Source: an optimization exercise on an open RTL-to-GDS flow (aim: small area and a short achievable clock period). Production flows keep margins and buffers that such runs may drop.
Where RTL was checked, it was by simulation tests only, not by an equivalence proof against the original.
Some runs may be left out. An edit can pass the tests and still lose a function that they never use.
For run 6, only the layout was checked, not whether the RTL still works.

Run 1, M1 wires:
Bar = 50 um. Supply wires on this layer in gray.
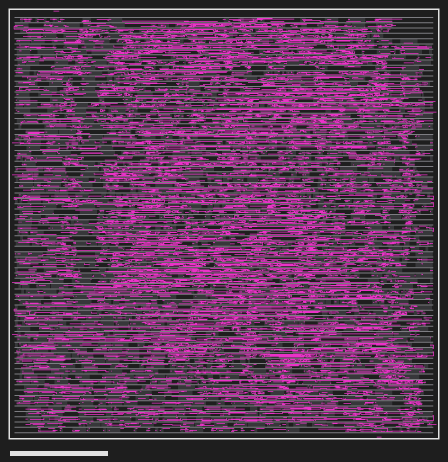
Run 1, logic cells by family:
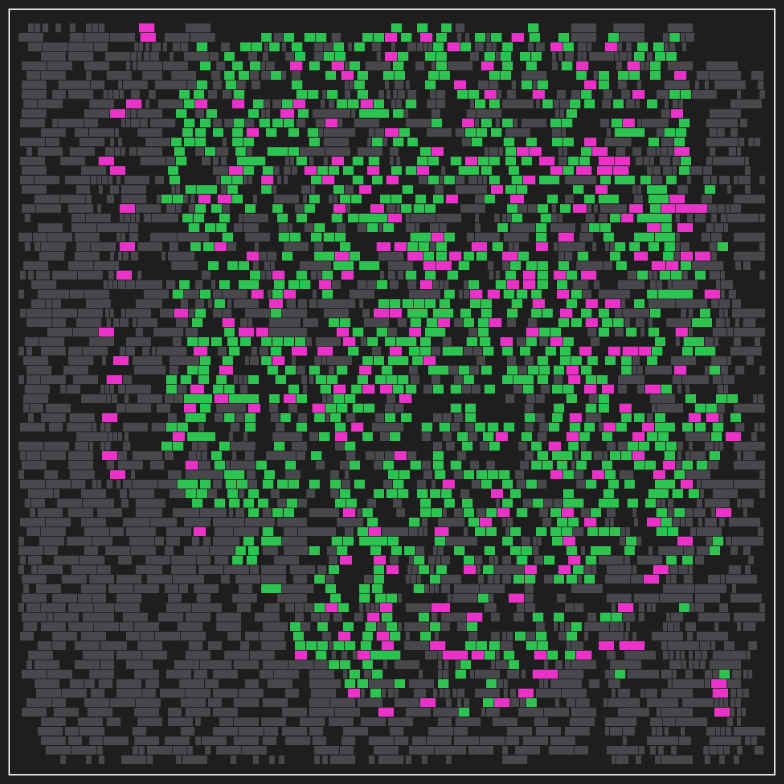
Run 1, wiring by layer:
Bar = 50 um.
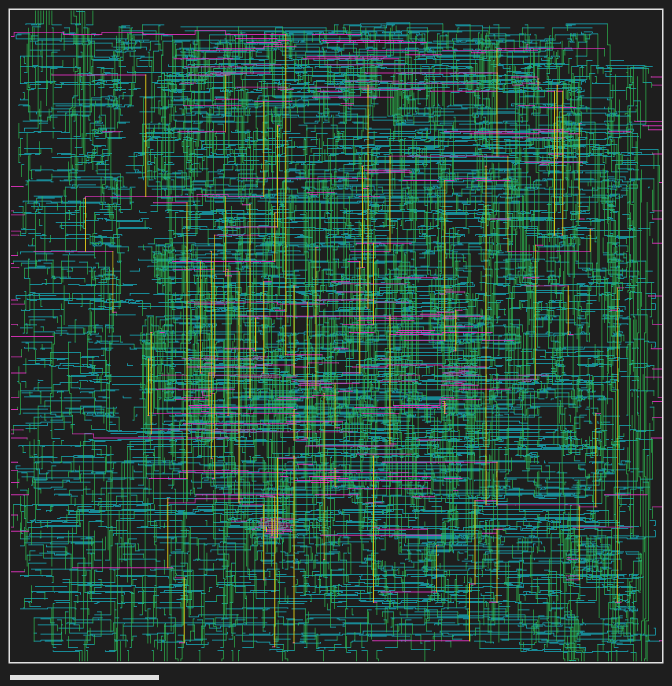
Run 1, M3 wires:
Bar = 50 um.
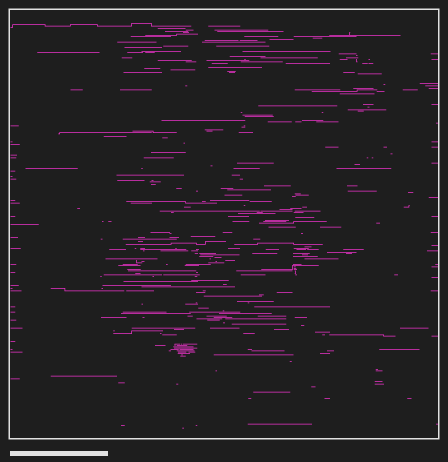
==> flow/design.v, too long to show whole: its modules and the start of the top module <==
// module PE: 1572 lines
module PE#(
    parameter d_width = 32,
    parameter a_width = 8,
    parameter iact_size =  5,
    parameter kernel_size = 3
)
(
    input start,
    input clk, rst_n,
    input [d_width -1 : 0] weight,
    input [d_width -1 : 0] iact,
    output reg load_weight,
    output reg load_iact,
    output reg done,
    output reg [d_width -1 : 0] pe_out
);
  // ...
==> flow/flow/run.sh <==
#!/bin/bash
# Layout flow: the standard layout (standard.sh) with these changes:
#  - the port buffers are buf_2 cells instead of the cell buffer_ports picks;
#  - timing repair aims at 6.8 ns of setup slack at the 10 ns clock, and
#    may only resize cells and swap pins (no buffers, no cloning).
set -euo pipefail
cat >> config.mk <<'EOC'
export BUFFER_PORTS_ARGS = -buffer_cell sky130_fd_sc_hd__buf_2
export SETUP_SLACK_MARGIN = 6.8
export SETUP_MOVE_SEQUENCE = sizeup,swap
EOC
bash standard.sh > standard.log 2>&1
==> flow/standard.sh <==
#!/bin/bash
# synth_recipe.tcl (not shown) runs the flow's synth.tcl, then flattens the netlist and writes it again
# the make line also repeats each setting of config.mk as NAME=value (left out here)
make -C /OpenROAD-flow-scripts/flow DESIGN_CONFIG=/design/flow/config.mk WORK_HOME=/design/flow/orfs CLKGATE_MAP_FILE= SYNTH_SCRIPT=/design/flow/synth_recipe.tcl "${@:-finish}"
==> flow/config.mk <==
export PLATFORM = sky130hd
export DESIGN_NAME = PE
export DESIGN_NICKNAME = PE
export VERILOG_FILES = /design/flow/design.v
export SDC_FILE = /design/flow/constraint.sdc
export NUM_CORES = 4
export LEC_CHECK = 0
export CAP_MARGIN = 20
export CORE_MARGIN = 2
export CORE_UTILIZATION = 60
export CTS_BUF_LIST = sky130_fd_sc_hd__clkbuf_16
export CTS_CLUSTER_DIAMETER = 60
export CTS_CLUSTER_SIZE = 40
export SLEW_MARGIN = 20
export BUFFER_PORTS_ARGS = -buffer_cell sky130_fd_sc_hd__buf_2
export SETUP_SLACK_MARGIN = 6.8
export SETUP_MOVE_SEQUENCE = sizeup,swap
==> flow/constraint.sdc <==
create_clock -name core_clock -period 10.0 [get_ports {clk}]
set_input_delay 2.0000 -clock core_clock [delete_from_list [all_inputs] [get_ports {clk}]]
set_output_delay 2.0000 -clock core_clock [all_outputs]
set_load 0.01 [all_outputs]
==> summary.txt, run 1 <==
Run status
  – Run status: finished clean

Synth
  – Mapped Area: 0.0276 sq mm
  – Ys flop type: dfxtp_1
  – Xor and xnor fraction of the mapped netlist area: 0.268
  – Post-synthesis compound-gate area fraction: 0.114
  – Synth Instances: 2822
  – Synth Area in Adders: 0.0950
  – #FFs+latches synth: between 400 and 500

Clock network
  – Clock root buffer: clkbuf_16
  – CTS buffer count: 35
  – Hold buffer count at cts: 0
  – Worst-Skew Late Latency: 590 ps
  – H-tree Lvls: 2

Global route
  – Largest net degree at the start of global routing: 94
  – First-pass GRT wire length: 107000 um
  – GRT met3 Usage: 0.0317

Setup path
  – Max Fanout on Critical Path: 2
  – Gate family responsible for the most delay along the worst path: flip-flops
  – Critical path endpoint category: output pin
  – Req. time, crit path: 8000 ps
  – Cell Chain, Critical Path: buf_2
  – Setup Crit Path Kind: reg -> out
  – R2r setup slk: 6920 ps
  – Reg2Reg Depth: 8
  – Worst Setup Start Kind: flop

Placement
  – Routability cong.: 0.874
  – Dpl cells: 3377
  – Placed instance area: 0.0282 sq mm

Final layout
  – Area of the multi-input gates: 0.0170 sq mm
  – Final Core Density: 0.659
  – Count of non-CTS inverters in the layout: 44
  – Data buffer area share: 0.0279
  – FF+latch count: 476
  – Area delta synth->final: 8.10%
  – Seq/total area: 0.330
  – Final instance area: 0.0299 sq mm
  – Fill cells: 3773

Floorplanning
  – Tapcells: 600
  – IO Pins: 102
  – Die width: 219 um
  – Die area: 0.0478 sq mm
  – Die Ht: 219 um

Route
  – Initial DRT Pass Iterations: 6
  – Vias/cell: around 5.7

Timing
  – Period Utilization, post-route: 0.315
  – Clk_skew: ~46 ps
  – Relative slew slack: 0.260
-- 'M1 wires' (at the start) --
- main direction: horizontal
- share of all routed wire: 45%
- wire length on this layer: 30.5 mm
- longest straight run: 106 um
- nets with wire on the layer: 2750
vias: 19800
M1 GR Usage: 0.378
Total Wirelength: 67400 um

-- 'logic cells by family' (at the start) --
- xor and xnor cells: green (cells 817)
- fa/ha/maj cells: magenta (cells 242)
leading cell type in the layout, fill and taps excluded: xnor2_1
final cell count without fillers: 3439
multi-input gate share of total cell area: 0.570

-- 'wiring by layer' (at the start) --
- metal 4: yellow (wire length 2350 um)
- metal 3: magenta (wire length 3660 um)
- metal 1: cyan (wire length 30.5 mm)
- metal 2: green (wire length 30.9 mm)
Avg WL per Cell: 19.6 um
overall routing resource usage: 0.282

-- 'M3 wires' (at the start) --
- wire length on this layer: 3660 um
- longest straight run: 50.8 um
- nets with wire on the layer: 175
- share of all routed wire: 5.4%
- main direction: horizontal

==> run 2, diff against run 1 <==
--- a/flow/config.mk
+++ b/flow/config.mk
@@ -9,8 +9,8 @@
 export CORE_MARGIN = 2
 export CORE_UTILIZATION = 60
 export CTS_BUF_LIST = sky130_fd_sc_hd__clkbuf_16
-export CTS_CLUSTER_DIAMETER = 60
-export CTS_CLUSTER_SIZE = 40
+export CTS_CLUSTER_DIAMETER = 80
+export CTS_CLUSTER_SIZE = 36
 export SLEW_MARGIN = 20
 export BUFFER_PORTS_ARGS = -buffer_cell sky130_fd_sc_hd__buf_2
 export SETUP_SLACK_MARGIN = 6.8
Run 2, routing view:
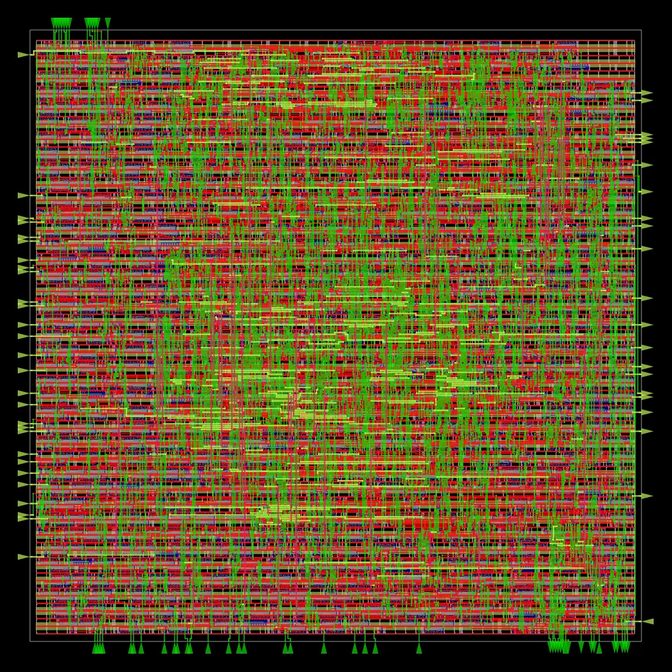
met3 WL post-DR: 3720 um
vias: 19700
Top Metal Used: met4
overall routing resource usage: 0.279

Run 2, logic cells by family:
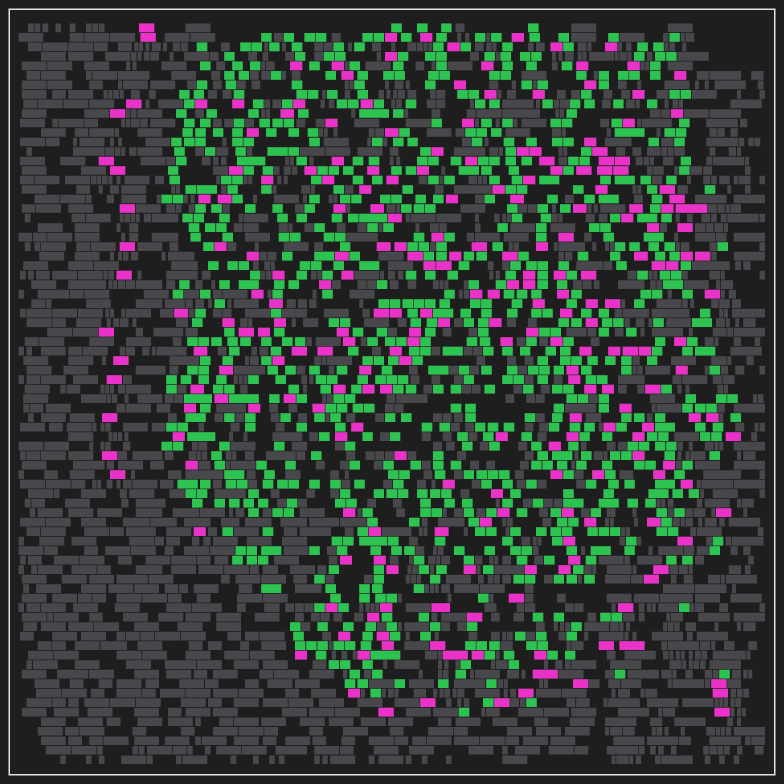
multi-input gate share of total cell area: 0.574
final cell count without fillers: 3418

Run 2, M1 wires:
Bar = 50 um. Supply wires on this layer in gray.
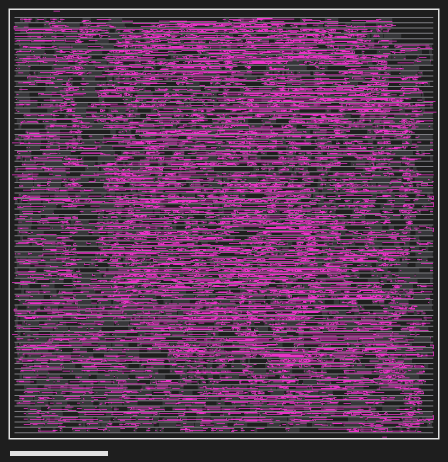
- main direction: horizontal
- share of all routed wire: 45%

==> run 2 against run 1 <==
Net effect:
- still clean on timing, DRC and antenna
- critical path depth is the same
- clock-buffer cell count down 12
- via count decreased by 0.31%
- routed wire length shrank 0.28%
- final cell count shrank 0.61%
- clock skew is 4.6 ps lower
- core utilization shrank 0.90 points
- global-route usage decreased by 0.36 points
- design area down 1.4%
- largest cell class unchanged
==> summary.txt, run 2 <==
Run status
  – Run status: finished clean

Setup path
  – Cell Chain, Critical Path: buf_6
  – Critical path endpoint category: output pin

Final layout
  – Final Core Density: 0.650 (-0.00896)
  – Seq/total area: 0.334 (+0.00413)
  – Count of non-CTS inverters in the layout: 44 (unchanged)
  – Data buffer area share: 0.0281 (+0.000215)

Route
  – Vias/cell: 5.77 (+0.30%)
  – Total Wirelength: 67200 um (-0.28%)
  – Avg WL per Cell: 19.7 um (+0.33%)
  – Initial DRT Pass Iterations: 7 (+1)

Synth
  – Synth Area in Adders: 0.0950 (unchanged)
  – Ys flop type: dfxtp_1
  – Post-synthesis compound-gate area fraction: 0.114 (unchanged)
  – #FFs+latches synth: 476 (unchanged)
  – Synth Instances: 2822 (unchanged)
  – Xor and xnor fraction of the mapped netlist area: 0.268 (unchanged)

Placement
  – Routability cong.: 0.874 (unchanged)
  – Placed instance area: 0.0282 sq mm (unchanged)

Floorplanning
  – Tapcells: 600 (unchanged)
  – Die width: 219 um (unchanged)
  – Die area: 0.0478 sq mm (unchanged)

Timing
  – Relative slew slack: 0.252 (-0.00788)
  – Period Utilization, post-route: 0.319 (+0.00400)

Clock network
  – Hold buffer count at cts: 0 (unchanged)
  – Clock root buffer: clkbuf_16
  – H-tree Lvls: 1 (-1)

Global route
  – M1 GR Usage: 0.378 (about the same)
==> run 3, diff against run 2 <==
--- a/flow/config.mk
+++ b/flow/config.mk
@@ -9,8 +9,8 @@
 export CORE_MARGIN = 2
 export CORE_UTILIZATION = 60
 export CTS_BUF_LIST = sky130_fd_sc_hd__clkbuf_16
-export CTS_CLUSTER_DIAMETER = 80
-export CTS_CLUSTER_SIZE = 36
+export CTS_CLUSTER_DIAMETER = 100
+export CTS_CLUSTER_SIZE = 32
 export SLEW_MARGIN = 20
 export BUFFER_PORTS_ARGS = -buffer_cell sky130_fd_sc_hd__buf_2
 export SETUP_SLACK_MARGIN = 6.8
Run 3, wiring by layer:
Bar = 50 um.
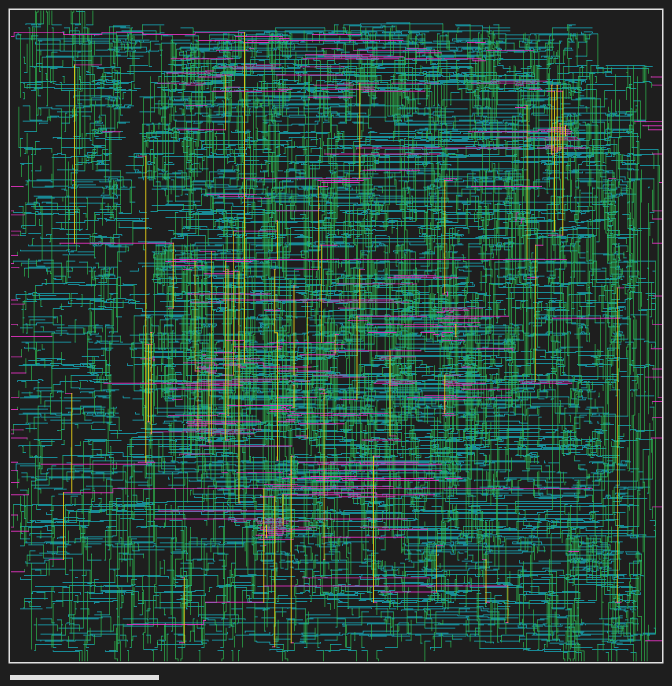
- metal 2: green (wire length 31.0 mm)
- metal 4: yellow (wire length 1880 um)
- metal 3: magenta (wire length 3990 um)
- metal 1: cyan (wire length 30.0 mm)

Run 3, M1 wires:
Bar = 50 um. Supply wires on this layer in gray.
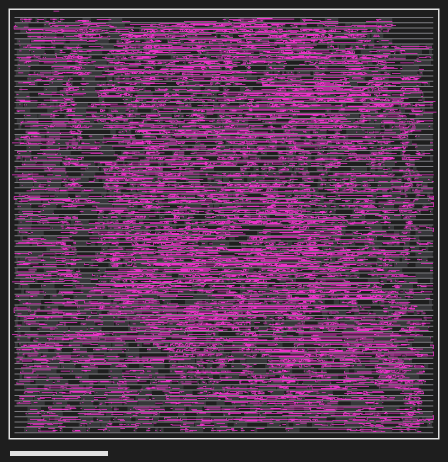
vias: 19700
Total Wirelength: 66900 um
M1 GR Usage: 0.377

Run 3, M3 wires:
Bar = 50 um.
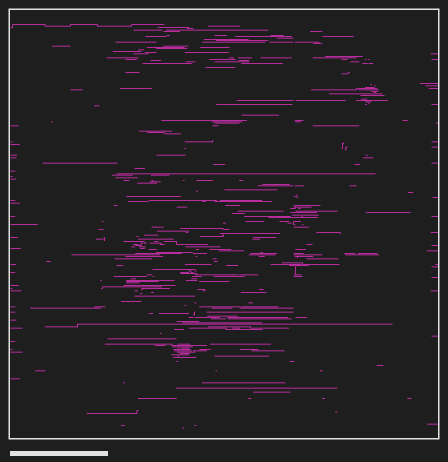
GRT met3 Usage: 0.0277

==> run 3 against run 2 <==
Net effect:
- design area fell by 1.0%
- final cell count decreased by 0.41%
- maximum frequency is 0.89% higher
- routed wire length decreased by 0.56%
- synthesized area stayed put
- core utilization fell by 0.66 points
- clock-buffer cell count down 5
- highest routed layer unchanged
==> summary.txt, run 3 <==
Run status
  – Run status: finished clean

Clock network
  – CTS-repair resized insts: 33
  – Clock root buffer: clkbuf_16
  – Hold buffer count at cts: 0 (unchanged)
  – CTS max path bufs: 3
  – CTS buffer count: 19
  – H-tree Lvls: 1 (unchanged)

Synth
  – Syn nets: 2952
  – Post-synthesis compound-gate area fraction: 0.114 (unchanged)
  – Post-synthesis sequential area ratio: 0.353
  – Share of the synthesized area in the top cell type: 0.311
  – Ys flop type: dfxtp_1
  – Synth Area in Adders: 0.0950 (unchanged)
  – Xor and xnor fraction of the mapped netlist area: 0.268 (unchanged)
  – Synth Instances: 2822 (unchanged)
  – #FFs+latches synth: 476 (unchanged)
  – Most frequent cell after synthesis: xnor2_1
  – EDFF count, synth: 0

Route
  – Initial DRT Pass Iterations: 6 (-1)
  – Post-route ant nets: 0
  – Met3 WL post-DR: 3990 um (+7.3%)
  – Avg WL per Cell: 19.6 um (-0.15%)
  – Vias/cell: 5.79 (+0.36%)
  – Top Metal Used: met4

Final layout
  – Seq/total area: 0.338 (+0.00434)
  – Data buffer area share: 0.0277 (-0.000354)
  – Layout cell share with drive strength beyond 1: 0.140
  – Final cell count without fillers: 3404 (-0.41%)
  – Final Core Density: 0.643 (-0.00662)
  – Count of non-CTS inverters in the layout: 44 (unchanged)
  – Most frequent cells in the layout: xnor2_1, dfxtp_1, a22oi_1
  – Multi-input gate share of total cell area: 0.582 (+0.00810)

Timing
  – Relative slew slack: 0.259 (+0.00768)
  – RSZ-0062 raised after global routing: true
  – Period Utilization, post-route: 0.316 (-0.00281)

Setup path
  – Cell count along the critical path: 1
  – R2r setup slk: between 6000 and 7000 ps
  – Cell Chain, Critical Path: buf_6
  – Critical path endpoint category: output pin
  – Max Fanout on Critical Path: 2
  – Worst EP arrival: between 1000 and 1500 ps
  – Gate family responsible for the most delay along the worst path: flip-flops

Global route
  – Overall routing resource usage: 0.278 (-0.00102)
  – Global Route met2 Usage: 0.463

Floorplanning
  – Tapcells: 600 (unchanged)
  – Die area: 0.0478 sq mm (unchanged)
  – Die width: 219 um (unchanged)
  – Row cnt: approximately 80

Placement
  – Dpl hpwl: 47000 um
  – Routability cong.: 0.874 (unchanged)
  – Placed instance area: 0.0282 sq mm (unchanged)
==> run 4, diff against run 3 <==
--- a/flow/config.mk
+++ b/flow/config.mk
@@ -7,7 +7,7 @@
 export LEC_CHECK = 0
 export CAP_MARGIN = 20
 export CORE_MARGIN = 2
-export CORE_UTILIZATION = 60
+export CORE_UTILIZATION = 70
 export CTS_BUF_LIST = sky130_fd_sc_hd__clkbuf_16
 export CTS_CLUSTER_DIAMETER = 100
 export CTS_CLUSTER_SIZE = 32
Run 4, logic cells by family:
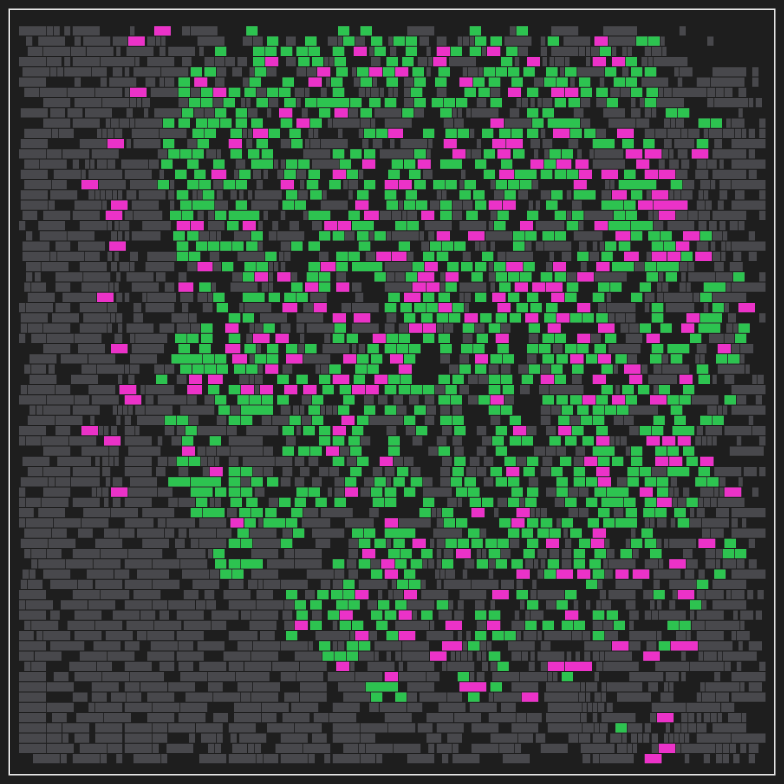
multi-input gate share of total cell area: 0.586
final cell count without fillers: 3320

Run 4, routing view:
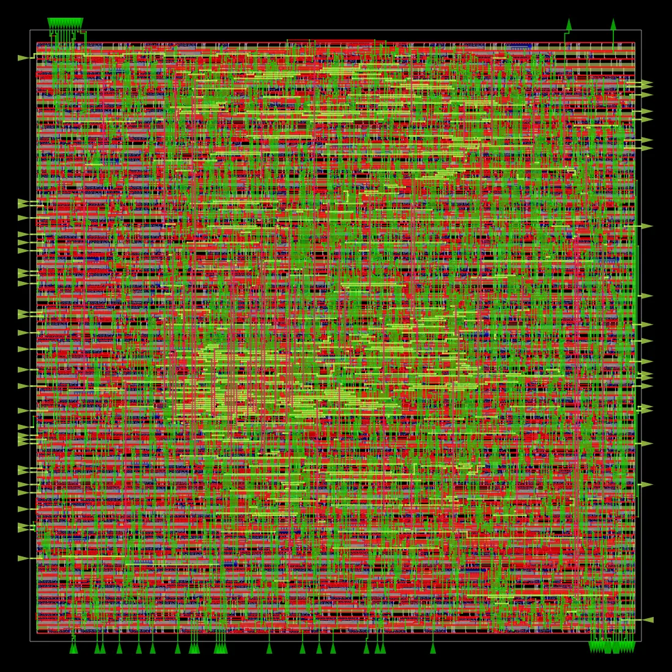
Total Wirelength: 65900 um
vias: 20000

Run 4, M1 wires:
Bar = 50 um. Supply wires on this layer in gray.
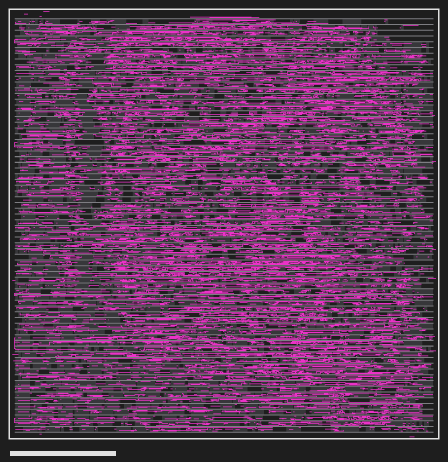
- longest straight run: 63.9 um
- main direction: horizontal
- share of all routed wire: 42%
M1 GR Usage: 0.419

==> run 4 against run 3 <==
Net effect:
- non-clock buffer count is 2 lower
- critical endpoint is now load_iact
- clock skew grew 24 ps
- die area decreased by 14%
- still clean
==> summary.txt, run 4 <==
Setup path
  – Max Fanout on Critical Path: 3 (+1)
  – Gate family responsible for the most delay along the worst path: flip-flops
  – Cell Chain, Critical Path: buf_2
  – R2r setup slk: 6870 ps (-20 ps)
  – Cell count along the critical path: 1 (unchanged)
  – Critical path endpoint category: output pin
  – Worst EP arrival: 1160 ps (about the same)

Global route
  – GRT met3 Usage: 0.0403 (+0.0126)
  – Global Route met2 Usage: 0.544 (+0.0807)
  – Overall routing resource usage: 0.321 (+0.0427)

Final layout
  – Most frequent cells in the layout: xnor2_1, dfxtp_1, a22oi_1
  – Layout cell share with drive strength beyond 1: 0.137 (-0.00240)
  – Final Core Density: 0.745 (+0.102)
  – Count of non-CTS inverters in the layout: 44 (unchanged)

Synth
  – Most frequent cell after synthesis: xnor2_1
  – #FFs+latches synth: 476 (unchanged)
  – Post-synthesis sequential area ratio: 0.353 (unchanged)
  – Synth Instances: 2822 (unchanged)
  – Share of the synthesized area in the top cell type: 0.311 (unchanged)
  – Ys flop type: dfxtp_1
  – EDFF count, synth: 0 (unchanged)
  – Xor and xnor fraction of the mapped netlist area: 0.268 (unchanged)
  – Syn nets: 2952 (unchanged)
  – Post-synthesis compound-gate area fraction: 0.114 (unchanged)
  – Synth Area in Adders: 0.0950 (unchanged)

Placement
  – Dpl cells: 3293

Clock network
  – Hold buffer count at cts: 0 (unchanged)
  – CTS buffer count: 19 (unchanged)
  – CTS max path bufs: 3 (unchanged)
  – H-tree Lvls: 1 (unchanged)
  – Clock root buffer: clkbuf_16

Timing
  – Period Utilization, post-route: 0.316 (-0.000491)
  – Relative slew slack: 0.371 (+0.112)

Route
  – Met3 WL post-DR: 4440 um (+11%)
  – Avg WL per Cell: 19.8 um (+1.0%)
  – Initial DRT Pass Iterations: 6 (unchanged)

Floorplanning
  – Die width: 203 um (-7.3%)
  – Die area: 0.0411 sq mm (-14%)

Run status
  – Run status: finished clean
==> run 5, diff against run 4 <==
--- a/flow/config.mk
+++ b/flow/config.mk
@@ -7,10 +7,10 @@
 export LEC_CHECK = 0
 export CAP_MARGIN = 20
 export CORE_MARGIN = 2
-export CORE_UTILIZATION = 70
+export CORE_UTILIZATION = 60
 export CTS_BUF_LIST = sky130_fd_sc_hd__clkbuf_16
-export CTS_CLUSTER_DIAMETER = 100
-export CTS_CLUSTER_SIZE = 32
+export CTS_CLUSTER_DIAMETER = 60
+export CTS_CLUSTER_SIZE = 30
 export SLEW_MARGIN = 20
 export BUFFER_PORTS_ARGS = -buffer_cell sky130_fd_sc_hd__buf_2
 export SETUP_SLACK_MARGIN = 6.8
Run 5, M1 wires:
Bar = 50 um. Supply wires on this layer in gray.
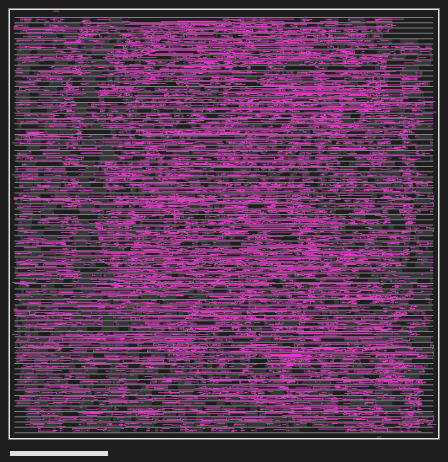
- main direction: horizontal
- share of all routed wire: 45%
M1 GR Usage: 0.379
vias: 19800
Total Wirelength: 67600 um

Run 5, logic cells by family:
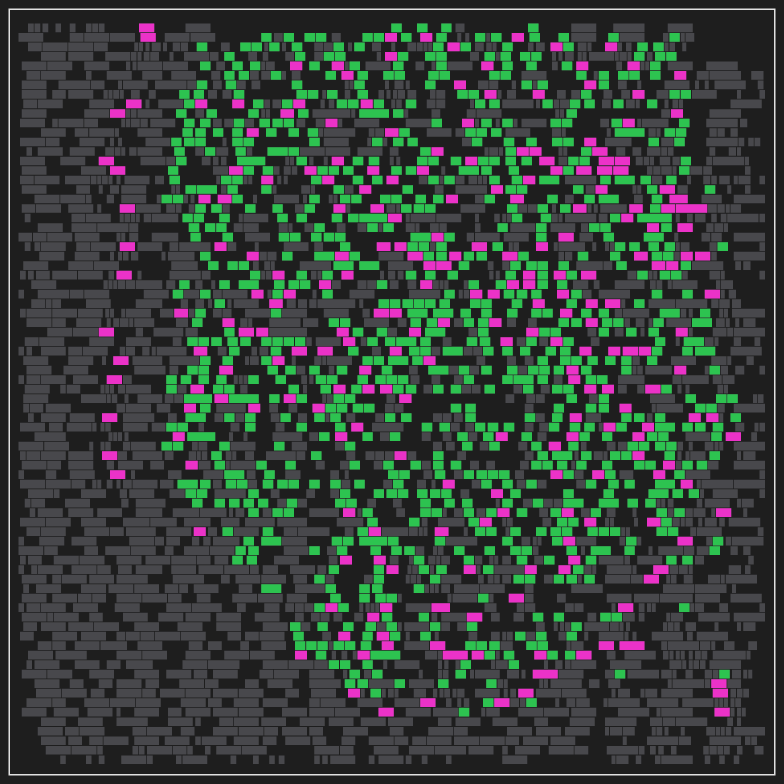
- xor and xnor cells: green (cells 817)
- fa/ha/maj cells: magenta (cells 242)
multi-input gate share of total cell area: 0.569
final cell count without fillers: 3442

Run 5, wiring by layer:
Bar = 50 um.
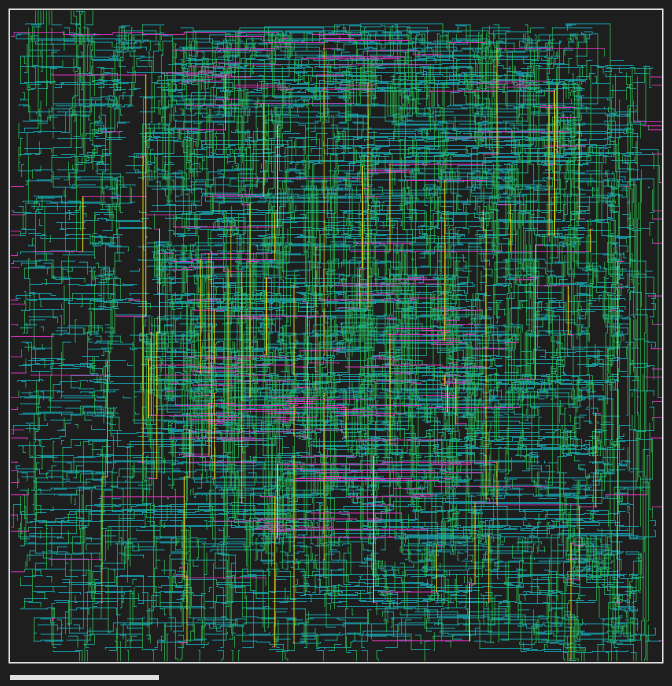
- metal 2: green (wire length 31.0 mm)
- metal 3: magenta (wire length 3680 um)
- metal 4: yellow (wire length 2460 um)
- metal 1: cyan (wire length 30.5 mm)
Avg WL per Cell: 19.6 um
overall routing resource usage: 0.283

==> run 5 against run 4 <==
Net effect:
- global-route usage shrank 3.7 points
- maximum frequency increased by 0.29%
- first-iteration DRC count decreased by 11%
- clock skew down 9.9 ps
- non-clock buffer count increased by 2
- setup slack improved by 9.0 ps
- routed wire length increased by 2.6%
==> summary.txt, run 5 <==
Run status
  – Run status: finished clean

Floorplanning
  – Die Ht: 219 um
  – Die width: 219 um (+7.9%)

Synth
  – Synth cell count leaders: xnor2_1, dfxtp_1, a22oi_1
  – #FFs+latches synth: 476 (unchanged)
  – Syn nets: 2952 (unchanged)
  – Most frequent cell after synthesis: xnor2_1
  – Share of the synthesized area in the top cell type: 0.311 (unchanged)
  – Ys flop type: dfxtp_1
  – Post-synthesis sequential area ratio: 0.353 (unchanged)
  – Avg Synthesized Cell Area: 9.80 sq um
  – EDFF count, synth: 0 (unchanged)
  – Synth Area in Adders: 0.0950 (unchanged)
  – Xor and xnor fraction of the mapped netlist area: 0.268 (unchanged)
  – Synth Instances: 2822 (unchanged)
  – Post-synthesis compound-gate area fraction: 0.114 (unchanged)

Clock network
  – H-tree Lvls: 2 (+1)
  – CTS tree: built
  – Hold buffer count at cts: 0 (unchanged)
  – CTS buffer count: 36 (+17)
  – CTS max path bufs: 3 (unchanged)

Timing
  – F_max: 318 MHz
  – Fin Hold WS: between 300 and 400 ps
  – Relative slew slack: 0.260 (-0.111)
  – Sum Neg Setup Slack: 0 ps
  – Clk_skew: 43.9 ps
  – Period Utilization, post-route: 0.315 (-0.000898)

Global route
  – GRT met3 Usage: 0.0320 (-0.00828)
  – Global Route met2 Usage: 0.466 (-0.0779)

Final layout
  – Count of non-CTS inverters in the layout: 44 (unchanged)
  – Clock buffers: 39
  – Layout cell share with drive strength beyond 1: 0.152 (+0.0150)
  – Most frequent cells in the layout: xnor2_1, dfxtp_1, a22oi_1
  – Final Core Density: 0.659 (-0.0862)

Route
  – Met3 WL post-DR: 3680 um (-17%)
  – Initial DRT Pass Iterations: 6 (unchanged)

Setup path
  – Gate family responsible for the most delay along the worst path: flip-flops
  – Max Fanout on Critical Path: 2 (-1)
  – R2r setup slk: 6920 ps (+50 ps)
  – Cell count along the critical path: 1 (unchanged)
  – Worst Setup Start Kind: flop
  – Worst EP arrival: 1150 ps (about the same)
  – Cell Chain, Critical Path: buf_2
  – Critical path endpoint category: output pin

Placement
  – Dpl cells: 3377 (+2.6%)
==> run 6, diff against run 5 <==
--- a/flow/design.v
+++ b/flow/design.v
@@ -25,17 +25,21 @@
     reg clr;     
     reg tap4;    
     reg hold;    
+    always @(posedge clk) begin
+        ld_i <= (nc >= 5'd1) && (nc <= 5'd5);
+        ld_w <= (nc >= 5'd7) && (nc <= 5'd9);
+        clr  <= (nc == 5'd9) || (nc == 5'd14) || (nc == 5'd18);
+        tap4 <= (nc == 5'd14) || (nc == 5'd18) || (nc == 5'd19) || (nc == 5'd20);
+        hold <= (nc == 5'd12);
+    end
     reg outp;    
+    reg keep;    
     always @(posedge clk or negedge rst_n)
         if (!rst_n) begin
-            ld_i <= 1'b0; ld_w <= 1'b0; clr <= 1'b0; tap4 <= 1'b0; hold <= 1'b0; outp <= 1'b0;
+            outp <= 1'b0; keep <= 1'b0;
         end else begin
-            ld_i <= (nc >= 5'd1) && (nc <= 5'd5);
-            ld_w <= (nc >= 5'd7) && (nc <= 5'd9);
-            clr  <= (nc == 5'd9) || (nc == 5'd14) || (nc == 5'd18);
-            tap4 <= (nc == 5'd14) || (nc == 5'd18) || (nc == 5'd19) || (nc == 5'd20);
-            hold <= (nc == 5'd12);
             outp <= (nc == 5'd14) || (nc == 5'd18) || (nc == 5'd22);
+            keep <= (nc != 5'd0) && (nc != 5'd14) && (nc != 5'd18) && (nc != 5'd22);
         end
     reg [31:0] r0, r1, r2, r3, r4;
     reg [31:0] w0, w1, w2;
@@ -1561,12 +1565,10 @@
     always @(posedge clk or negedge rst_n)
         if (!rst_n) begin
             load_iact <= 1'b0; load_weight <= 1'b0; done <= 1'b0; pe_out <= 32'd0;
-        end else if (cnt == 5'd0) begin
-            load_iact <= 1'b0; load_weight <= 1'b0; done <= 1'b0; pe_out <= 32'd0;
         end else begin
-            if (cnt == 5'd6) load_iact <= 1'b1;
-            if (cnt == 5'd10) load_weight <= 1'b1;
+            load_iact <= (cnt != 5'd0) && (load_iact || cnt == 5'd6);
+            load_weight <= (cnt != 5'd0) && (load_weight || cnt == 5'd10);
             done <= outp;
-            if (outp) pe_out <= sum;
+            pe_out <= ({32{outp}} & sum) | ({32{keep}} & pe_out);
         end
 endmodule
Run 6, M3 wires:
Bar = 50 um.
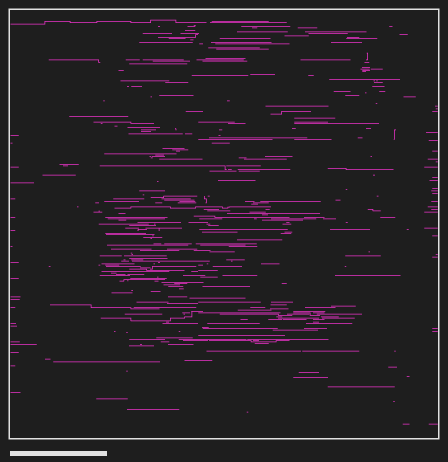
- longest straight run: 64.2 um
- main direction: horizontal
- nets with wire on the layer: 175
- share of all routed wire: 6.8%

Run 6, wiring by layer:
Bar = 50 um.
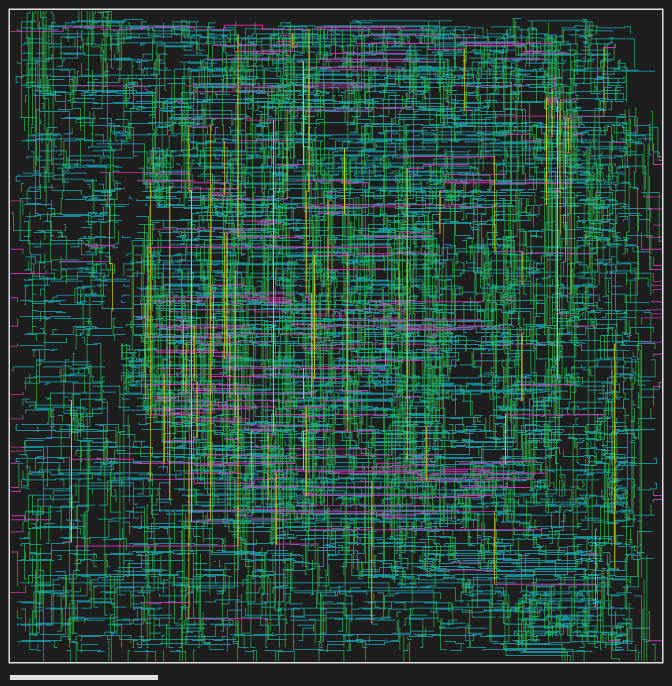
- metal 4: yellow (wire length 2460 um)
- metal 2: green (wire length 31.4 mm)
- metal 3: magenta (wire length 4740 um)
- metal 1: cyan (wire length 30.9 mm)
overall routing resource usage: 0.289
Avg WL per Cell: 20.6 um
Total Wirelength: 69500 um
vias: 19600

Run 6, M1 wires:
Bar = 50 um. Supply wires on this layer in gray.
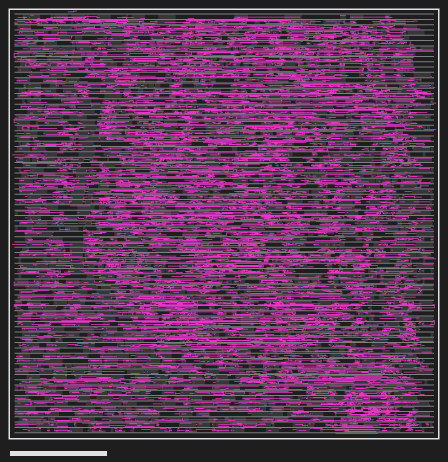
- main direction: horizontal
- longest straight run: 108 um

==> run 6 against run 5 <==
Net effect:
- still clean on timing, DRC and antenna
- final cell count shrank 1.7%
- clock-buffer cell count did not move
- register-to-register slack got worse by 170 ps
- global-route usage increased by 0.57 points
- first-iteration DRC count is 8.1% higher
- design area is 2.0% higher
- flip-flop and latch count increased by 1
==> summary.txt, run 6 <==
Run status
  – Run status: finished clean

Setup path
  – Worst EP arrival: 3700 ps (+2550 ps)
  – Worst Setup Start Kind: flop
  – Max Fanout on Critical Path: 6 (+4)
  – R2r setup slk: 6750 ps (-170 ps)
  – CP max stage delay: around 400 ps
  – Cell count along the critical path: 12 (+11)
  – Gate family responsible for the most delay along the worst path: compound AO/OA/AOI/OAI gates
  – Cell Chain, Critical Path: maj3_2 > maj3_2 > ha_4 > a21o_1 > a21oi_2 > o21ai_1 > a21oi_1 > or2_4 > o31a_1 > a211oi_4 > or3_1 > a32o_1
  – Critical path endpoint category: flop

Floorplanning
  – Die Ht: 220 um (+0.48%)
  – Die width: 220 um (+0.48%)

Route
  – Wl on met1: 30900 um
  – Initial DRT Pass Iterations: 6 (unchanged)
  – Top Metal Used: met4
  – Met3 WL post-DR: 4740 um (+29%)

Synth
  – #FFs+latches synth: 477 (+0.21%)
  – Post-synthesis compound-gate area fraction: 0.115 (+0.000880)
  – Synth Instances: 2746 (-2.7%)
  – Ys flop type: dfxtp_1
  – Synth cell count leaders: xnor2_1, dfxtp_1, a22oi_1
  – EDFF count, synth: 0 (unchanged)
  – Avg Synthesized Cell Area: 10.2 sq um (+3.8%)
  – Xor and xnor fraction of the mapped netlist area: 0.287 (+0.0185)
  – Largest family of logic cells by synthesized area: XOR/XNOR gates
  – Share of the synthesized area in the top cell type: 0.312 (+0.000599)
  – Syn nets: 2863 (-3.0%)
  – Most frequent cell after synthesis: xnor2_1
  – Post-synthesis sequential area ratio: 0.350 (-0.00339)

Final layout
  – Multi-input gate share of total cell area: 0.568 (about the same)
  – Most frequent cells in the layout: xnor2_1, dfxtp_1, a22oi_1
  – Area delta synth->final: 9.27%
  – Clock buffers: 39 (unchanged)
  – Final cell count without fillers: 3382 (-1.7%)
  – Count of non-CTS inverters in the layout: 58 (+32%)
  – Final Core Density: 0.659 (+0.000665)
  – Seq/total area: 0.322
  – Layout cell share with drive strength beyond 1: 0.151 (-0.00173)
  – Area of the multi-input gates: around 0.017 sq mm

Timing
  – F_max: 308 MHz (-3.1%)
  – Relative slew slack: 0.304 (+0.0440)
  – Sum Neg Setup Slack: 0 ps (unchanged)
  – Period Utilization, post-route: 0.325 (+0.0101)
  – Clk_skew: 54.0 ps (+10.2 ps)
  – Fin Hold WS: 326 ps (+25.5 ps)

Global route
  – GRT met3 Usage: 0.0374 (+0.00539)
  – Gr ovfl total: 0
  – Global Route met2 Usage: 0.466 (about the same)
  – M1 GR Usage: 0.395 (+0.0163)

Placement
  – Dpl hpwl: 47400 um
  – Post-Place Worst Slack: 6470 ps
  – Dpl cells: 3315 (-1.8%)

Clock network
  – CTS buffer count: 38 (+5.6%)
  – CTS tree: built
  – Hold buffer count at cts: 0 (unchanged)
  – H-tree Lvls: 2 (unchanged)
  – CTS max path bufs: 3 (unchanged)
## Run 7: large edit since run 6, in outline
flow/design.v: 1574 -> 1558 lines; modules unchanged: 0
  PE: edited, 1574 -> 1558 lines
Run 7, M1 wires:
Bar = 50 um. Supply wires on this layer in gray.
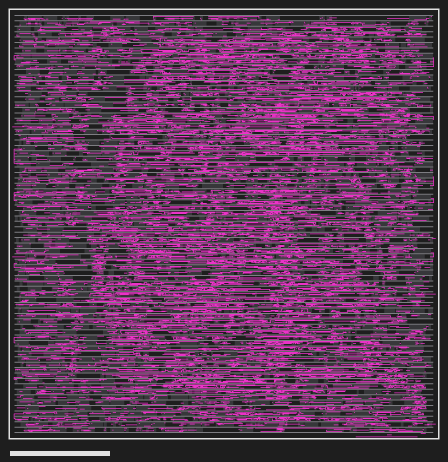
- share of all routed wire: 45%
- main direction: horizontal
- nets with wire on the layer: 2682
- longest straight run: 129 um
- wire length on this layer: 29.8 mm

Run 7, logic cells by family:
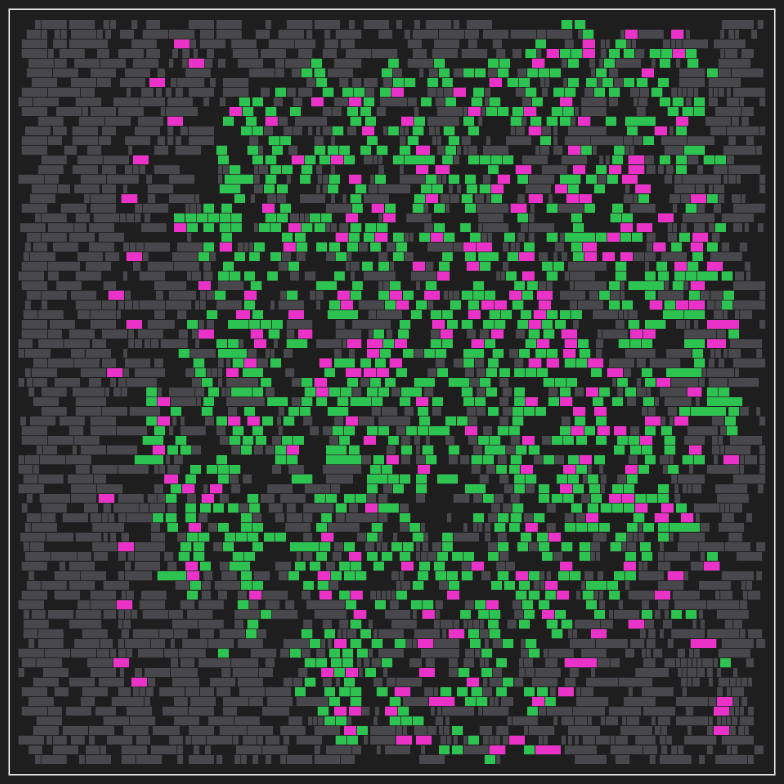
- fa/ha/maj cells: magenta (cells 245; where all over the die)
- xor and xnor cells: green (cells 827)
multi-input gate share of total cell area: 0.577
final cell count without fillers: 3367

Run 7, routing view:
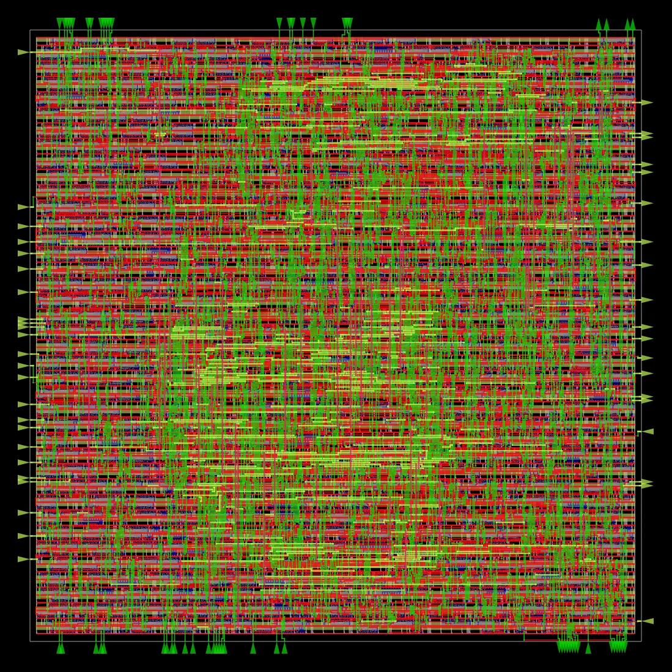
metal2 WL: 30400 um
met3 WL post-DR: 4720 um
Avg WL per Cell: 19.9 um

==> run 7 against run 6 <==
Net effect:
- synthesized cell count up 0.66%
- highest routed layer unchanged
==> summary.txt, run 7 <==
Run status
  – Run status: finished clean

Clock network
  – CTS buffer count: 31 (-18%)
  – CTS max path bufs: 3 (unchanged)
  – CTS tree: built
  – Hold buffer count at cts: 0 (unchanged)
  – H-tree Lvls: 1 (-1)

Synth
  – Syn nets: 2894 (+1.1%)
  – Largest family of logic cells by synthesized area: XOR/XNOR gates
  – Post-synthesis sequential area ratio: 0.342 (-0.00788)
  – Share of the synthesized area in the top cell type: 0.299 (-0.0134)
  – Synth Instances: 2764 (+0.66%)
  – Post-synthesis compound-gate area fraction: 0.116 (+0.000981)
  – Avg Synthesized Cell Area: 9.65 sq um (-5.0%)
  – #FFs+latches synth: 444 (-6.9%)
  – Ys flop type: dfxtp_1
  – Most frequent cell after synthesis: xnor2_1
  – EDFF count, synth: 0 (unchanged)
  – Synth cell count leaders: xnor2_1, dfxtp_1, a22oi_1
  – Xor and xnor fraction of the mapped netlist area: 0.278 (-0.00890)

Global route
  – GRT met3 Usage: 0.0369 (-0.000462)
  – Overall routing resource usage: 0.286 (-0.00261)
  – Gr ovfl total: 0 (unchanged)
  – M1 GR Usage: 0.397 (+0.00204)

Setup path
  – Gate family responsible for the most delay along the worst path: compound AO/OA/AOI/OAI gates
  – CP max stage delay: 380 ps (about the same)
  – R2r setup slk: 6780 ps (+30 ps)
  – Worst Setup Start Kind: flop
  – Worst EP arrival: 3720 ps (+20 ps)
  – Critical path endpoint category: flop
  – Cell count along the critical path: 14 (+2)

Final layout
  – Layout cell share with drive strength beyond 1: 0.143 (-0.00757)
  – Most frequent cells in the layout: xnor2_1, dfxtp_1, a22oi_1
  – Count of non-CTS inverters in the layout: 60 (+3.4%)
  – Final Core Density: 0.665 (+0.00570)
  – Clock buffers: 31 (-21%)
  – Seq/total area: 0.314 (-0.00749)

Placement
  – Dpl cells: 3312 (-0.090%)
  – Dpl hpwl: 46500 um (-2.0%)

Floorplanning
  – Die width: 215 um (-2.2%)
  – Row cnt: between 70 and 80
  – Die Ht: 215 um (-2.2%)

Timing
  – F_max: 311 MHz (+0.95%)
  – Period Utilization, post-route: 0.322 (-0.00307)
  – Fin Hold WS: 326 ps (+0.494 ps)
  – Fin. Hold Viols: 0

Route
  – Total Wirelength: 66900 um (-3.8%)
  – Top Metal Used: met4
  – Initial DRT Pass Iterations: 6 (unchanged)
==> run 8, diff against run 7 <==
--- a/flow/config.mk
+++ b/flow/config.mk
@@ -9,8 +9,8 @@
 export CORE_MARGIN = 2
 export CORE_UTILIZATION = 60
 export CTS_BUF_LIST = sky130_fd_sc_hd__clkbuf_16
-export CTS_CLUSTER_DIAMETER = 60
-export CTS_CLUSTER_SIZE = 30
+export CTS_CLUSTER_DIAMETER = 100
+export CTS_CLUSTER_SIZE = 32
 export SLEW_MARGIN = 20
 export BUFFER_PORTS_ARGS = -buffer_cell sky130_fd_sc_hd__buf_2
 export SETUP_SLACK_MARGIN = 6.8
Run 8, wiring by layer:
Bar = 50 um.
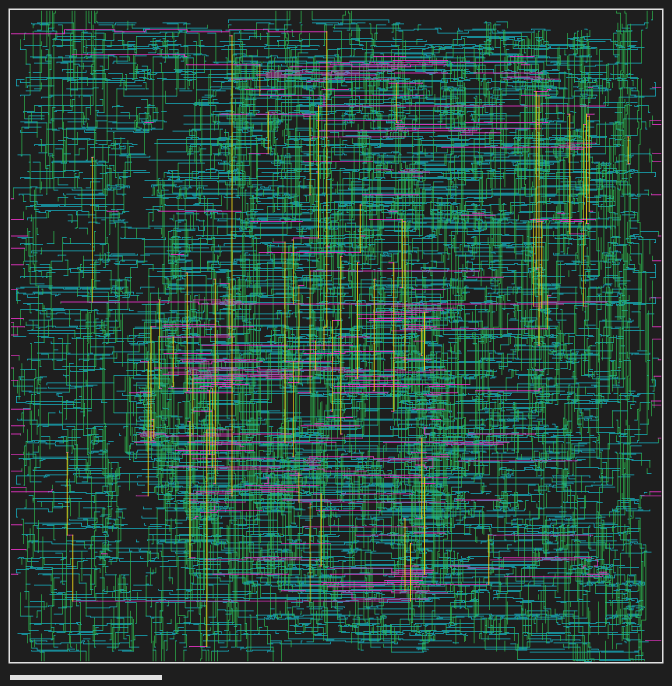
- metal 3: magenta (wire length 4380 um)
- metal 2: green (wire length 30.2 mm)
- metal 1: cyan (wire length 29.6 mm)
- metal 4: yellow (wire length 1990 um)
vias: 19500
Avg WL per Cell: 19.8 um
overall routing resource usage: 0.281
Total Wirelength: 66100 um

Run 8, routing view:
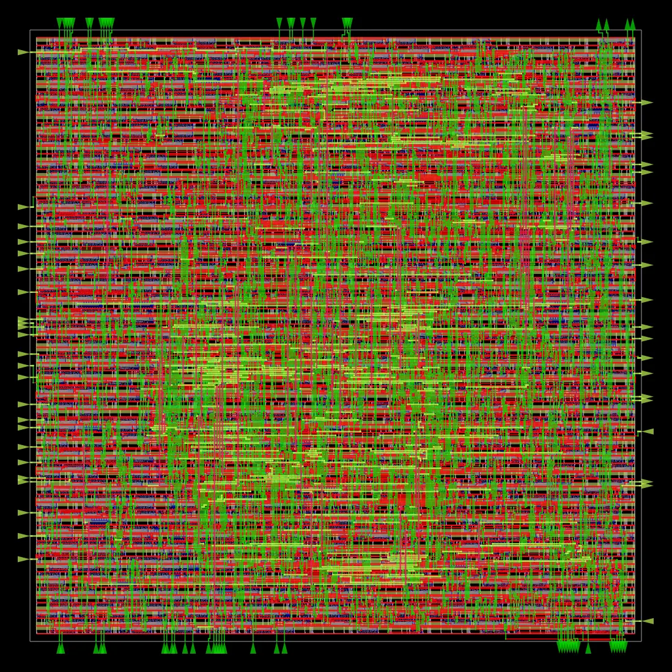
metal2 WL: 30200 um
met3 WL post-DR: 4380 um

Run 8, M3 wires:
Bar = 50 um.
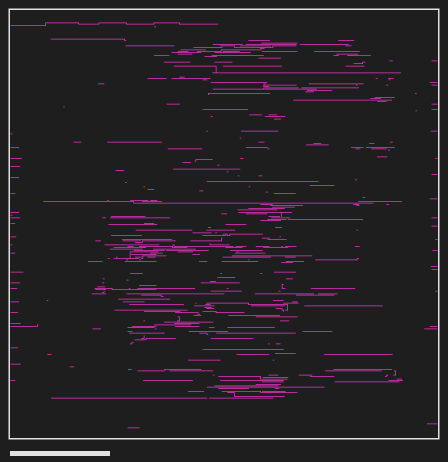
- wire length on this layer: 4380 um
- main direction: horizontal

==> run 8 against run 7 <==
Net effect:
- synthesized area did not move
- die area did not move
- global-route usage fell by 0.51 points
- final cell count fell by 0.80%
- critical endpoint is now pe_out[30]$_DFFE_PN0P_
- largest cell class unchanged
==> summary.txt, run 8 <==
Synth
  – Ys flop type: dfxtp_1
  – Post-synthesis sequential area ratio: 0.342 (unchanged)
  – EDFF count, synth: 0 (unchanged)
  – Post-synthesis compound-gate area fraction: 0.116 (unchanged)
  – Most frequent cell after synthesis: xnor2_1
  – Yosys Warn Count: 1
  – Avg Synthesized Cell Area: 9.65 sq um (unchanged)
  – Share of the synthesized area in the top cell type: 0.299 (unchanged)
  – #FFs+latches synth: 444 (unchanged)
  – Synth cell count leaders: xnor2_1, dfxtp_1, a22oi_1
  – Largest family of logic cells by synthesized area: XOR/XNOR gates
  – Xor and xnor fraction of the mapped netlist area: 0.278 (unchanged)
  – Synth Instances: 2764 (unchanged)
  – Syn nets: 2894 (unchanged)

Clock network
  – CTS buffer count: 19 (-39%)
  – H-tree Lvls: 1 (unchanged)
  – Worst-path clk slew: 120 ps
  – Worst-Skew Late Latency: 580 ps
  – Hold buffer count at cts: 0 (unchanged)

Route
  – Top Metal Used: met4
  – Initial DRT Pass Iterations: 6 (unchanged)

Global route
  – M1 GR Usage: 0.393 (-0.00453)
  – Gr ovfl total: 0 (unchanged)
  – Vias in the first global route: 19000
  – First-pass GRT wire length: 105000 um
  – GRT met3 Usage: 0.0328 (-0.00410)
  – GRT Max-Usage Layer: met2
  – Initial antenna violation count: 0

Setup path
  – Critical path endpoint category: flop
  – R2r setup slk: 6830 ps (+40 ps)
  – Worst Setup Start Kind: flop
  – CP max stage delay: 380 ps (about the same)
  – Cell count along the critical path: 14 (unchanged)
  – Gate family responsible for the most delay along the worst path: compound AO/OA/AOI/OAI gates
  – Worst EP arrival: 3660 ps (-60 ps)

Timing
  – Fin. Hold Viols: 0 (unchanged)
  – F_max: 315 MHz (+1.4%)
  – Period Utilization, post-route: 0.317 (-0.00442)

Run status
  – Run status: finished clean

Placement
  – Dpl cells: 3312 (unchanged)
  – Post-Place Worst Slack: about 6500 ps
  – Dpl hpwl: 46500 um (unchanged)

Floorplanning
  – Row cnt: 77 (unchanged)
  – Die width: 215 um (unchanged)
  – Die Ht: 215 um (unchanged)

Final layout
  – Final cell count without fillers: 3340 (-0.80%)
  – Seq/total area: 0.323 (+0.00847)
  – Area of the multi-input gates: ~0.017 sq mm
  – Layout cell share with drive strength beyond 1: 0.133 (-0.0102)
  – Clock buffers: 19 (-39%)
  – Final Core Density: 0.648 (-0.0175)
==> run 9, diff against run 8 <==
--- a/flow/config.mk
+++ b/flow/config.mk
@@ -7,7 +7,7 @@
 export LEC_CHECK = 0
 export CAP_MARGIN = 20
 export CORE_MARGIN = 2
-export CORE_UTILIZATION = 60
+export CORE_UTILIZATION = 70
 export CTS_BUF_LIST = sky130_fd_sc_hd__clkbuf_16
 export CTS_CLUSTER_DIAMETER = 100
 export CTS_CLUSTER_SIZE = 32
Run 9, logic cells by family:
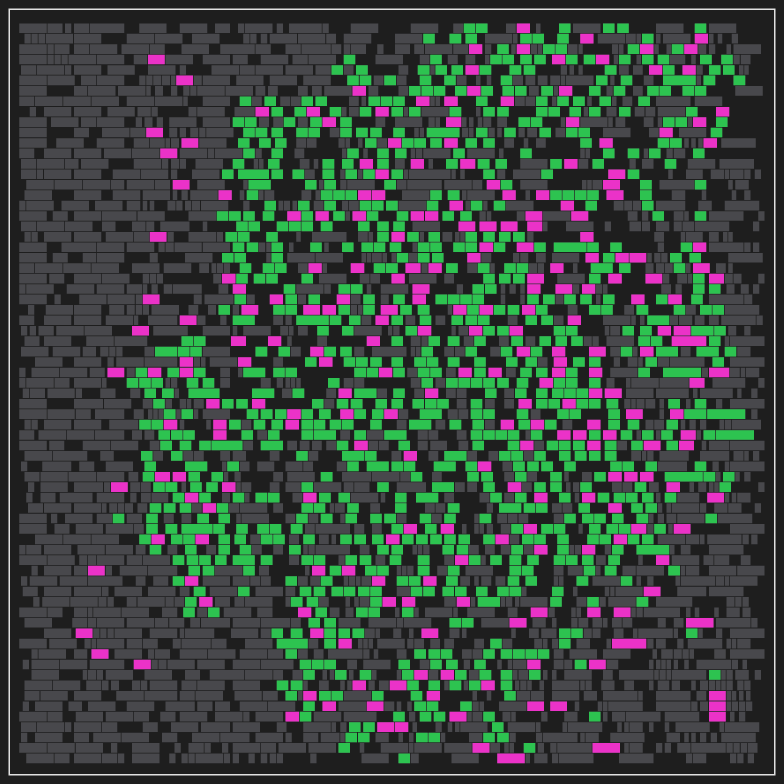
final cell count without fillers: 3254
multi-input gate share of total cell area: 0.593

Run 9, wiring by layer:
Bar = 50 um.
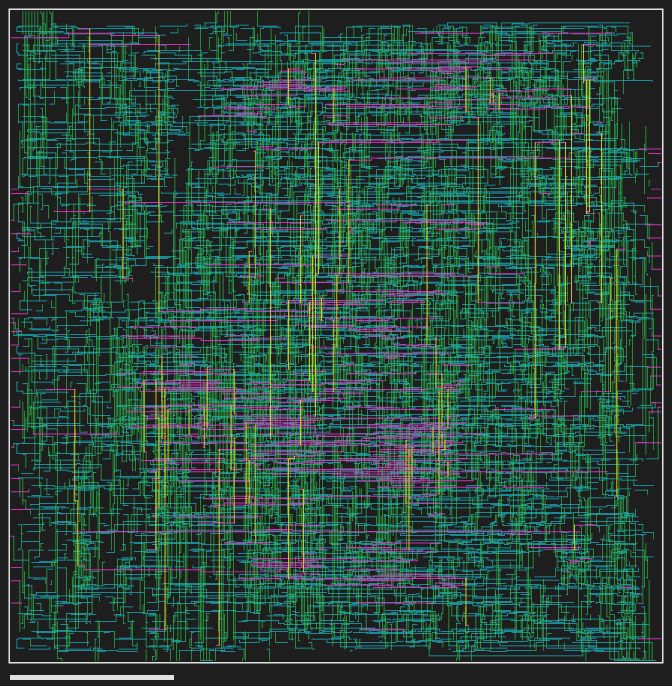
Total Wirelength: 65200 um
Avg WL per Cell: 20.0 um
overall routing resource usage: 0.326

Run 9, M1 wires:
Bar = 50 um. Supply wires on this layer in gray.
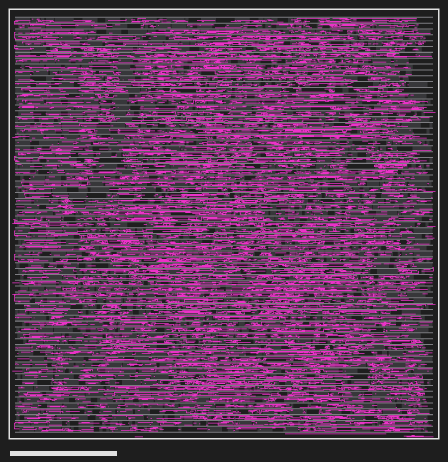
- wire length on this layer: 27.8 mm
- longest straight run: 73.6 um
- main direction: horizontal

==> run 9 against run 8 <==
Net effect:
- first-iteration DRC count up 5.9%
- design area fell by 0.72%
- global-route usage rose by 4.5 points
- setup slack got worse by 22 ps
- final cell count is 2.6% lower
==> summary.txt, run 9 <==
Route
  – Top Metal Used: met4
  – Metal2 WL: 30000 um (-0.48%)
  – Vias: 19700 (+1.3%)
  – Initial DRT Pass Iterations: 7 (+1)

Synth
  – Avg Synthesized Cell Area: 9.65 sq um (unchanged)
  – Xor and xnor fraction of the mapped netlist area: 0.278 (unchanged)
  – Share of the synthesized area in the top cell type: 0.299 (unchanged)
  – Synth Instances: 2764 (unchanged)
  – Syn nets: 2894 (unchanged)
  – #FFs+latches synth: 444 (unchanged)
  – Yosys Warn Count: 1 (unchanged)
  – Most frequent cell after synthesis: xnor2_1

Timing
  – F_max: 313 MHz (-0.69%)
  – Fin. Hold Viols: 0 (unchanged)
  – Period Utilization, post-route: 0.319 (+0.00220)

Setup path
  – Critical path endpoint category: flop
  – Worst Setup Start Kind: flop
  – Gate family responsible for the most delay along the worst path: compound AO/OA/AOI/OAI gates
  – CP max stage delay: 380 ps (about the same)
  – Worst EP arrival: 3660 ps (about the same)
  – R2r setup slk: 6810 ps (-20 ps)

Floorplanning
  – Die Ht: 199 um (-7.3%)
  – Die width: 199 um (-7.3%)

Placement
  – Dpl hpwl: 45500 um (-2.0%)
  – Post-Place Worst Slack: 6550 ps (+43.4 ps)
  – Dpl cells: 3229 (-2.5%)

Run status
  – Run status: finished clean

Clock network
  – Worst-Skew Late Latency: 570 ps (about the same)
  – CTS buffer count: 18 (-1)
  – H-tree Lvls: 1 (unchanged)
  – Worst-path clk slew: 120 ps (about the same)

Global route
  – GRT met3 Usage: 0.0434 (+0.0105)
  – Vias in the first global route: 19800 (+3.8%)
  – Gr ovfl total: 0 (unchanged)
  – M1 GR Usage: 0.436 (+0.0431)
  – First-pass GRT wire length: 103000 um (-1.6%)

Final layout
  – Layout cell share with drive strength beyond 1: 0.125 (-0.00741)
  – Clock buffers: 19 (unchanged)
  – Seq/total area: 0.325 (+0.00204)
==> run 10, diff against run 9 <==
--- a/flow/config.mk
+++ b/flow/config.mk
@@ -7,10 +7,11 @@
 export LEC_CHECK = 0
 export CAP_MARGIN = 20
 export CORE_MARGIN = 2
-export CORE_UTILIZATION = 70
+export CORE_UTILIZATION = 60
 export CTS_BUF_LIST = sky130_fd_sc_hd__clkbuf_16
 export CTS_CLUSTER_DIAMETER = 100
 export CTS_CLUSTER_SIZE = 32
+export PLACE_DENSITY = 0.75
 export SLEW_MARGIN = 20
 export BUFFER_PORTS_ARGS = -buffer_cell sky130_fd_sc_hd__buf_2
 export SETUP_SLACK_MARGIN = 6.8
Run 10, M3 wires:
Bar = 50 um.
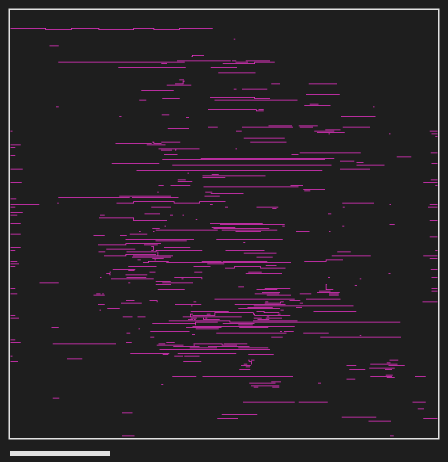
GRT met3 Usage: 0.0382
Total Wirelength: 63700 um
vias: 19500

Run 10, M1 wires:
Bar = 50 um. Supply wires on this layer in gray.
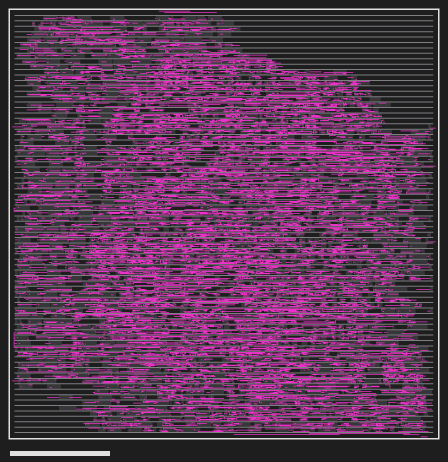
- longest straight run: 89.9 um
- main direction: horizontal
M1 GR Usage: 0.369

Run 10, logic cells by family:
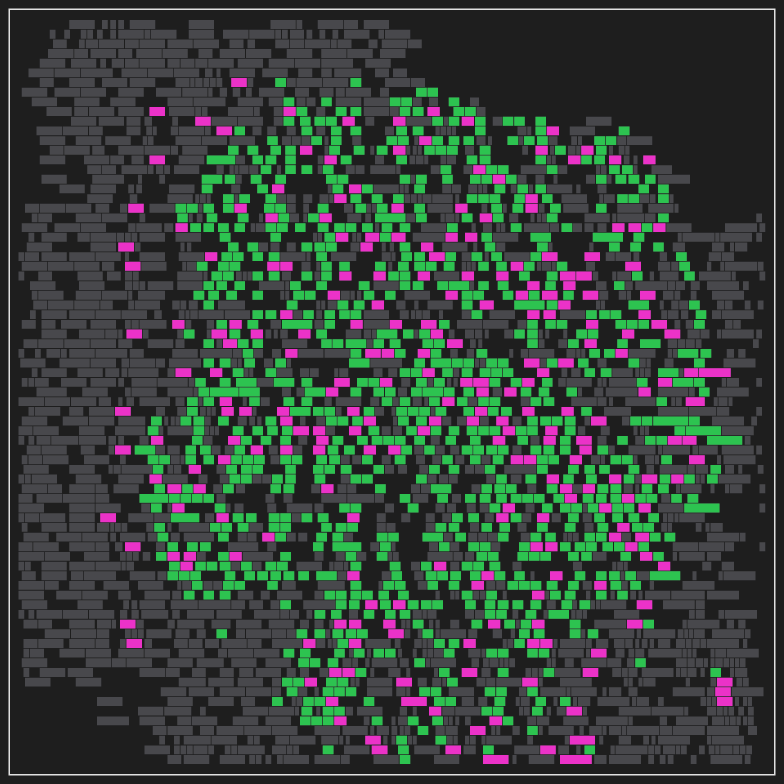
- xor and xnor cells: green (cells 827)
- fa/ha/maj cells: magenta (cells 245)
final cell count without fillers: 3335
multi-input gate share of total cell area: 0.591

==> run 10 against run 9 <==
Net effect:
- flip-flop and latch count unchanged
- synthesized cell count unchanged
- die area up 16%
- core utilization down 11 points
==> summary.txt, run 10 <==
Synth
  – Most frequent cell after synthesis: xnor2_1
  – Syn nets: 2894 (unchanged)
  – Avg Synthesized Cell Area: 9.65 sq um (unchanged)
  – Yosys Warn Count: 1 (unchanged)
  – #FFs+latches synth: 444 (unchanged)

Setup path
  – Worst Setup Start Kind: flop
  – Critical path endpoint category: flop
  – R2r setup slk: 6840 ps (+30 ps)
  – Gate family responsible for the most delay along the worst path: compound AO/OA/AOI/OAI gates
  – Cell Chain, Critical Path: maj3_2 > xnor2_2 > xnor2_2 > ha_4 > a21o_1 > a21o_1 > a21oi_2 > o21ai_2 > a221oi_2 > a21bo_2 > a31oi_4 > o21bai_2 > and3_1 > nor4_1
  – CP max stage delay: 390 ps (about the same)
  – Worst EP arrival: 3650 ps (about the same)

Floorplanning
  – Die width: 215 um (+7.9%)
  – Die Ht: 215 um (+7.9%)

Route
  – Top Metal Used: met4
  – Metal2 WL: 29600 um (-1.5%)
  – Avg WL per Cell: 19.1 um (-4.6%)

Global route
  – Gr ovfl total: 0 (unchanged)
  – Vias in the first global route: 19800 (+0.28%)
  – First-pass GRT wire length: 103000 um (+0.13%)
  – Overall routing resource usage: 0.272 (-0.0544)

Clock network
  – Worst-path clk slew: 130 ps (about the same)
  – Post-CTS Setup Inserts: 0
  – CTS buffer count: 19 (+1)
  – H-tree Lvls: 1 (unchanged)

Placement
  – Dpl hpwl: 45000 um (-1.2%)
  – Dpl cells: 3307 (+2.4%)

Timing
  – F_max: 316 MHz (+1.1%)
  – Fin. Hold Viols: 0 (unchanged)
  – Period Utilization, post-route: 0.316 (-0.00335)

Final layout
  – Layout cell share with drive strength beyond 1: 0.127 (+0.00182)
  – Seq/total area: 0.325 (about the same)
  – ANT cells: 0

Run status
  – Run status: finished clean
==> run 11, diff against run 10 <==
==> flow/flow/run.sh (replaced) <==
#!/bin/bash
# Layout flow: the standard layout (standard.sh) with these changes:
#  - the port buffers are buf_2 cells instead of the cell buffer_ports picks;
#  - timing repair aims at 7.0 ns of setup slack at the 10 ns clock, and
#    may only resize cells and swap pins (no buffers, no cloning).
set -euo pipefail
cat >> config.mk <<'EOC'
export BUFFER_PORTS_ARGS = -buffer_cell sky130_fd_sc_hd__buf_2
export SETUP_SLACK_MARGIN = 7.0
export SETUP_MOVE_SEQUENCE = sizeup,swap
EOC
bash standard.sh > standard.log 2>&1
--- a/flow/config.mk
+++ b/flow/config.mk
@@ -11,8 +11,7 @@
 export CTS_BUF_LIST = sky130_fd_sc_hd__clkbuf_16
 export CTS_CLUSTER_DIAMETER = 100
 export CTS_CLUSTER_SIZE = 32
-export PLACE_DENSITY = 0.75
 export SLEW_MARGIN = 20
 export BUFFER_PORTS_ARGS = -buffer_cell sky130_fd_sc_hd__buf_2
-export SETUP_SLACK_MARGIN = 6.8
+export SETUP_SLACK_MARGIN = 7.0
 export SETUP_MOVE_SEQUENCE = sizeup,swap
Run 11, logic cells by family:
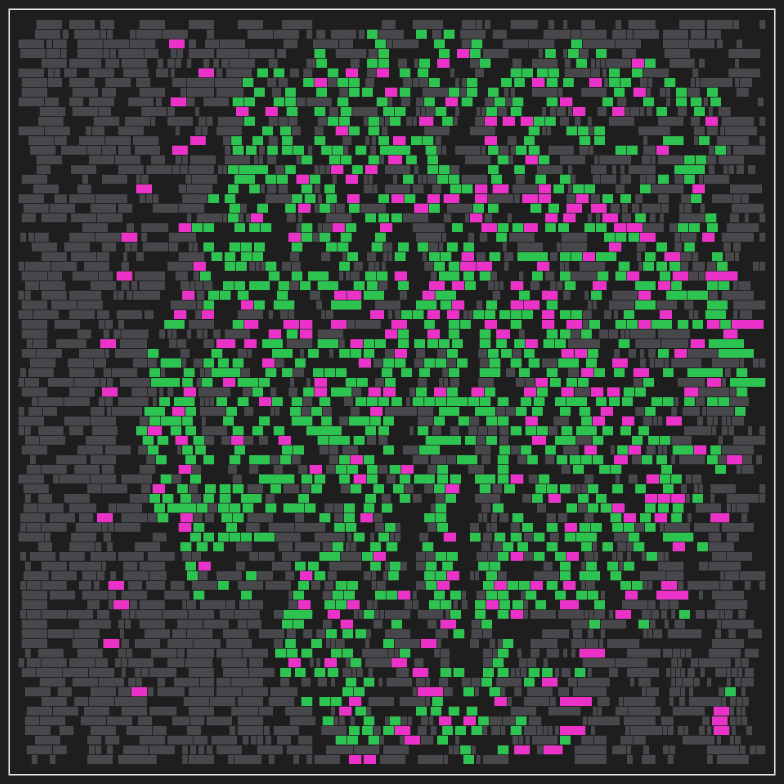
- xor and xnor cells: green (cells 827)
- fa/ha/maj cells: magenta (cells 245; where all over the die)
final cell count without fillers: 3341
multi-input gate share of total cell area: 0.591

Run 11, wiring by layer:
Bar = 50 um.
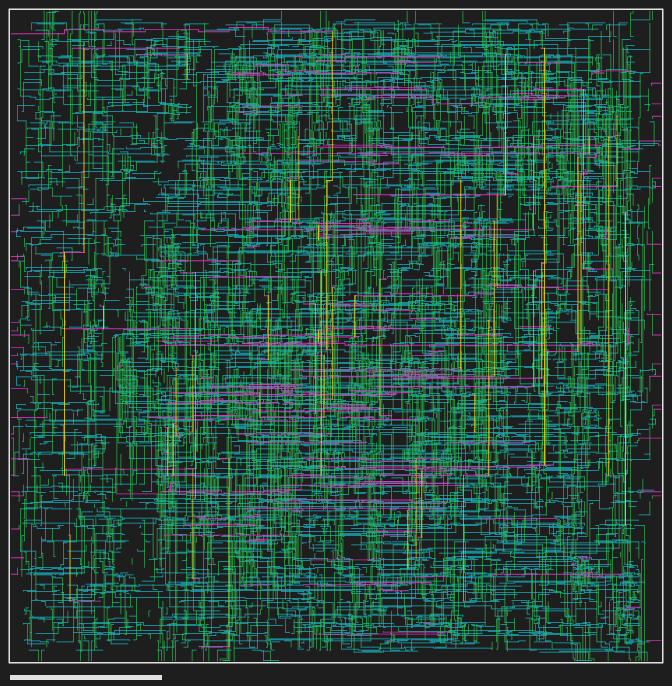
overall routing resource usage: 0.283
vias: 19300
Avg WL per Cell: 19.8 um
Total Wirelength: 66100 um

Run 11, M1 wires:
Bar = 50 um. Supply wires on this layer in gray.
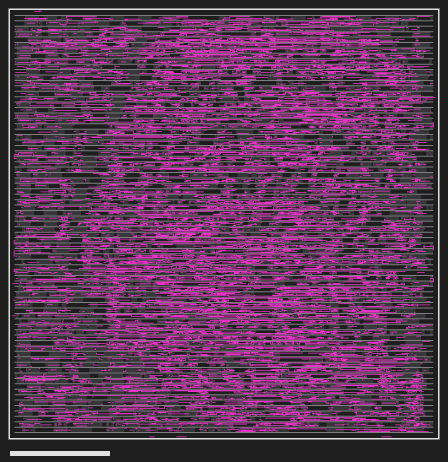
- share of all routed wire: 44%
- wire length on this layer: 29.4 mm

==> run 11 against run 10 <==
Net effect:
- first-iteration DRC count is 15% lower
- design area increased by 2.6%
- core utilization rose by 1.7 points
- register-to-register slack about the same
- critical path depth is 13 lower
- synthesized area unchanged
- routed wire length up 3.7%
- clock skew is 21 ps lower
- largest cell class unchanged
- via count decreased by 0.92%
- die area unchanged
==> summary.txt, run 11 <==
Run status
  – Run status: finished clean

Final layout
  – ANT cells: 0 (unchanged)
  – Layout cell share with drive strength beyond 1: 0.157 (+0.0296)
  – Seq/total area: 0.317 (-0.00784)
  – Clock buffers: 19
  – Non-clock buffers: 142
  – Fill cells: 3687
  – ClkCell Share: 0.0199

Timing
  – Clk_skew: around 36 ps
  – Minimum clock period: around 3200 ps
  – Period Utilization, post-route: 0.316 (about the same)
  – Fin. Hold Viols: 0 (unchanged)

Global route
  – First-pass GRT wire length: 105000 um (+1.4%)
  – M1 GR Usage: 0.377 (+0.00755)
  – Global Route met2 Usage: 0.472
  – Gr ovfl total: 0 (unchanged)
  – GRT met3 Usage: 0.0412 (+0.00297)
  – Largest net degree at the start of global routing: 66
  – Vias in the first global route: 19300 (-2.4%)

Placement
  – Dpl cells: 3314 (+0.21%)
  – Dpl hpwl: 46000 um (+2.2%)

Setup path
  – Gate family responsible for the most delay along the worst path: flip-flops
  – Worst EP arrival: 1160 ps (-2490 ps)
  – R2r setup slk: 6840 ps (about the same)
  – Cell Chain, Critical Path: buf_2
  – CP max stage delay: 430 ps (+40 ps)
  – Critical path endpoint category: output pin
  – Worst Setup Start Kind: flop

Synth
  – #FFs+latches synth: 444 (unchanged)
  – Most frequent cell after synthesis: xnor2_1
  – Syn nets: 2894 (unchanged)
  – Yosys Warn Count: 1 (unchanged)
  – Avg Synthesized Cell Area: 9.65 sq um (unchanged)
  – Ys flop type: dfxtp_1
  – Mapped Area: 0.0267 sq mm
  – Post-synthesis sequential area ratio: 0.342
  – Xor and xnor fraction of the mapped netlist area: 0.278

Clock network
  – Post-CTS Setup Inserts: 0 (unchanged)
  – Worst-Skew Late Latency: 590 ps
  – Clock root buffer: clkbuf_16
  – Worst-path clk slew: 110 ps (-20 ps)
  – H-tree Lvls: 1 (unchanged)
  – CTS buffer count: 19 (unchanged)

Floorplanning
  – Die Ht: 215 um (unchanged)
  – Tapcells: roughly 590

Route
  – Top Metal Used: met4
  – Metal2 WL: 30800 um (+4.3%)
==> run 12, diff against run 11 <==
--- a/flow/config.mk
+++ b/flow/config.mk
@@ -12,6 +12,7 @@
 export CTS_CLUSTER_DIAMETER = 100
 export CTS_CLUSTER_SIZE = 32
 export SLEW_MARGIN = 20
+export TNS_END_PERCENT = 30
 export BUFFER_PORTS_ARGS = -buffer_cell sky130_fd_sc_hd__buf_2
 export SETUP_SLACK_MARGIN = 7.0
 export SETUP_MOVE_SEQUENCE = sizeup,swap
Run 12, M1 wires:
Bar = 50 um. Supply wires on this layer in gray.
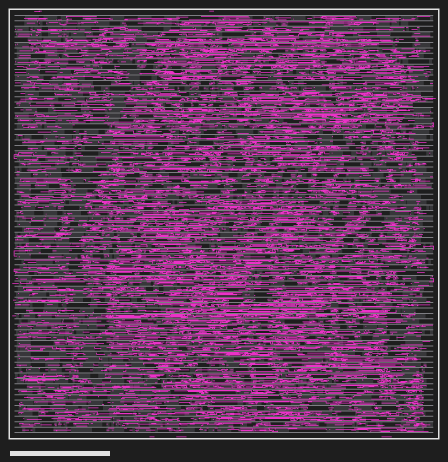
- nets with wire on the layer: 2682
- longest straight run: 67.6 um
- wire length on this layer: 29.7 mm
- share of all routed wire: 45%

Run 12, routing view:
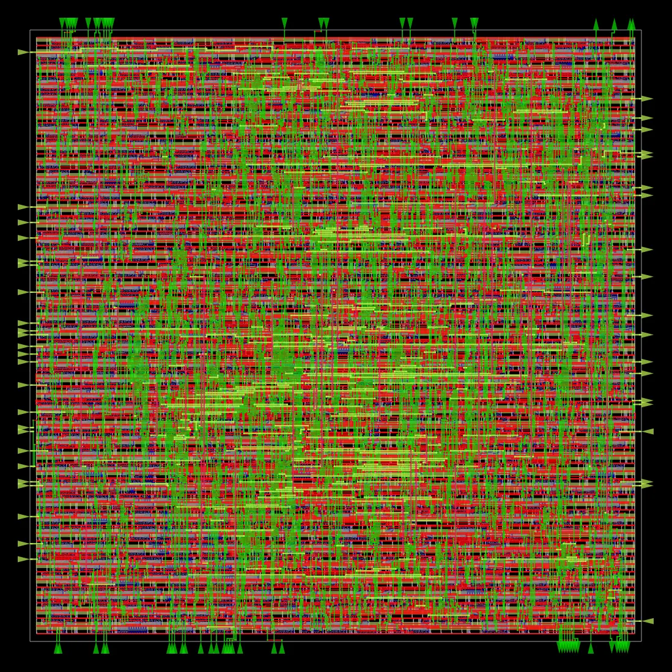
vias: 19300
Avg WL per Cell: 19.8 um
met3 WL post-DR: 3860 um

Run 12, M3 wires:
Bar = 50 um.
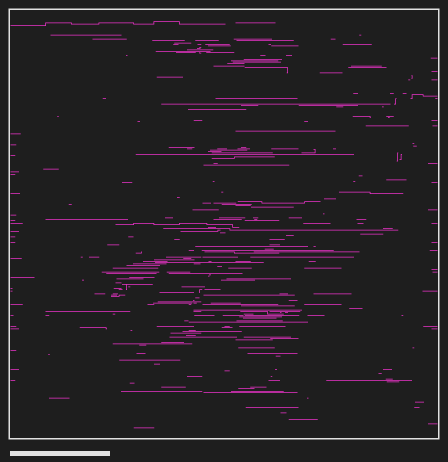
- wire length on this layer: 3860 um
- longest straight run: 115 um
Total Wirelength: 66200 um
GRT met3 Usage: 0.0413

==> run 12 against run 11 <==
Net effect:
- final cell count is the same
- design area is 0.64% lower
- hold slack improved by 2.4 ps
- non-clock buffer count did not move
- flip-flop and latch count is the same
- critical endpoint unchanged
- highest routed layer unchanged
==> summary.txt, run 12 <==
Synth
  – #FFs+latches synth: 444 (unchanged)
  – Avg Synthesized Cell Area: 9.65 sq um (unchanged)
  – Mapped Area: 0.0267 sq mm (unchanged)
  – Most frequent cell after synthesis: xnor2_1
  – Xor and xnor fraction of the mapped netlist area: 0.278 (unchanged)
  – Ys flop type: dfxtp_1
  – Syn nets: 2894 (unchanged)
  – Yosys Warn Count: 1 (unchanged)

Global route
  – First-pass GRT wire length: 105000 um (-0.13%)
  – Gr ovfl total: 0 (unchanged)
  – Largest net degree at the start of global routing: 66 (unchanged)
  – Overall routing resource usage: 0.282 (-0.000375)
  – Vias in the first global route: 19300 (-0.062%)

Final layout
  – ANT cells: 0 (unchanged)
  – Final cell count without fillers: 3341 (unchanged)
  – Non-clock buffers: 142 (unchanged)
  – Layout cell share with drive strength beyond 1: 0.149 (-0.00764)
  – Multi-input gate share of total cell area: 0.591 (about the same)
  – Seq/total area: 0.319 (+0.00172)
  – ClkCell Share: 0.0200 (+0.000127)

Setup path
  – CP max stage delay: 430 ps (about the same)
  – Cell Chain, Critical Path: buf_2
  – Worst Setup Start Kind: flop
  – R2r setup slk: 6850 ps (about the same)
  – Worst EP arrival: 1160 ps (about the same)
  – Critical path endpoint category: output pin

Clock network
  – Clock root buffer: clkbuf_16
  – Worst-path clk slew: 110 ps (about the same)
  – Post-CTS Setup Inserts: 0 (unchanged)
  – Worst-Skew Late Latency: 580 ps (about the same)
  – CTS buffer count: 19 (unchanged)

Timing
  – Clk_skew: 35.1 ps (-1.18 ps)
  – Period Utilization, post-route: 0.316 (+0.000344)
  – Minimum clock period: 3160 ps (+3.44 ps)

Floorplanning
  – Die Ht: 215 um (unchanged)
  – Tapcells: 592 (unchanged)

Run status
  – Run status: finished clean

Placement
  – Dpl cells: 3314 (unchanged)
  – Dpl hpwl: 46000 um (unchanged)
==> run 13, diff against run 12 <==
==> flow/flow/run.sh (replaced) <==
#!/bin/bash
# Layout flow: the standard layout (standard.sh) with these changes:
#  - the port buffers are buf_2 cells instead of the cell buffer_ports picks;
#  - timing repair aims at 6.9 ns of setup slack at the 10 ns clock, and
#    may only resize cells and swap pins (no buffers, no cloning).
set -euo pipefail
cat >> config.mk <<'EOC'
export BUFFER_PORTS_ARGS = -buffer_cell sky130_fd_sc_hd__buf_2
export SETUP_SLACK_MARGIN = 6.9
export SETUP_MOVE_SEQUENCE = sizeup,swap
EOC
bash standard.sh > standard.log 2>&1
--- a/flow/config.mk
+++ b/flow/config.mk
@@ -14,5 +14,5 @@
 export SLEW_MARGIN = 20
 export TNS_END_PERCENT = 30
 export BUFFER_PORTS_ARGS = -buffer_cell sky130_fd_sc_hd__buf_2
-export SETUP_SLACK_MARGIN = 7.0
+export SETUP_SLACK_MARGIN = 6.9
 export SETUP_MOVE_SEQUENCE = sizeup,swap
Run 13, logic cells by family:
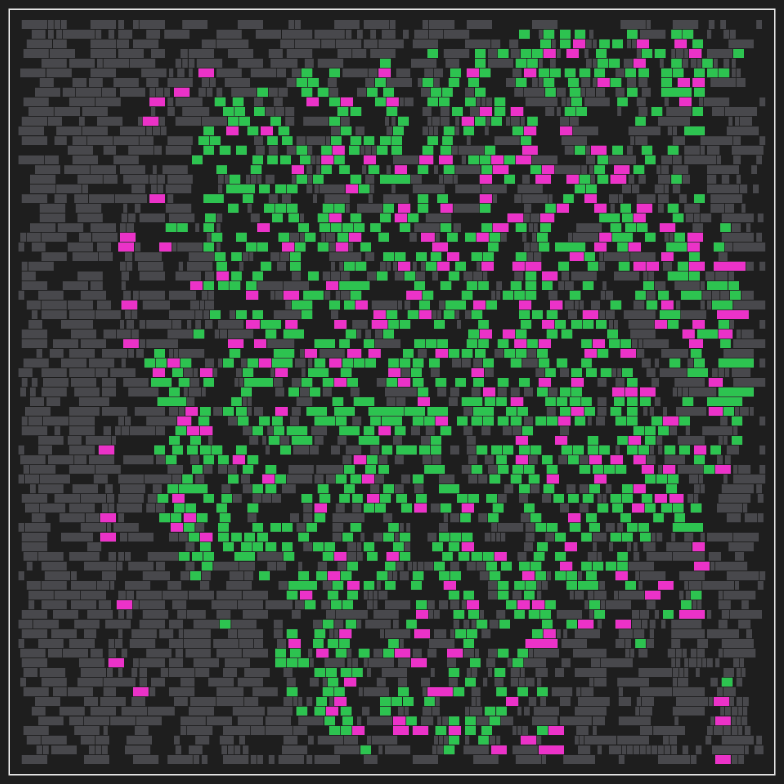
- fa/ha/maj cells: magenta (cells 245; where all over the die)
- xor and xnor cells: green (cells 827)

Run 13, M1 wires:
Bar = 50 um. Supply wires on this layer in gray.
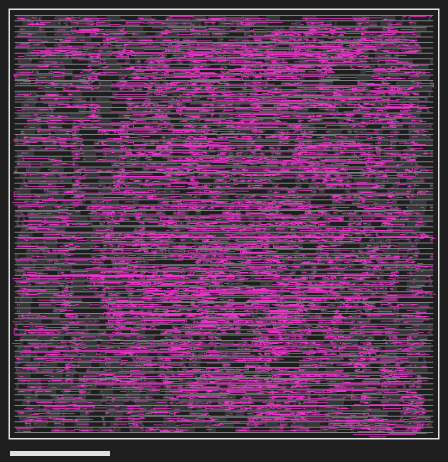
- nets with wire on the layer: 2693
- main direction: horizontal
- share of all routed wire: 46%
- longest straight run: 81.0 um
Total Wirelength: 65000 um
M1 GR Usage: 0.390
vias: 19200

Run 13, routing view:
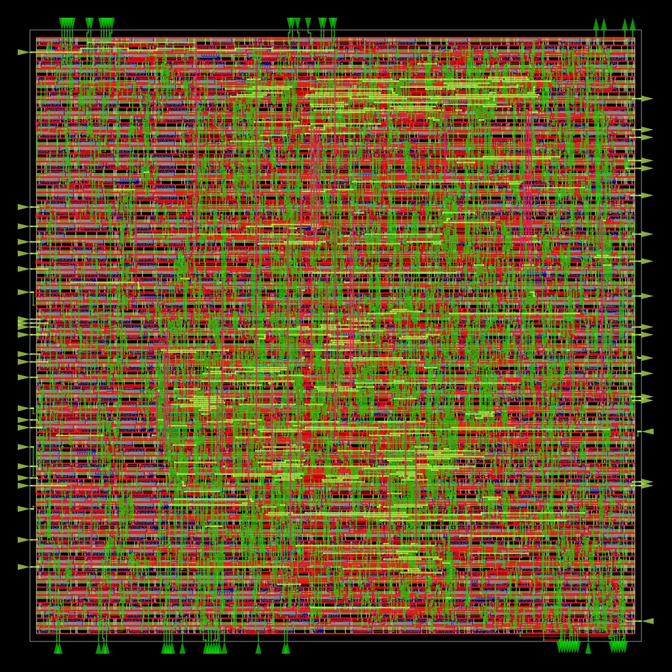
overall routing resource usage: 0.278
Avg WL per Cell: 19.5 um
met3 WL post-DR: 3770 um

==> run 13 against run 12 <==
Net effect:
- still clean
- core utilization is 0.64 points lower
- setup slack better by 22 ps
- clock-buffer cell count stayed put
- clock skew up 2.7 ps
- flip-flop and latch count did not move
- synthesized cell count is the same
- critical path depth did not move
- hold slack got worse by 3.2 ps
- sequential share of layout area is 0.29 points higher
- highest routed layer unchanged
==> summary.txt, run 13 <==
Run status
  – Run status: finished clean

Timing
  – Minimum clock period: 3140 ps (-22.1 ps)
  – Clk_skew: 37.8 ps (+2.72 ps)
  – Period Utilization, post-route: 0.314 (-0.00222)

Clock network
  – Clock root buffer: clkbuf_16
  – CTS buffer count: 19 (unchanged)
  – Post-CTS Setup Inserts: 0 (unchanged)

Setup path
  – Worst EP arrival: 1140 ps (-20 ps)
  – Cell Chain, Critical Path: buf_2
  – Max Fanout on Critical Path: 2
  – CP max stage delay: 420 ps (about the same)
  – Gate family responsible for the most delay along the worst path: flip-flops
  – Critical path endpoint category: output pin
  – R2r setup slk: 6930 ps (+80 ps)

Placement
  – Routability cong.: 0.869
  – Dpl cells: 3314 (unchanged)

Global route
  – First-pass GRT wire length: 104000 um (-0.86%)
  – Vias in the first global route: 19000 (-1.5%)
  – GRT met3 Usage: 0.0268 (-0.0146)
  – Gr ovfl total: 0 (unchanged)

Synth
  – Avg Synthesized Cell Area: 9.65 sq um (unchanged)
  – Xor and xnor fraction of the mapped netlist area: 0.278 (unchanged)
  – Syn nets: 2894 (unchanged)
  – Ys flop type: dfxtp_1
  – Mapped Area: 0.0267 sq mm (unchanged)
  – Yosys Warn Count: 1 (unchanged)
  – #FFs+latches synth: 444 (unchanged)

Final layout
  – ClkCell Share: 0.0200 (-0.0000225)
  – Layout cell share with drive strength beyond 1: 0.139 (-0.0102)
  – Non-clock buffers: 142 (unchanged)
  – Seq/total area: 0.321 (+0.00290)
  – ANT cells: 0 (unchanged)
  – Multi-input gate share of total cell area: 0.592 (+0.00120)
  – FF+latch count: between 400 and 500

Floorplanning
  – Die Ht: 215 um (unchanged)
  – Tapcells: 592 (unchanged)
==> run 14, diff against run 13 <==
--- a/flow/config.mk
+++ b/flow/config.mk
@@ -12,7 +12,6 @@
 export CTS_CLUSTER_DIAMETER = 100
 export CTS_CLUSTER_SIZE = 32
 export SLEW_MARGIN = 20
-export TNS_END_PERCENT = 30
 export BUFFER_PORTS_ARGS = -buffer_cell sky130_fd_sc_hd__buf_2
 export SETUP_SLACK_MARGIN = 6.9
 export SETUP_MOVE_SEQUENCE = sizeup,swap
Run 14, routing view:
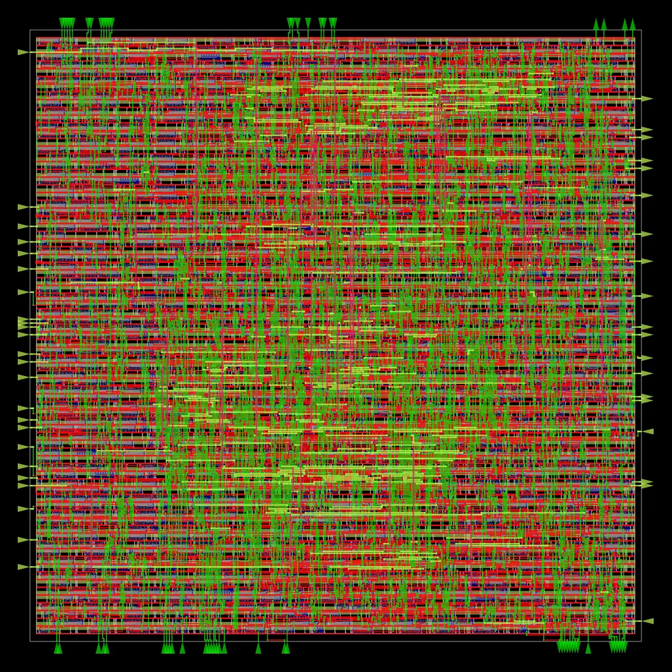
metal2 WL: 29900 um
vias: 19200
overall routing resource usage: 0.278

Run 14, logic cells by family:
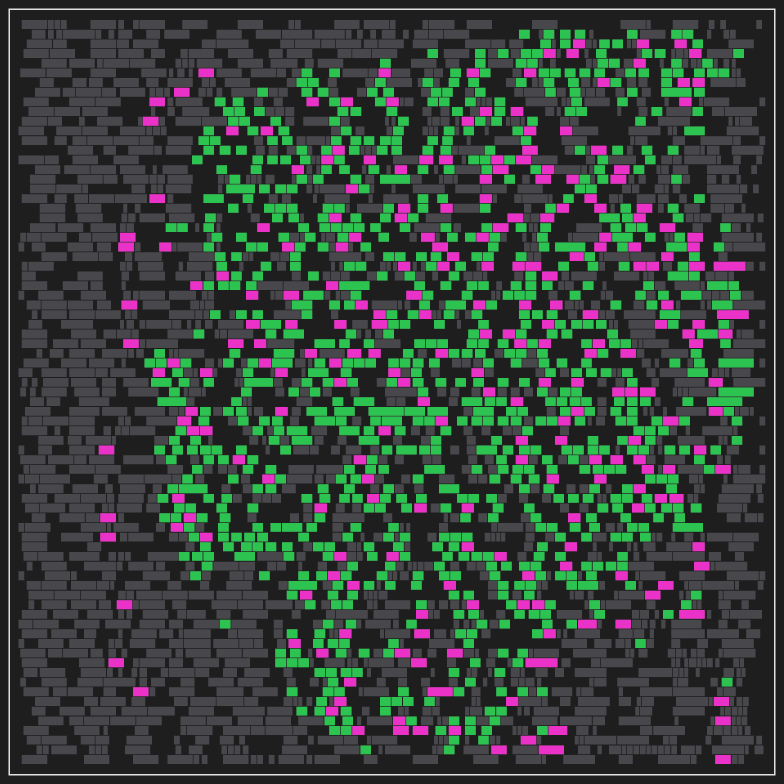
- fa/ha/maj cells: magenta (cells 245; where all over the die)
- xor and xnor cells: green (cells 827)
final cell count without fillers: 3342
multi-input gate share of total cell area: 0.592

Run 14, wiring by layer:
Bar = 50 um.
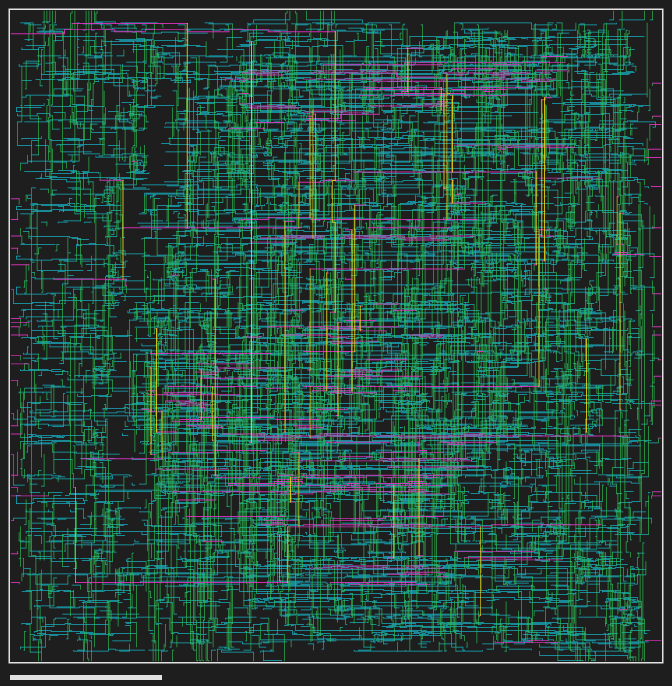
Avg WL per Cell: 19.4 um
Total Wirelength: 65000 um

==> run 14 against run 13 <==
Net effect:
- critical endpoint unchanged
- die area stayed put
- flip-flop and latch count is the same
- clock skew fell by 0.63 ps
- sequential share of layout area is 0.073 points lower
- clock-buffer cell count did not move
- synthesized cell count unchanged
- design area grew 0.23%
- critical path depth did not move
- non-clock buffer count is the same
- critical path type unchanged
- routed wire length barely moved
==> summary.txt, run 14 <==
Run status
  – Run status: finished clean

Floorplanning
  – Row cnt: 77
  – Tapcells: 592 (unchanged)
  – Die width: 215 um
  – Die Ht: 215 um (unchanged)

Synth
  – Mapped Area: 0.0267 sq mm (unchanged)
  – Post-synthesis compound-gate area fraction: 0.116
  – EDFF count, synth: 0
  – Yosys Warn Count: 1 (unchanged)
  – Syn nets: 2894 (unchanged)
  – Xor and xnor fraction of the mapped netlist area: 0.278 (unchanged)
  – Avg Synthesized Cell Area: 9.65 sq um (unchanged)
  – Ys flop type: dfxtp_1
  – #FFs+latches synth: 444 (unchanged)

Setup path
  – Critical path endpoint category: output pin
  – Max Fanout on Critical Path: 2 (unchanged)
  – CP max stage delay: 430 ps (about the same)
  – R2r setup slk: 6910 ps (-20 ps)
  – Worst EP arrival: 1150 ps (about the same)
  – Gate family responsible for the most delay along the worst path: flip-flops
  – Cell Chain, Critical Path: buf_2

Route
  – Top Metal Used: met4
  – Wl on met1: 29700 um
  – DRT iter0 DRCs: 1364
  – Initial DRT Pass Iterations: 6
  – Met3 WL post-DR: 3790 um (+0.61%)

Timing
  – Worst-margin pin slew: 1090 ps
  – Minimum clock period: 3150 ps (+5.02 ps)
  – Period Utilization, post-route: 0.315 (+0.000502)
  – F_max: between 300 and 400 MHz
  – Sum Neg Setup Slack: 0 ps
  – RSZ-0062 raised after global routing: true
  – Clk_skew: 37.2 ps (-0.630 ps)

Global route
  – First-pass GRT wire length: 104000 um (about the same)
  – Gr ovfl total: 0 (unchanged)
  – Global Route met2 Usage: 0.458
  – M1 GR Usage: 0.390 (about the same)
  – GRT Max-Usage Layer: met2
  – GRT met3 Usage: 0.0268 (unchanged)
  – Vias in the first global route: 19000 (-0.032%)

Clock network
  – Clock root buffer: clkbuf_16
  – Hold buffer count at cts: 0
  – CTS buffer count: 19 (unchanged)
  – CTS-repair resized insts: 65
  – Post-CTS Setup Inserts: 0 (unchanged)

Final layout
  – FF+latch count: 444 (unchanged)
  – ClkCell Share: 0.0200 (-0.0000453)
  – Seq/total area: 0.321 (-0.000728)
  – ANT cells: 0 (unchanged)
  – Non-clock buffers: 142 (unchanged)

Placement
  – Routability cong.: 0.869 (unchanged)
  – Dpl cells: 3314 (unchanged)
==> run 15, diff against run 14 <==
--- a/flow/config.mk
+++ b/flow/config.mk
@@ -12,6 +12,7 @@
 export CTS_CLUSTER_DIAMETER = 100
 export CTS_CLUSTER_SIZE = 32
 export SLEW_MARGIN = 20
+export TNS_END_PERCENT = 60
 export BUFFER_PORTS_ARGS = -buffer_cell sky130_fd_sc_hd__buf_2
 export SETUP_SLACK_MARGIN = 6.9
 export SETUP_MOVE_SEQUENCE = sizeup,swap
Run 15, M3 wires:
Bar = 50 um.
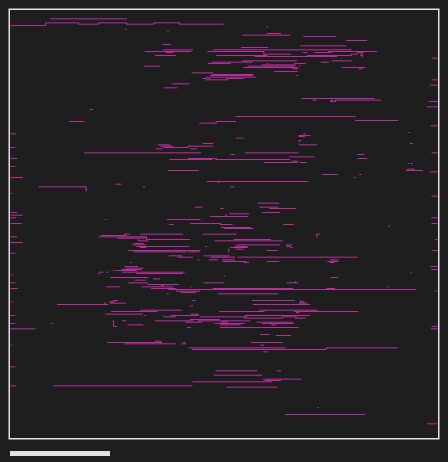
- wire length on this layer: 3620 um
- longest straight run: 124 um

Run 15, logic cells by family:
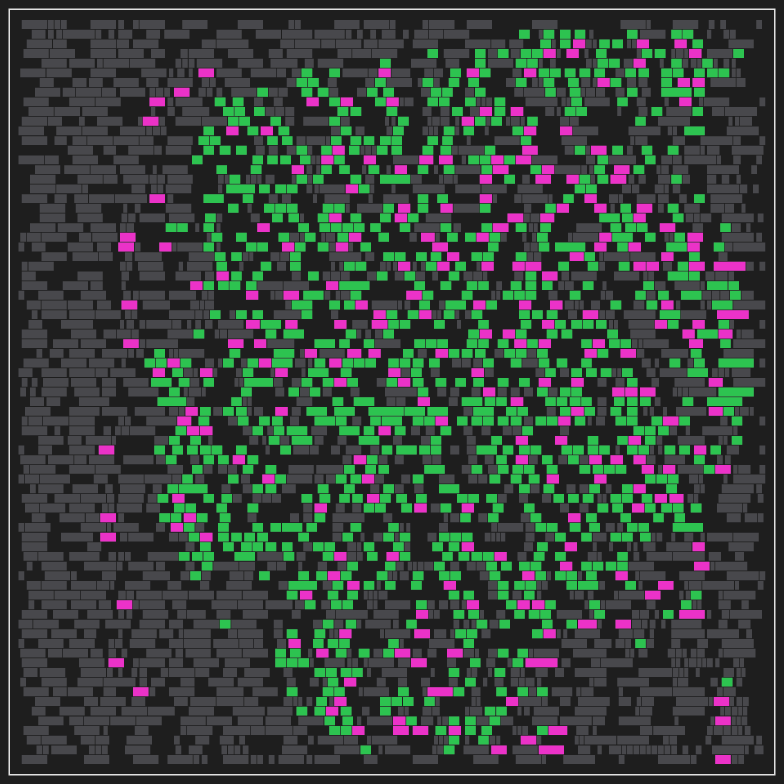
- xor and xnor cells: green (cells 827)
- fa/ha/maj cells: magenta (cells 245; where all over the die)

Run 15, wiring by layer:
Bar = 50 um.
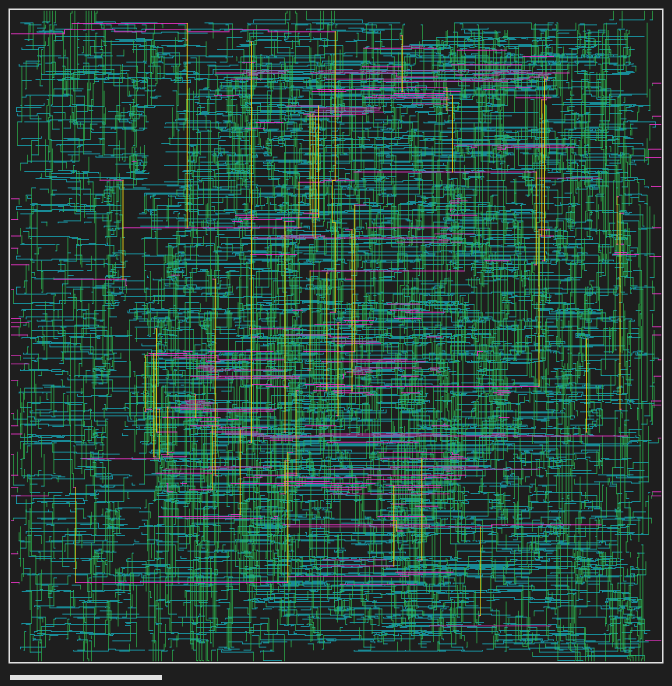
Avg WL per Cell: 19.4 um
Total Wirelength: 64900 um
vias: 19200

==> run 15 against run 14 <==
Net effect:
- setup slack improved by 1.2 ps
- flip-flop and latch count did not move
- critical path depth did not move
- final cell count did not move
- die area did not move
- routed wire length fell by 0.13%
- via count rose by 0.13%
- sequential share of layout area barely moved
- design area barely moved
==> summary.txt, run 15 <==
Synth
  – #FFs+latches synth: 444 (unchanged)
  – Post-synthesis compound-gate area fraction: 0.116 (unchanged)
  – Ys flop type: dfxtp_1
  – Yosys Warn Count: 1 (unchanged)
  – EDFF count, synth: 0 (unchanged)
  – Xor and xnor fraction of the mapped netlist area: 0.278 (unchanged)
  – Syn nets: 2894 (unchanged)
  – Avg Synthesized Cell Area: 9.65 sq um (unchanged)

Run status
  – Run status: finished clean

Global route
  – GRT Max-Usage Layer: met2
  – Overall routing resource usage: 0.278 (unchanged)
  – Gr ovfl total: 0 (unchanged)
  – M1 GR Usage: 0.390 (about the same)
  – Global Route met2 Usage: 0.458 (about the same)

Clock network
  – CTS buffer count: 19 (unchanged)
  – Hold buffer count at cts: 0 (unchanged)
  – CTS-repair resized insts: 61 (-6.2%)
  – Post-CTS Setup Inserts: 0 (unchanged)

Final layout
  – ANT cells: 0 (unchanged)
  – ClkCell Share: 0.0200 (about the same)
  – Non-clock buffers: 142 (unchanged)
  – FF+latch count: 444 (unchanged)
  – Final cell count without fillers: 3342 (unchanged)

Route
  – Met3 WL post-DR: 3620 um (-4.5%)
  – DRT iter0 DRCs: 1518 (+11%)
  – Wl on met1: 29900 um (+0.56%)
  – Top Metal Used: met4
  – Initial DRT Pass Iterations: 6 (unchanged)

Floorplanning
  – Initial Util: 0.606
  – Row cnt: 77 (unchanged)
  – Die width: 215 um (unchanged)
  – Die Ht: 215 um (unchanged)
  – Tapcells: 592 (unchanged)

Timing
  – RSZ-0062 raised after global routing: true
  – F_max: 318 MHz (about the same)
  – Max Slew Vio Count: 0
  – Sum Neg Setup Slack: 0 ps (unchanged)
  – Worst-margin pin slew: 1090 ps (-2.49 ps)
  – Minimum clock period: 3150 ps (-1.21 ps)

Setup path
  – Cell Chain, Critical Path: buf_2
  – Max Fanout on Critical Path: 2 (unchanged)
  – Worst EP arrival: 1150 ps (about the same)
  – R2r setup slk: 6930 ps (+20 ps)
  – Gate family responsible for the most delay along the worst path: flip-flops

Placement
  – Dpl cells: 3314 (unchanged)
  – Routability cong.: 0.869 (unchanged)
==> run 16, diff against run 15 <==
--- a/flow/config.mk
+++ b/flow/config.mk
@@ -12,7 +12,7 @@
 export CTS_CLUSTER_DIAMETER = 100
 export CTS_CLUSTER_SIZE = 32
 export SLEW_MARGIN = 20
-export TNS_END_PERCENT = 60
+export TNS_END_PERCENT = 10
 export BUFFER_PORTS_ARGS = -buffer_cell sky130_fd_sc_hd__buf_2
 export SETUP_SLACK_MARGIN = 6.9
 export SETUP_MOVE_SEQUENCE = sizeup,swap
Run 16, routing view:
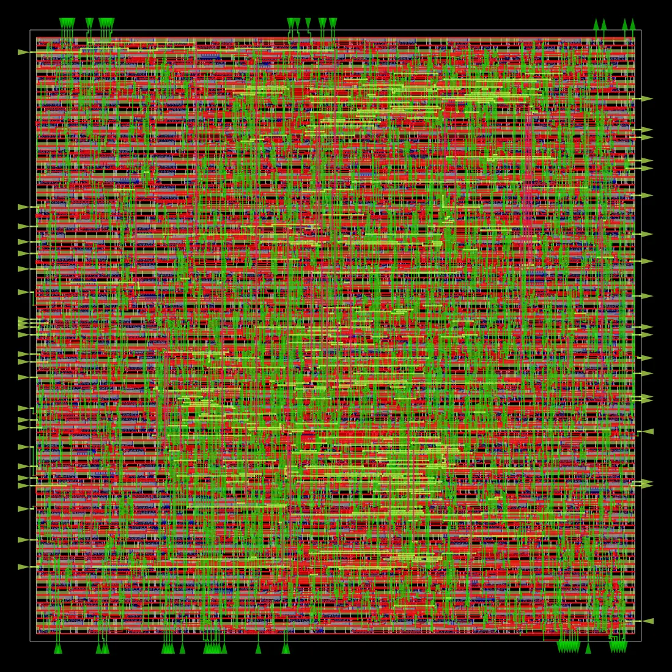
Total Wirelength: 65000 um
met3 WL post-DR: 3720 um

Run 16, wiring by layer:
Bar = 50 um.
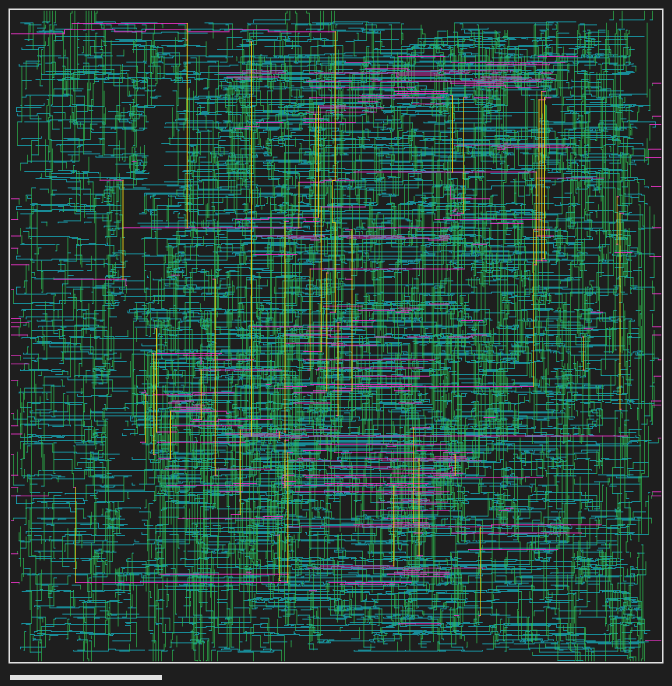
- metal 3: magenta (wire length 3720 um)
- metal 4: yellow (wire length 1520 um)
- metal 2: green (wire length 29.9 mm)
- metal 1: cyan (wire length 29.9 mm)
Avg WL per Cell: 19.4 um
overall routing resource usage: 0.278
vias: 19300

Run 16, logic cells by family:
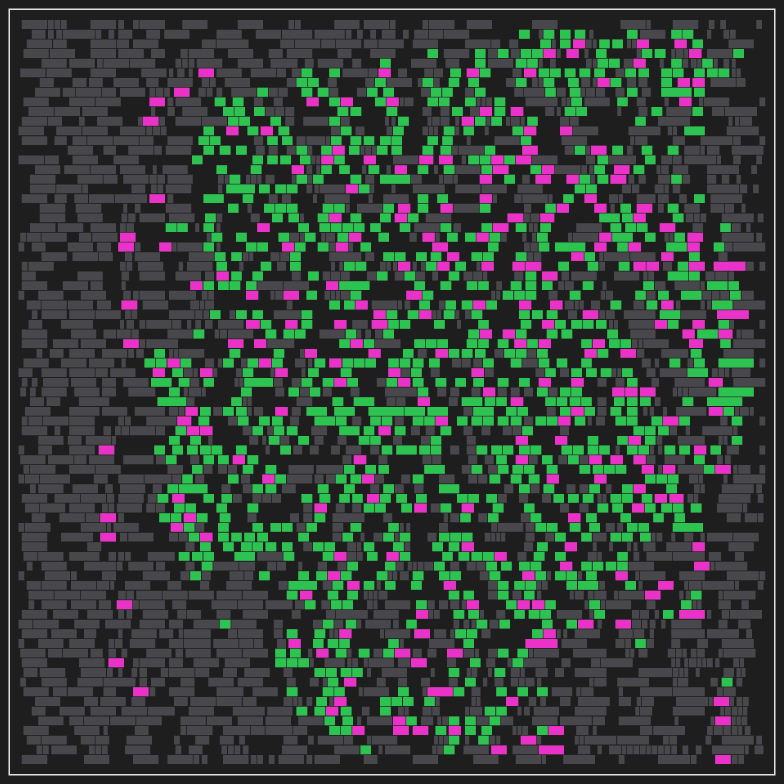
multi-input gate share of total cell area: 0.591

==> run 16 against run 15 <==
Net effect:
- first-iteration DRC count is 7.0% lower
- core utilization is 0.42 points lower
- largest cell class unchanged
- setup slack better by 5.1 ps
- clock-buffer cell count stayed put
- hold slack worse by 3.9 ps
- still clean on timing, DRC and antenna
- critical path depth stayed put
==> summary.txt, run 16 <==
Synth
  – Mapped Area: 0.0267 sq mm
  – #FFs+latches synth: 444 (unchanged)
  – Syn nets: 2894 (unchanged)
  – Yosys Warn Count: 1 (unchanged)
  – Xor and xnor fraction of the mapped netlist area: 0.278 (unchanged)
  – EDFF count, synth: 0 (unchanged)
  – Avg Synthesized Cell Area: 9.65 sq um (unchanged)
  – Post-synthesis compound-gate area fraction: 0.116 (unchanged)
  – Ys flop type: dfxtp_1

Global route
  – M1 GR Usage: 0.390 (about the same)
  – GRT Max-Usage Layer: met2
  – Global Route met2 Usage: 0.458 (about the same)

Timing
  – RSZ-0062 raised after global routing: true
  – Minimum clock period: 3140 ps (-5.12 ps)
  – Worst-margin pin slew: 1070 ps (-14.0 ps)
  – Sum Neg Setup Slack: 0 ps (unchanged)
  – Period Utilization, post-route: 0.314

Floorplanning
  – Die Ht: 215 um (unchanged)
  – Tapcells: 592 (unchanged)
  – Initial Util: 0.606 (unchanged)

Setup path
  – Worst EP arrival: 1140 ps (about the same)
  – Cell Chain, Critical Path: buf_2
  – Max Fanout on Critical Path: 2 (unchanged)

Final layout
  – FF+latch count: 444 (unchanged)
  – Non-clock buffers: 142 (unchanged)
  – Final cell count without fillers: 3342 (unchanged)
  – ClkCell Share: 0.0201 (+0.000130)
  – Leading cell type in the layout, fill and taps excluded: xnor2_1

Clock network
  – Post-CTS Setup Inserts: 0 (unchanged)
  – CTS-repair resized insts: 59 (-3.3%)
  – CTS buffer count: 19 (unchanged)
  – Hold buffer count at cts: 0 (unchanged)

Placement
  – Dpl cells: 3314 (unchanged)
  – Routability cong.: 0.869 (unchanged)

Route
  – DRT iter0 DRCs: 1411 (-7.0%)
  – Initial DRT Pass Iterations: 6 (unchanged)
  – Wl on met1: 29900 um (about the same)
  – Top Metal Used: met4

Run status
  – Run status: finished clean
==> run 17, diff against run 16 <==
--- a/flow/config.mk
+++ b/flow/config.mk
@@ -12,7 +12,7 @@
 export CTS_CLUSTER_DIAMETER = 100
 export CTS_CLUSTER_SIZE = 32
 export SLEW_MARGIN = 20
-export TNS_END_PERCENT = 10
+export TNS_END_PERCENT = 20
 export BUFFER_PORTS_ARGS = -buffer_cell sky130_fd_sc_hd__buf_2
 export SETUP_SLACK_MARGIN = 6.9
 export SETUP_MOVE_SEQUENCE = sizeup,swap
Run 17, wiring by layer:
Bar = 50 um.
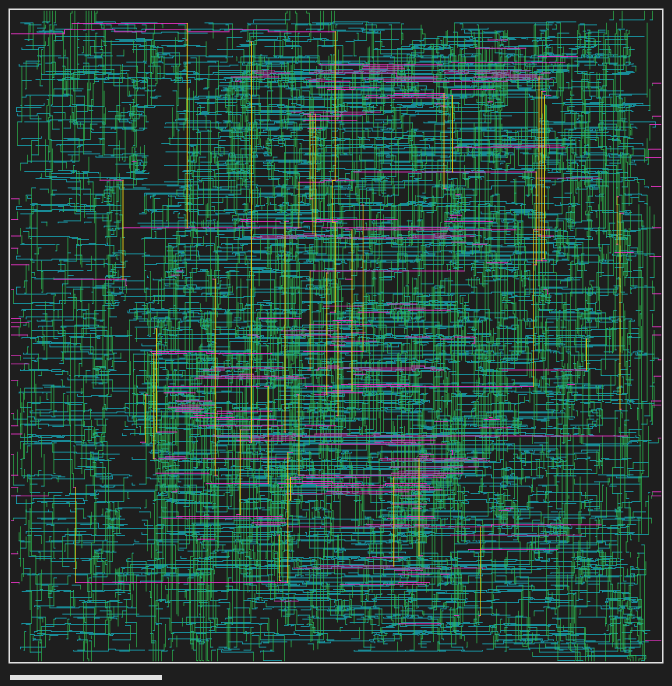
Total Wirelength: 64900 um
Avg WL per Cell: 19.4 um
vias: 19200

Run 17, M3 wires:
Bar = 50 um.
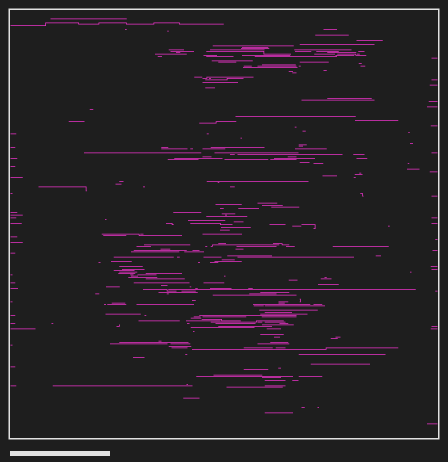
- share of all routed wire: 5.7%
- wire length on this layer: 3690 um
GRT met3 Usage: 0.0268

Run 17, logic cells by family:
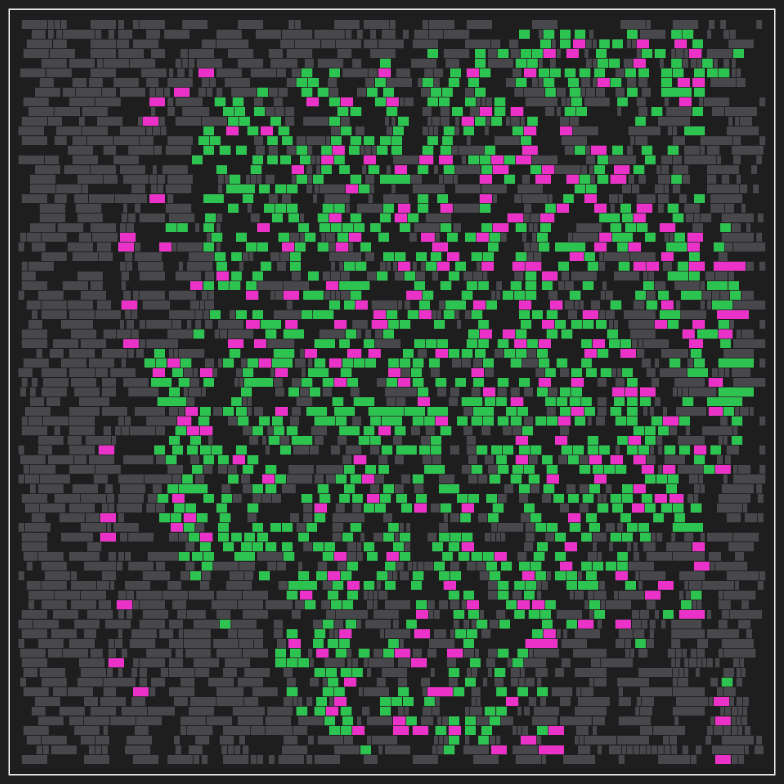
- fa/ha/maj cells: magenta (cells 245; where all over the die)
- xor and xnor cells: green (cells 827)

==> run 17 against run 16 <==
Net effect:
- still clean on timing, DRC and antenna
- first-iteration DRC count rose by 0.35%
- setup slack barely moved
- design area is 0.40% higher
- flip-flop and latch count unchanged
- core utilization grew 0.26 points
- synthesized area stayed put
- largest cell class unchanged
==> summary.txt, run 17 <==
Route
  – Top Metal Used: met4
  – Wl on met1: 29800 um (-0.30%)
  – Met3 WL post-DR: 3690 um (-0.78%)
  – Initial DRT Pass Iterations: 5 (-1)
  – Post-route ant nets: 0
  – Drt drc: 0

Floorplanning
  – Die Ht: 215 um (unchanged)
  – Tapcells: 592 (unchanged)
  – Initial Util: 0.606 (unchanged)

Global route
  – Overall routing resource usage: 0.278 (unchanged)
  – GRT Max-Usage Layer: met2
  – M1 GR Usage: 0.390 (unchanged)
  – Global Route met2 Usage: 0.458 (unchanged)

Clock network
  – Post-CTS Setup Inserts: 0 (unchanged)
  – Hold buffer count at cts: 0 (unchanged)
  – CTS-repair resized insts: 59 (unchanged)
  – H-tree Lvls: 1
  – CTS buffer count: 19 (unchanged)

Final layout
  – Non-clock buffers: 142 (unchanged)
  – Final Core Density: 0.650
  – FF+latch count: 444 (unchanged)
  – ClkCell Share: 0.0200 (-0.0000799)
  – Count of non-CTS inverters in the layout: 60
  – Leading cell type in the layout, fill and taps excluded: xnor2_1
  – Layout net count: between 2000 and 3000
  – Final cell count without fillers: 3342 (unchanged)
  – Multi-input gate share of total cell area: 0.592 (+0.000970)

Timing
  – Worst-margin pin slew: 1080 ps (+6.91 ps)
  – Clk_skew: 39.3 ps
  – F_max: 318 MHz
  – Sum Neg Setup Slack: 0 ps (unchanged)
  – Period Utilization, post-route: 0.314 (about the same)
  – RSZ-0062 raised after global routing: true
  – Minimum clock period: 3140 ps (+0.380 ps)

Synth
  – #FFs+latches synth: 444 (unchanged)
  – Post-synthesis compound-gate area fraction: 0.116 (unchanged)
  – Ys flop type: dfxtp_1
  – Xor and xnor fraction of the mapped netlist area: 0.278 (unchanged)
  – Yosys Warn Count: 1 (unchanged)
  – EDFF count, synth: 0 (unchanged)
  – Mapped Area: 0.0267 sq mm (unchanged)
  – Syn nets: 2894 (unchanged)

Run status
  – Run status: finished clean

Setup path
  – Critical path endpoint category: output pin
  – Max Fanout on Critical Path: 2 (unchanged)
  – Cell Chain, Critical Path: buf_2
  – Setup Crit Path Kind: reg -> out

Placement
  – Routability cong.: 0.869 (unchanged)
==> run 18, diff against run 17 <==
--- a/flow/config.mk
+++ b/flow/config.mk
@@ -7,12 +7,11 @@
 export LEC_CHECK = 0
 export CAP_MARGIN = 20
 export CORE_MARGIN = 2
-export CORE_UTILIZATION = 60
+export CORE_UTILIZATION = 65
 export CTS_BUF_LIST = sky130_fd_sc_hd__clkbuf_16
 export CTS_CLUSTER_DIAMETER = 100
 export CTS_CLUSTER_SIZE = 32
 export SLEW_MARGIN = 20
-export TNS_END_PERCENT = 20
 export BUFFER_PORTS_ARGS = -buffer_cell sky130_fd_sc_hd__buf_2
 export SETUP_SLACK_MARGIN = 6.9
 export SETUP_MOVE_SEQUENCE = sizeup,swap
Run 18, logic cells by family:
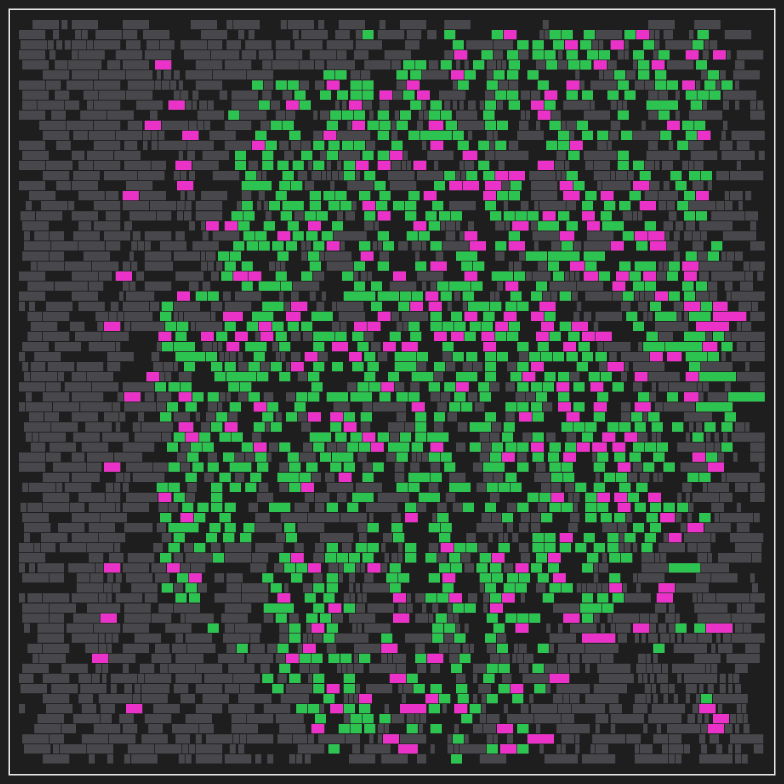
- fa/ha/maj cells: magenta (cells 245; where all over the die)
- xor and xnor cells: green (cells 827)

Run 18, wiring by layer:
Bar = 50 um.
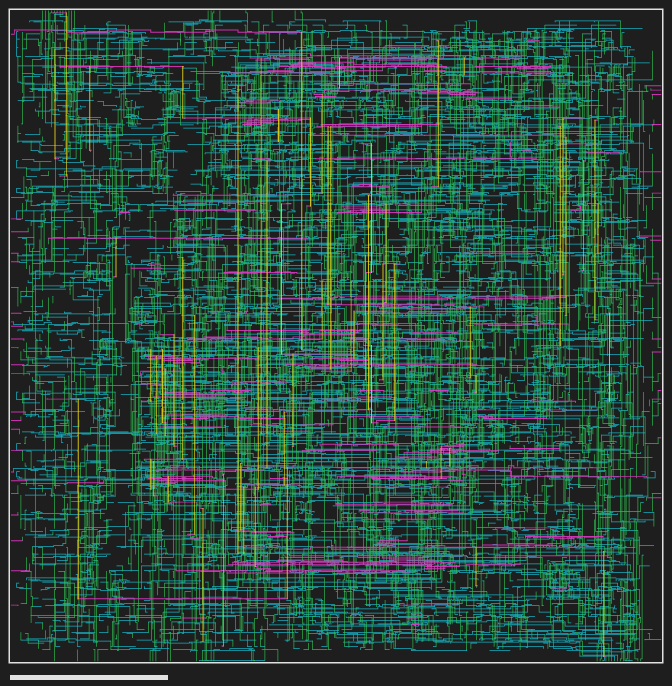
- metal 1: cyan (wire length 28.7 mm)
- metal 2: green (wire length 30.2 mm)
- metal 3: magenta (wire length 4860 um)
- metal 4: yellow (wire length 2320 um)
Total Wirelength: 66100 um
Avg WL per Cell: 20.2 um
overall routing resource usage: 0.306

Run 18, routing view:
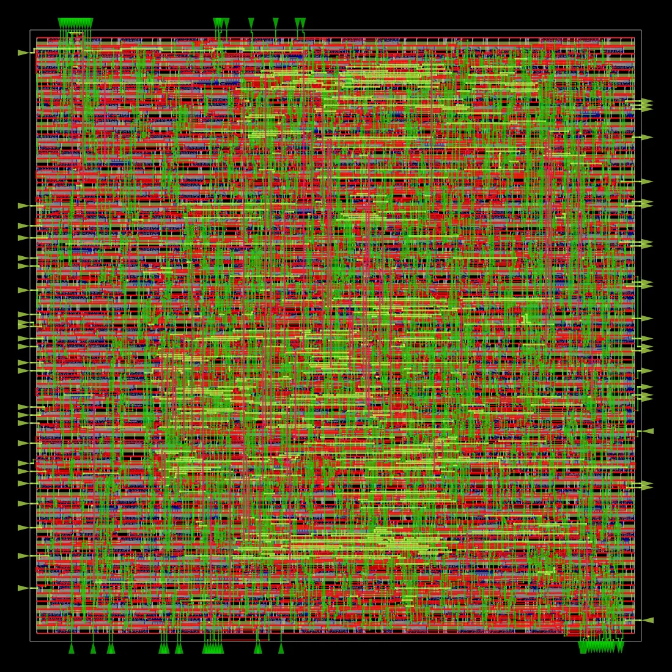
wl on met1: 28700 um
metal2 WL: 30200 um
met3 WL post-DR: 4860 um
vias: 19600

==> run 18 against run 17 <==
Net effect:
- maximum frequency fell by 1.3%
- still clean on timing, DRC and antenna
- clock skew fell by 7.4 ps
- clock-buffer cell count did not move
- largest cell class unchanged
- flip-flop and latch count did not move
- synthesized area did not move
- critical path depth did not move
- sequential share of layout area fell by 0.15 points
- routed wire length rose by 1.9%
- global-route usage rose by 2.8 points
- via count rose by 2.4%
==> summary.txt, run 18 <==
Synth
  – Syn nets: 2894 (unchanged)
  – Mapped Area: 0.0267 sq mm (unchanged)
  – EDFF count, synth: 0 (unchanged)
  – #FFs+latches synth: 444 (unchanged)
  – Ys flop type: dfxtp_1
  – Post-synthesis compound-gate area fraction: 0.116 (unchanged)
  – Xor and xnor fraction of the mapped netlist area: 0.278 (unchanged)
  – Yosys Warn Count: 1 (unchanged)

Global route
  – Global Route met2 Usage: 0.499 (+0.0411)
  – M1 GR Usage: 0.417 (+0.0266)
  – GRT met3 Usage: 0.0391 (+0.0123)
  – GRT Max-Usage Layer: met2

Timing
  – RSZ-0062 raised after global routing: true
  – F_max: 314 MHz (-1.3%)
  – Sum Neg Setup Slack: 0 ps (unchanged)
  – Clk_skew: 31.8 ps (-7.42 ps)
  – Minimum clock period: 3180 ps (+41.6 ps)
  – Period Utilization, post-route: 0.318 (+0.00416)
  – Worst-margin pin slew: 944 ps (-134 ps)

Floorplanning
  – Die Ht: 207 um (-3.9%)
  – IO Pins: 102
  – Initial Util: 0.656 (+0.0504)
  – Tapcells: 532 (-10%)

Final layout
  – Final Core Density: 0.708 (+0.0573)
  – Final cell count without fillers: 3280 (-1.9%)
  – Multi-input gate share of total cell area: 0.591 (-0.00116)
  – FF+latch count: 444 (unchanged)
  – Layout net count: 2870 (-0.10%)
  – Clock buffers: 19
  – Leading cell type in the layout, fill and taps excluded: xnor2_1
  – Count of non-CTS inverters in the layout: 60 (unchanged)
  – Multi-input gates: just over 2000
  – ClkCell Share: 0.0198 (-0.000221)
  – Non-clock buffers: 139 (-2.1%)

Route
  – Drt drc: 0 (unchanged)
  – Post-route ant nets: 0 (unchanged)
  – Top Metal Used: met4

Clock network
  – H-tree Lvls: 1 (unchanged)
  – CTS-repair resized insts: 75 (+27%)
  – Hold buffer count at cts: 0 (unchanged)
  – CTS buffer count: 19 (unchanged)
  – Post-CTS Setup Inserts: 0 (unchanged)

Setup path
  – CP max stage delay: 450 ps
  – Max Fanout on Critical Path: 2 (unchanged)
  – Critical path endpoint category: output pin
  – Cell Chain, Critical Path: buf_2
  – Setup Crit Path Kind: reg -> out

Placement
  – Routability cong.: 0.880 (+1.2%)

Run status
  – Run status: finished clean

-- static timing again, ports no longer ideal --
In the flow no input, the clock included, has a driving cell. The finished layouts below were timed again as built, in two steps. Step 1 sets driving cells, clkbuf_16 on the clock port and buf_2 on the other inputs (assumed; they add their load-dependent delay and slew). Step 2 also shifts input and output timing later by t, the mid clock arrival at the registers, as if the neighbouring blocks saw the same clock. Three values: ideal ports, drivers, drivers and shift; two values: the first two.
run | t, ns | setup slack, ns | hold WS [ns] | worst register clock-pin slew, ns
run 1 | 0.629 | 6.851 / 6.791 / 6.696 | 0.302 / 0.302 / 0.302 | 0.12 / 0.12
run 2 | 0.656 | 6.811 / 6.750 / 6.736 | 0.322 / 0.322 / 0.322 | 0.12 / 0.12
run 3 | 0.625 | 6.840 / 6.779 / 6.751 | 0.320 / 0.320 / 0.320 | 0.12 / 0.12
run 4 | 0.627 | 6.844 / 6.785 / 6.859 | 0.310 / 0.310 / 0.310 | 0.12 / 0.12
run 5 | 0.628 | 6.853 / 6.792 / 6.717 | 0.300 / 0.300 / 0.300 | 0.10 / 0.10
run 6 | 0.640 | 6.753 / 6.753 / 6.513 | 0.326 / 0.326 / 0.326 | 0.11 / 0.11
run 7 | 0.666 | 6.783 / 6.763 / 6.745 | 0.326 / 0.326 / 0.326 | 0.10 / 0.10
run 8 | 0.625 | 6.828 / 6.819 / 6.696 | 0.290 / 0.290 / 0.290 | 0.12 / 0.12
run 9 | 0.608 | 6.806 / 6.806 / 6.770 | 0.324 / 0.324 / 0.324 | 0.12 / 0.12
run 10 | 0.623 | 6.839 / 6.786 / 6.839 | 0.285 / 0.285 / 0.285 | 0.13 / 0.13
run 11 | 0.628 | 6.838 / 6.779 / 6.532 | 0.314 / 0.314 / 0.314 | 0.12 / 0.12
run 12 | 0.625 | 6.835 / 6.776 / 6.528 | 0.316 / 0.316 / 0.316 | 0.12 / 0.12
run 13 | 0.617 | 6.857 / 6.798 / 6.826 | 0.313 / 0.313 / 0.313 | 0.12 / 0.12
run 14 | 0.616 | 6.852 / 6.793 / 6.828 | 0.312 / 0.312 / 0.312 | 0.12 / 0.12
run 15 | 0.617 | 6.853 / 6.795 / 6.829 | 0.315 / 0.315 / 0.315 | 0.12 / 0.12
run 16 | 0.615 | 6.859 / 6.800 / 6.823 | 0.311 / 0.311 / 0.311 | 0.12 / 0.12
run 17 | 0.615 | 6.858 / 6.799 / 6.826 | 0.310 / 0.310 / 0.310 | 0.12 / 0.12
run 18 | 0.613 | 6.817 / 6.759 / 6.654 | 0.304 / 0.304 / 0.304 | 0.12 / 0.12
After both steps setup and hold are still met in every run listed. The setup slack of run 12, which loses most, moves by -0.059 ns with the drivers and by -0.307 ns with both steps.
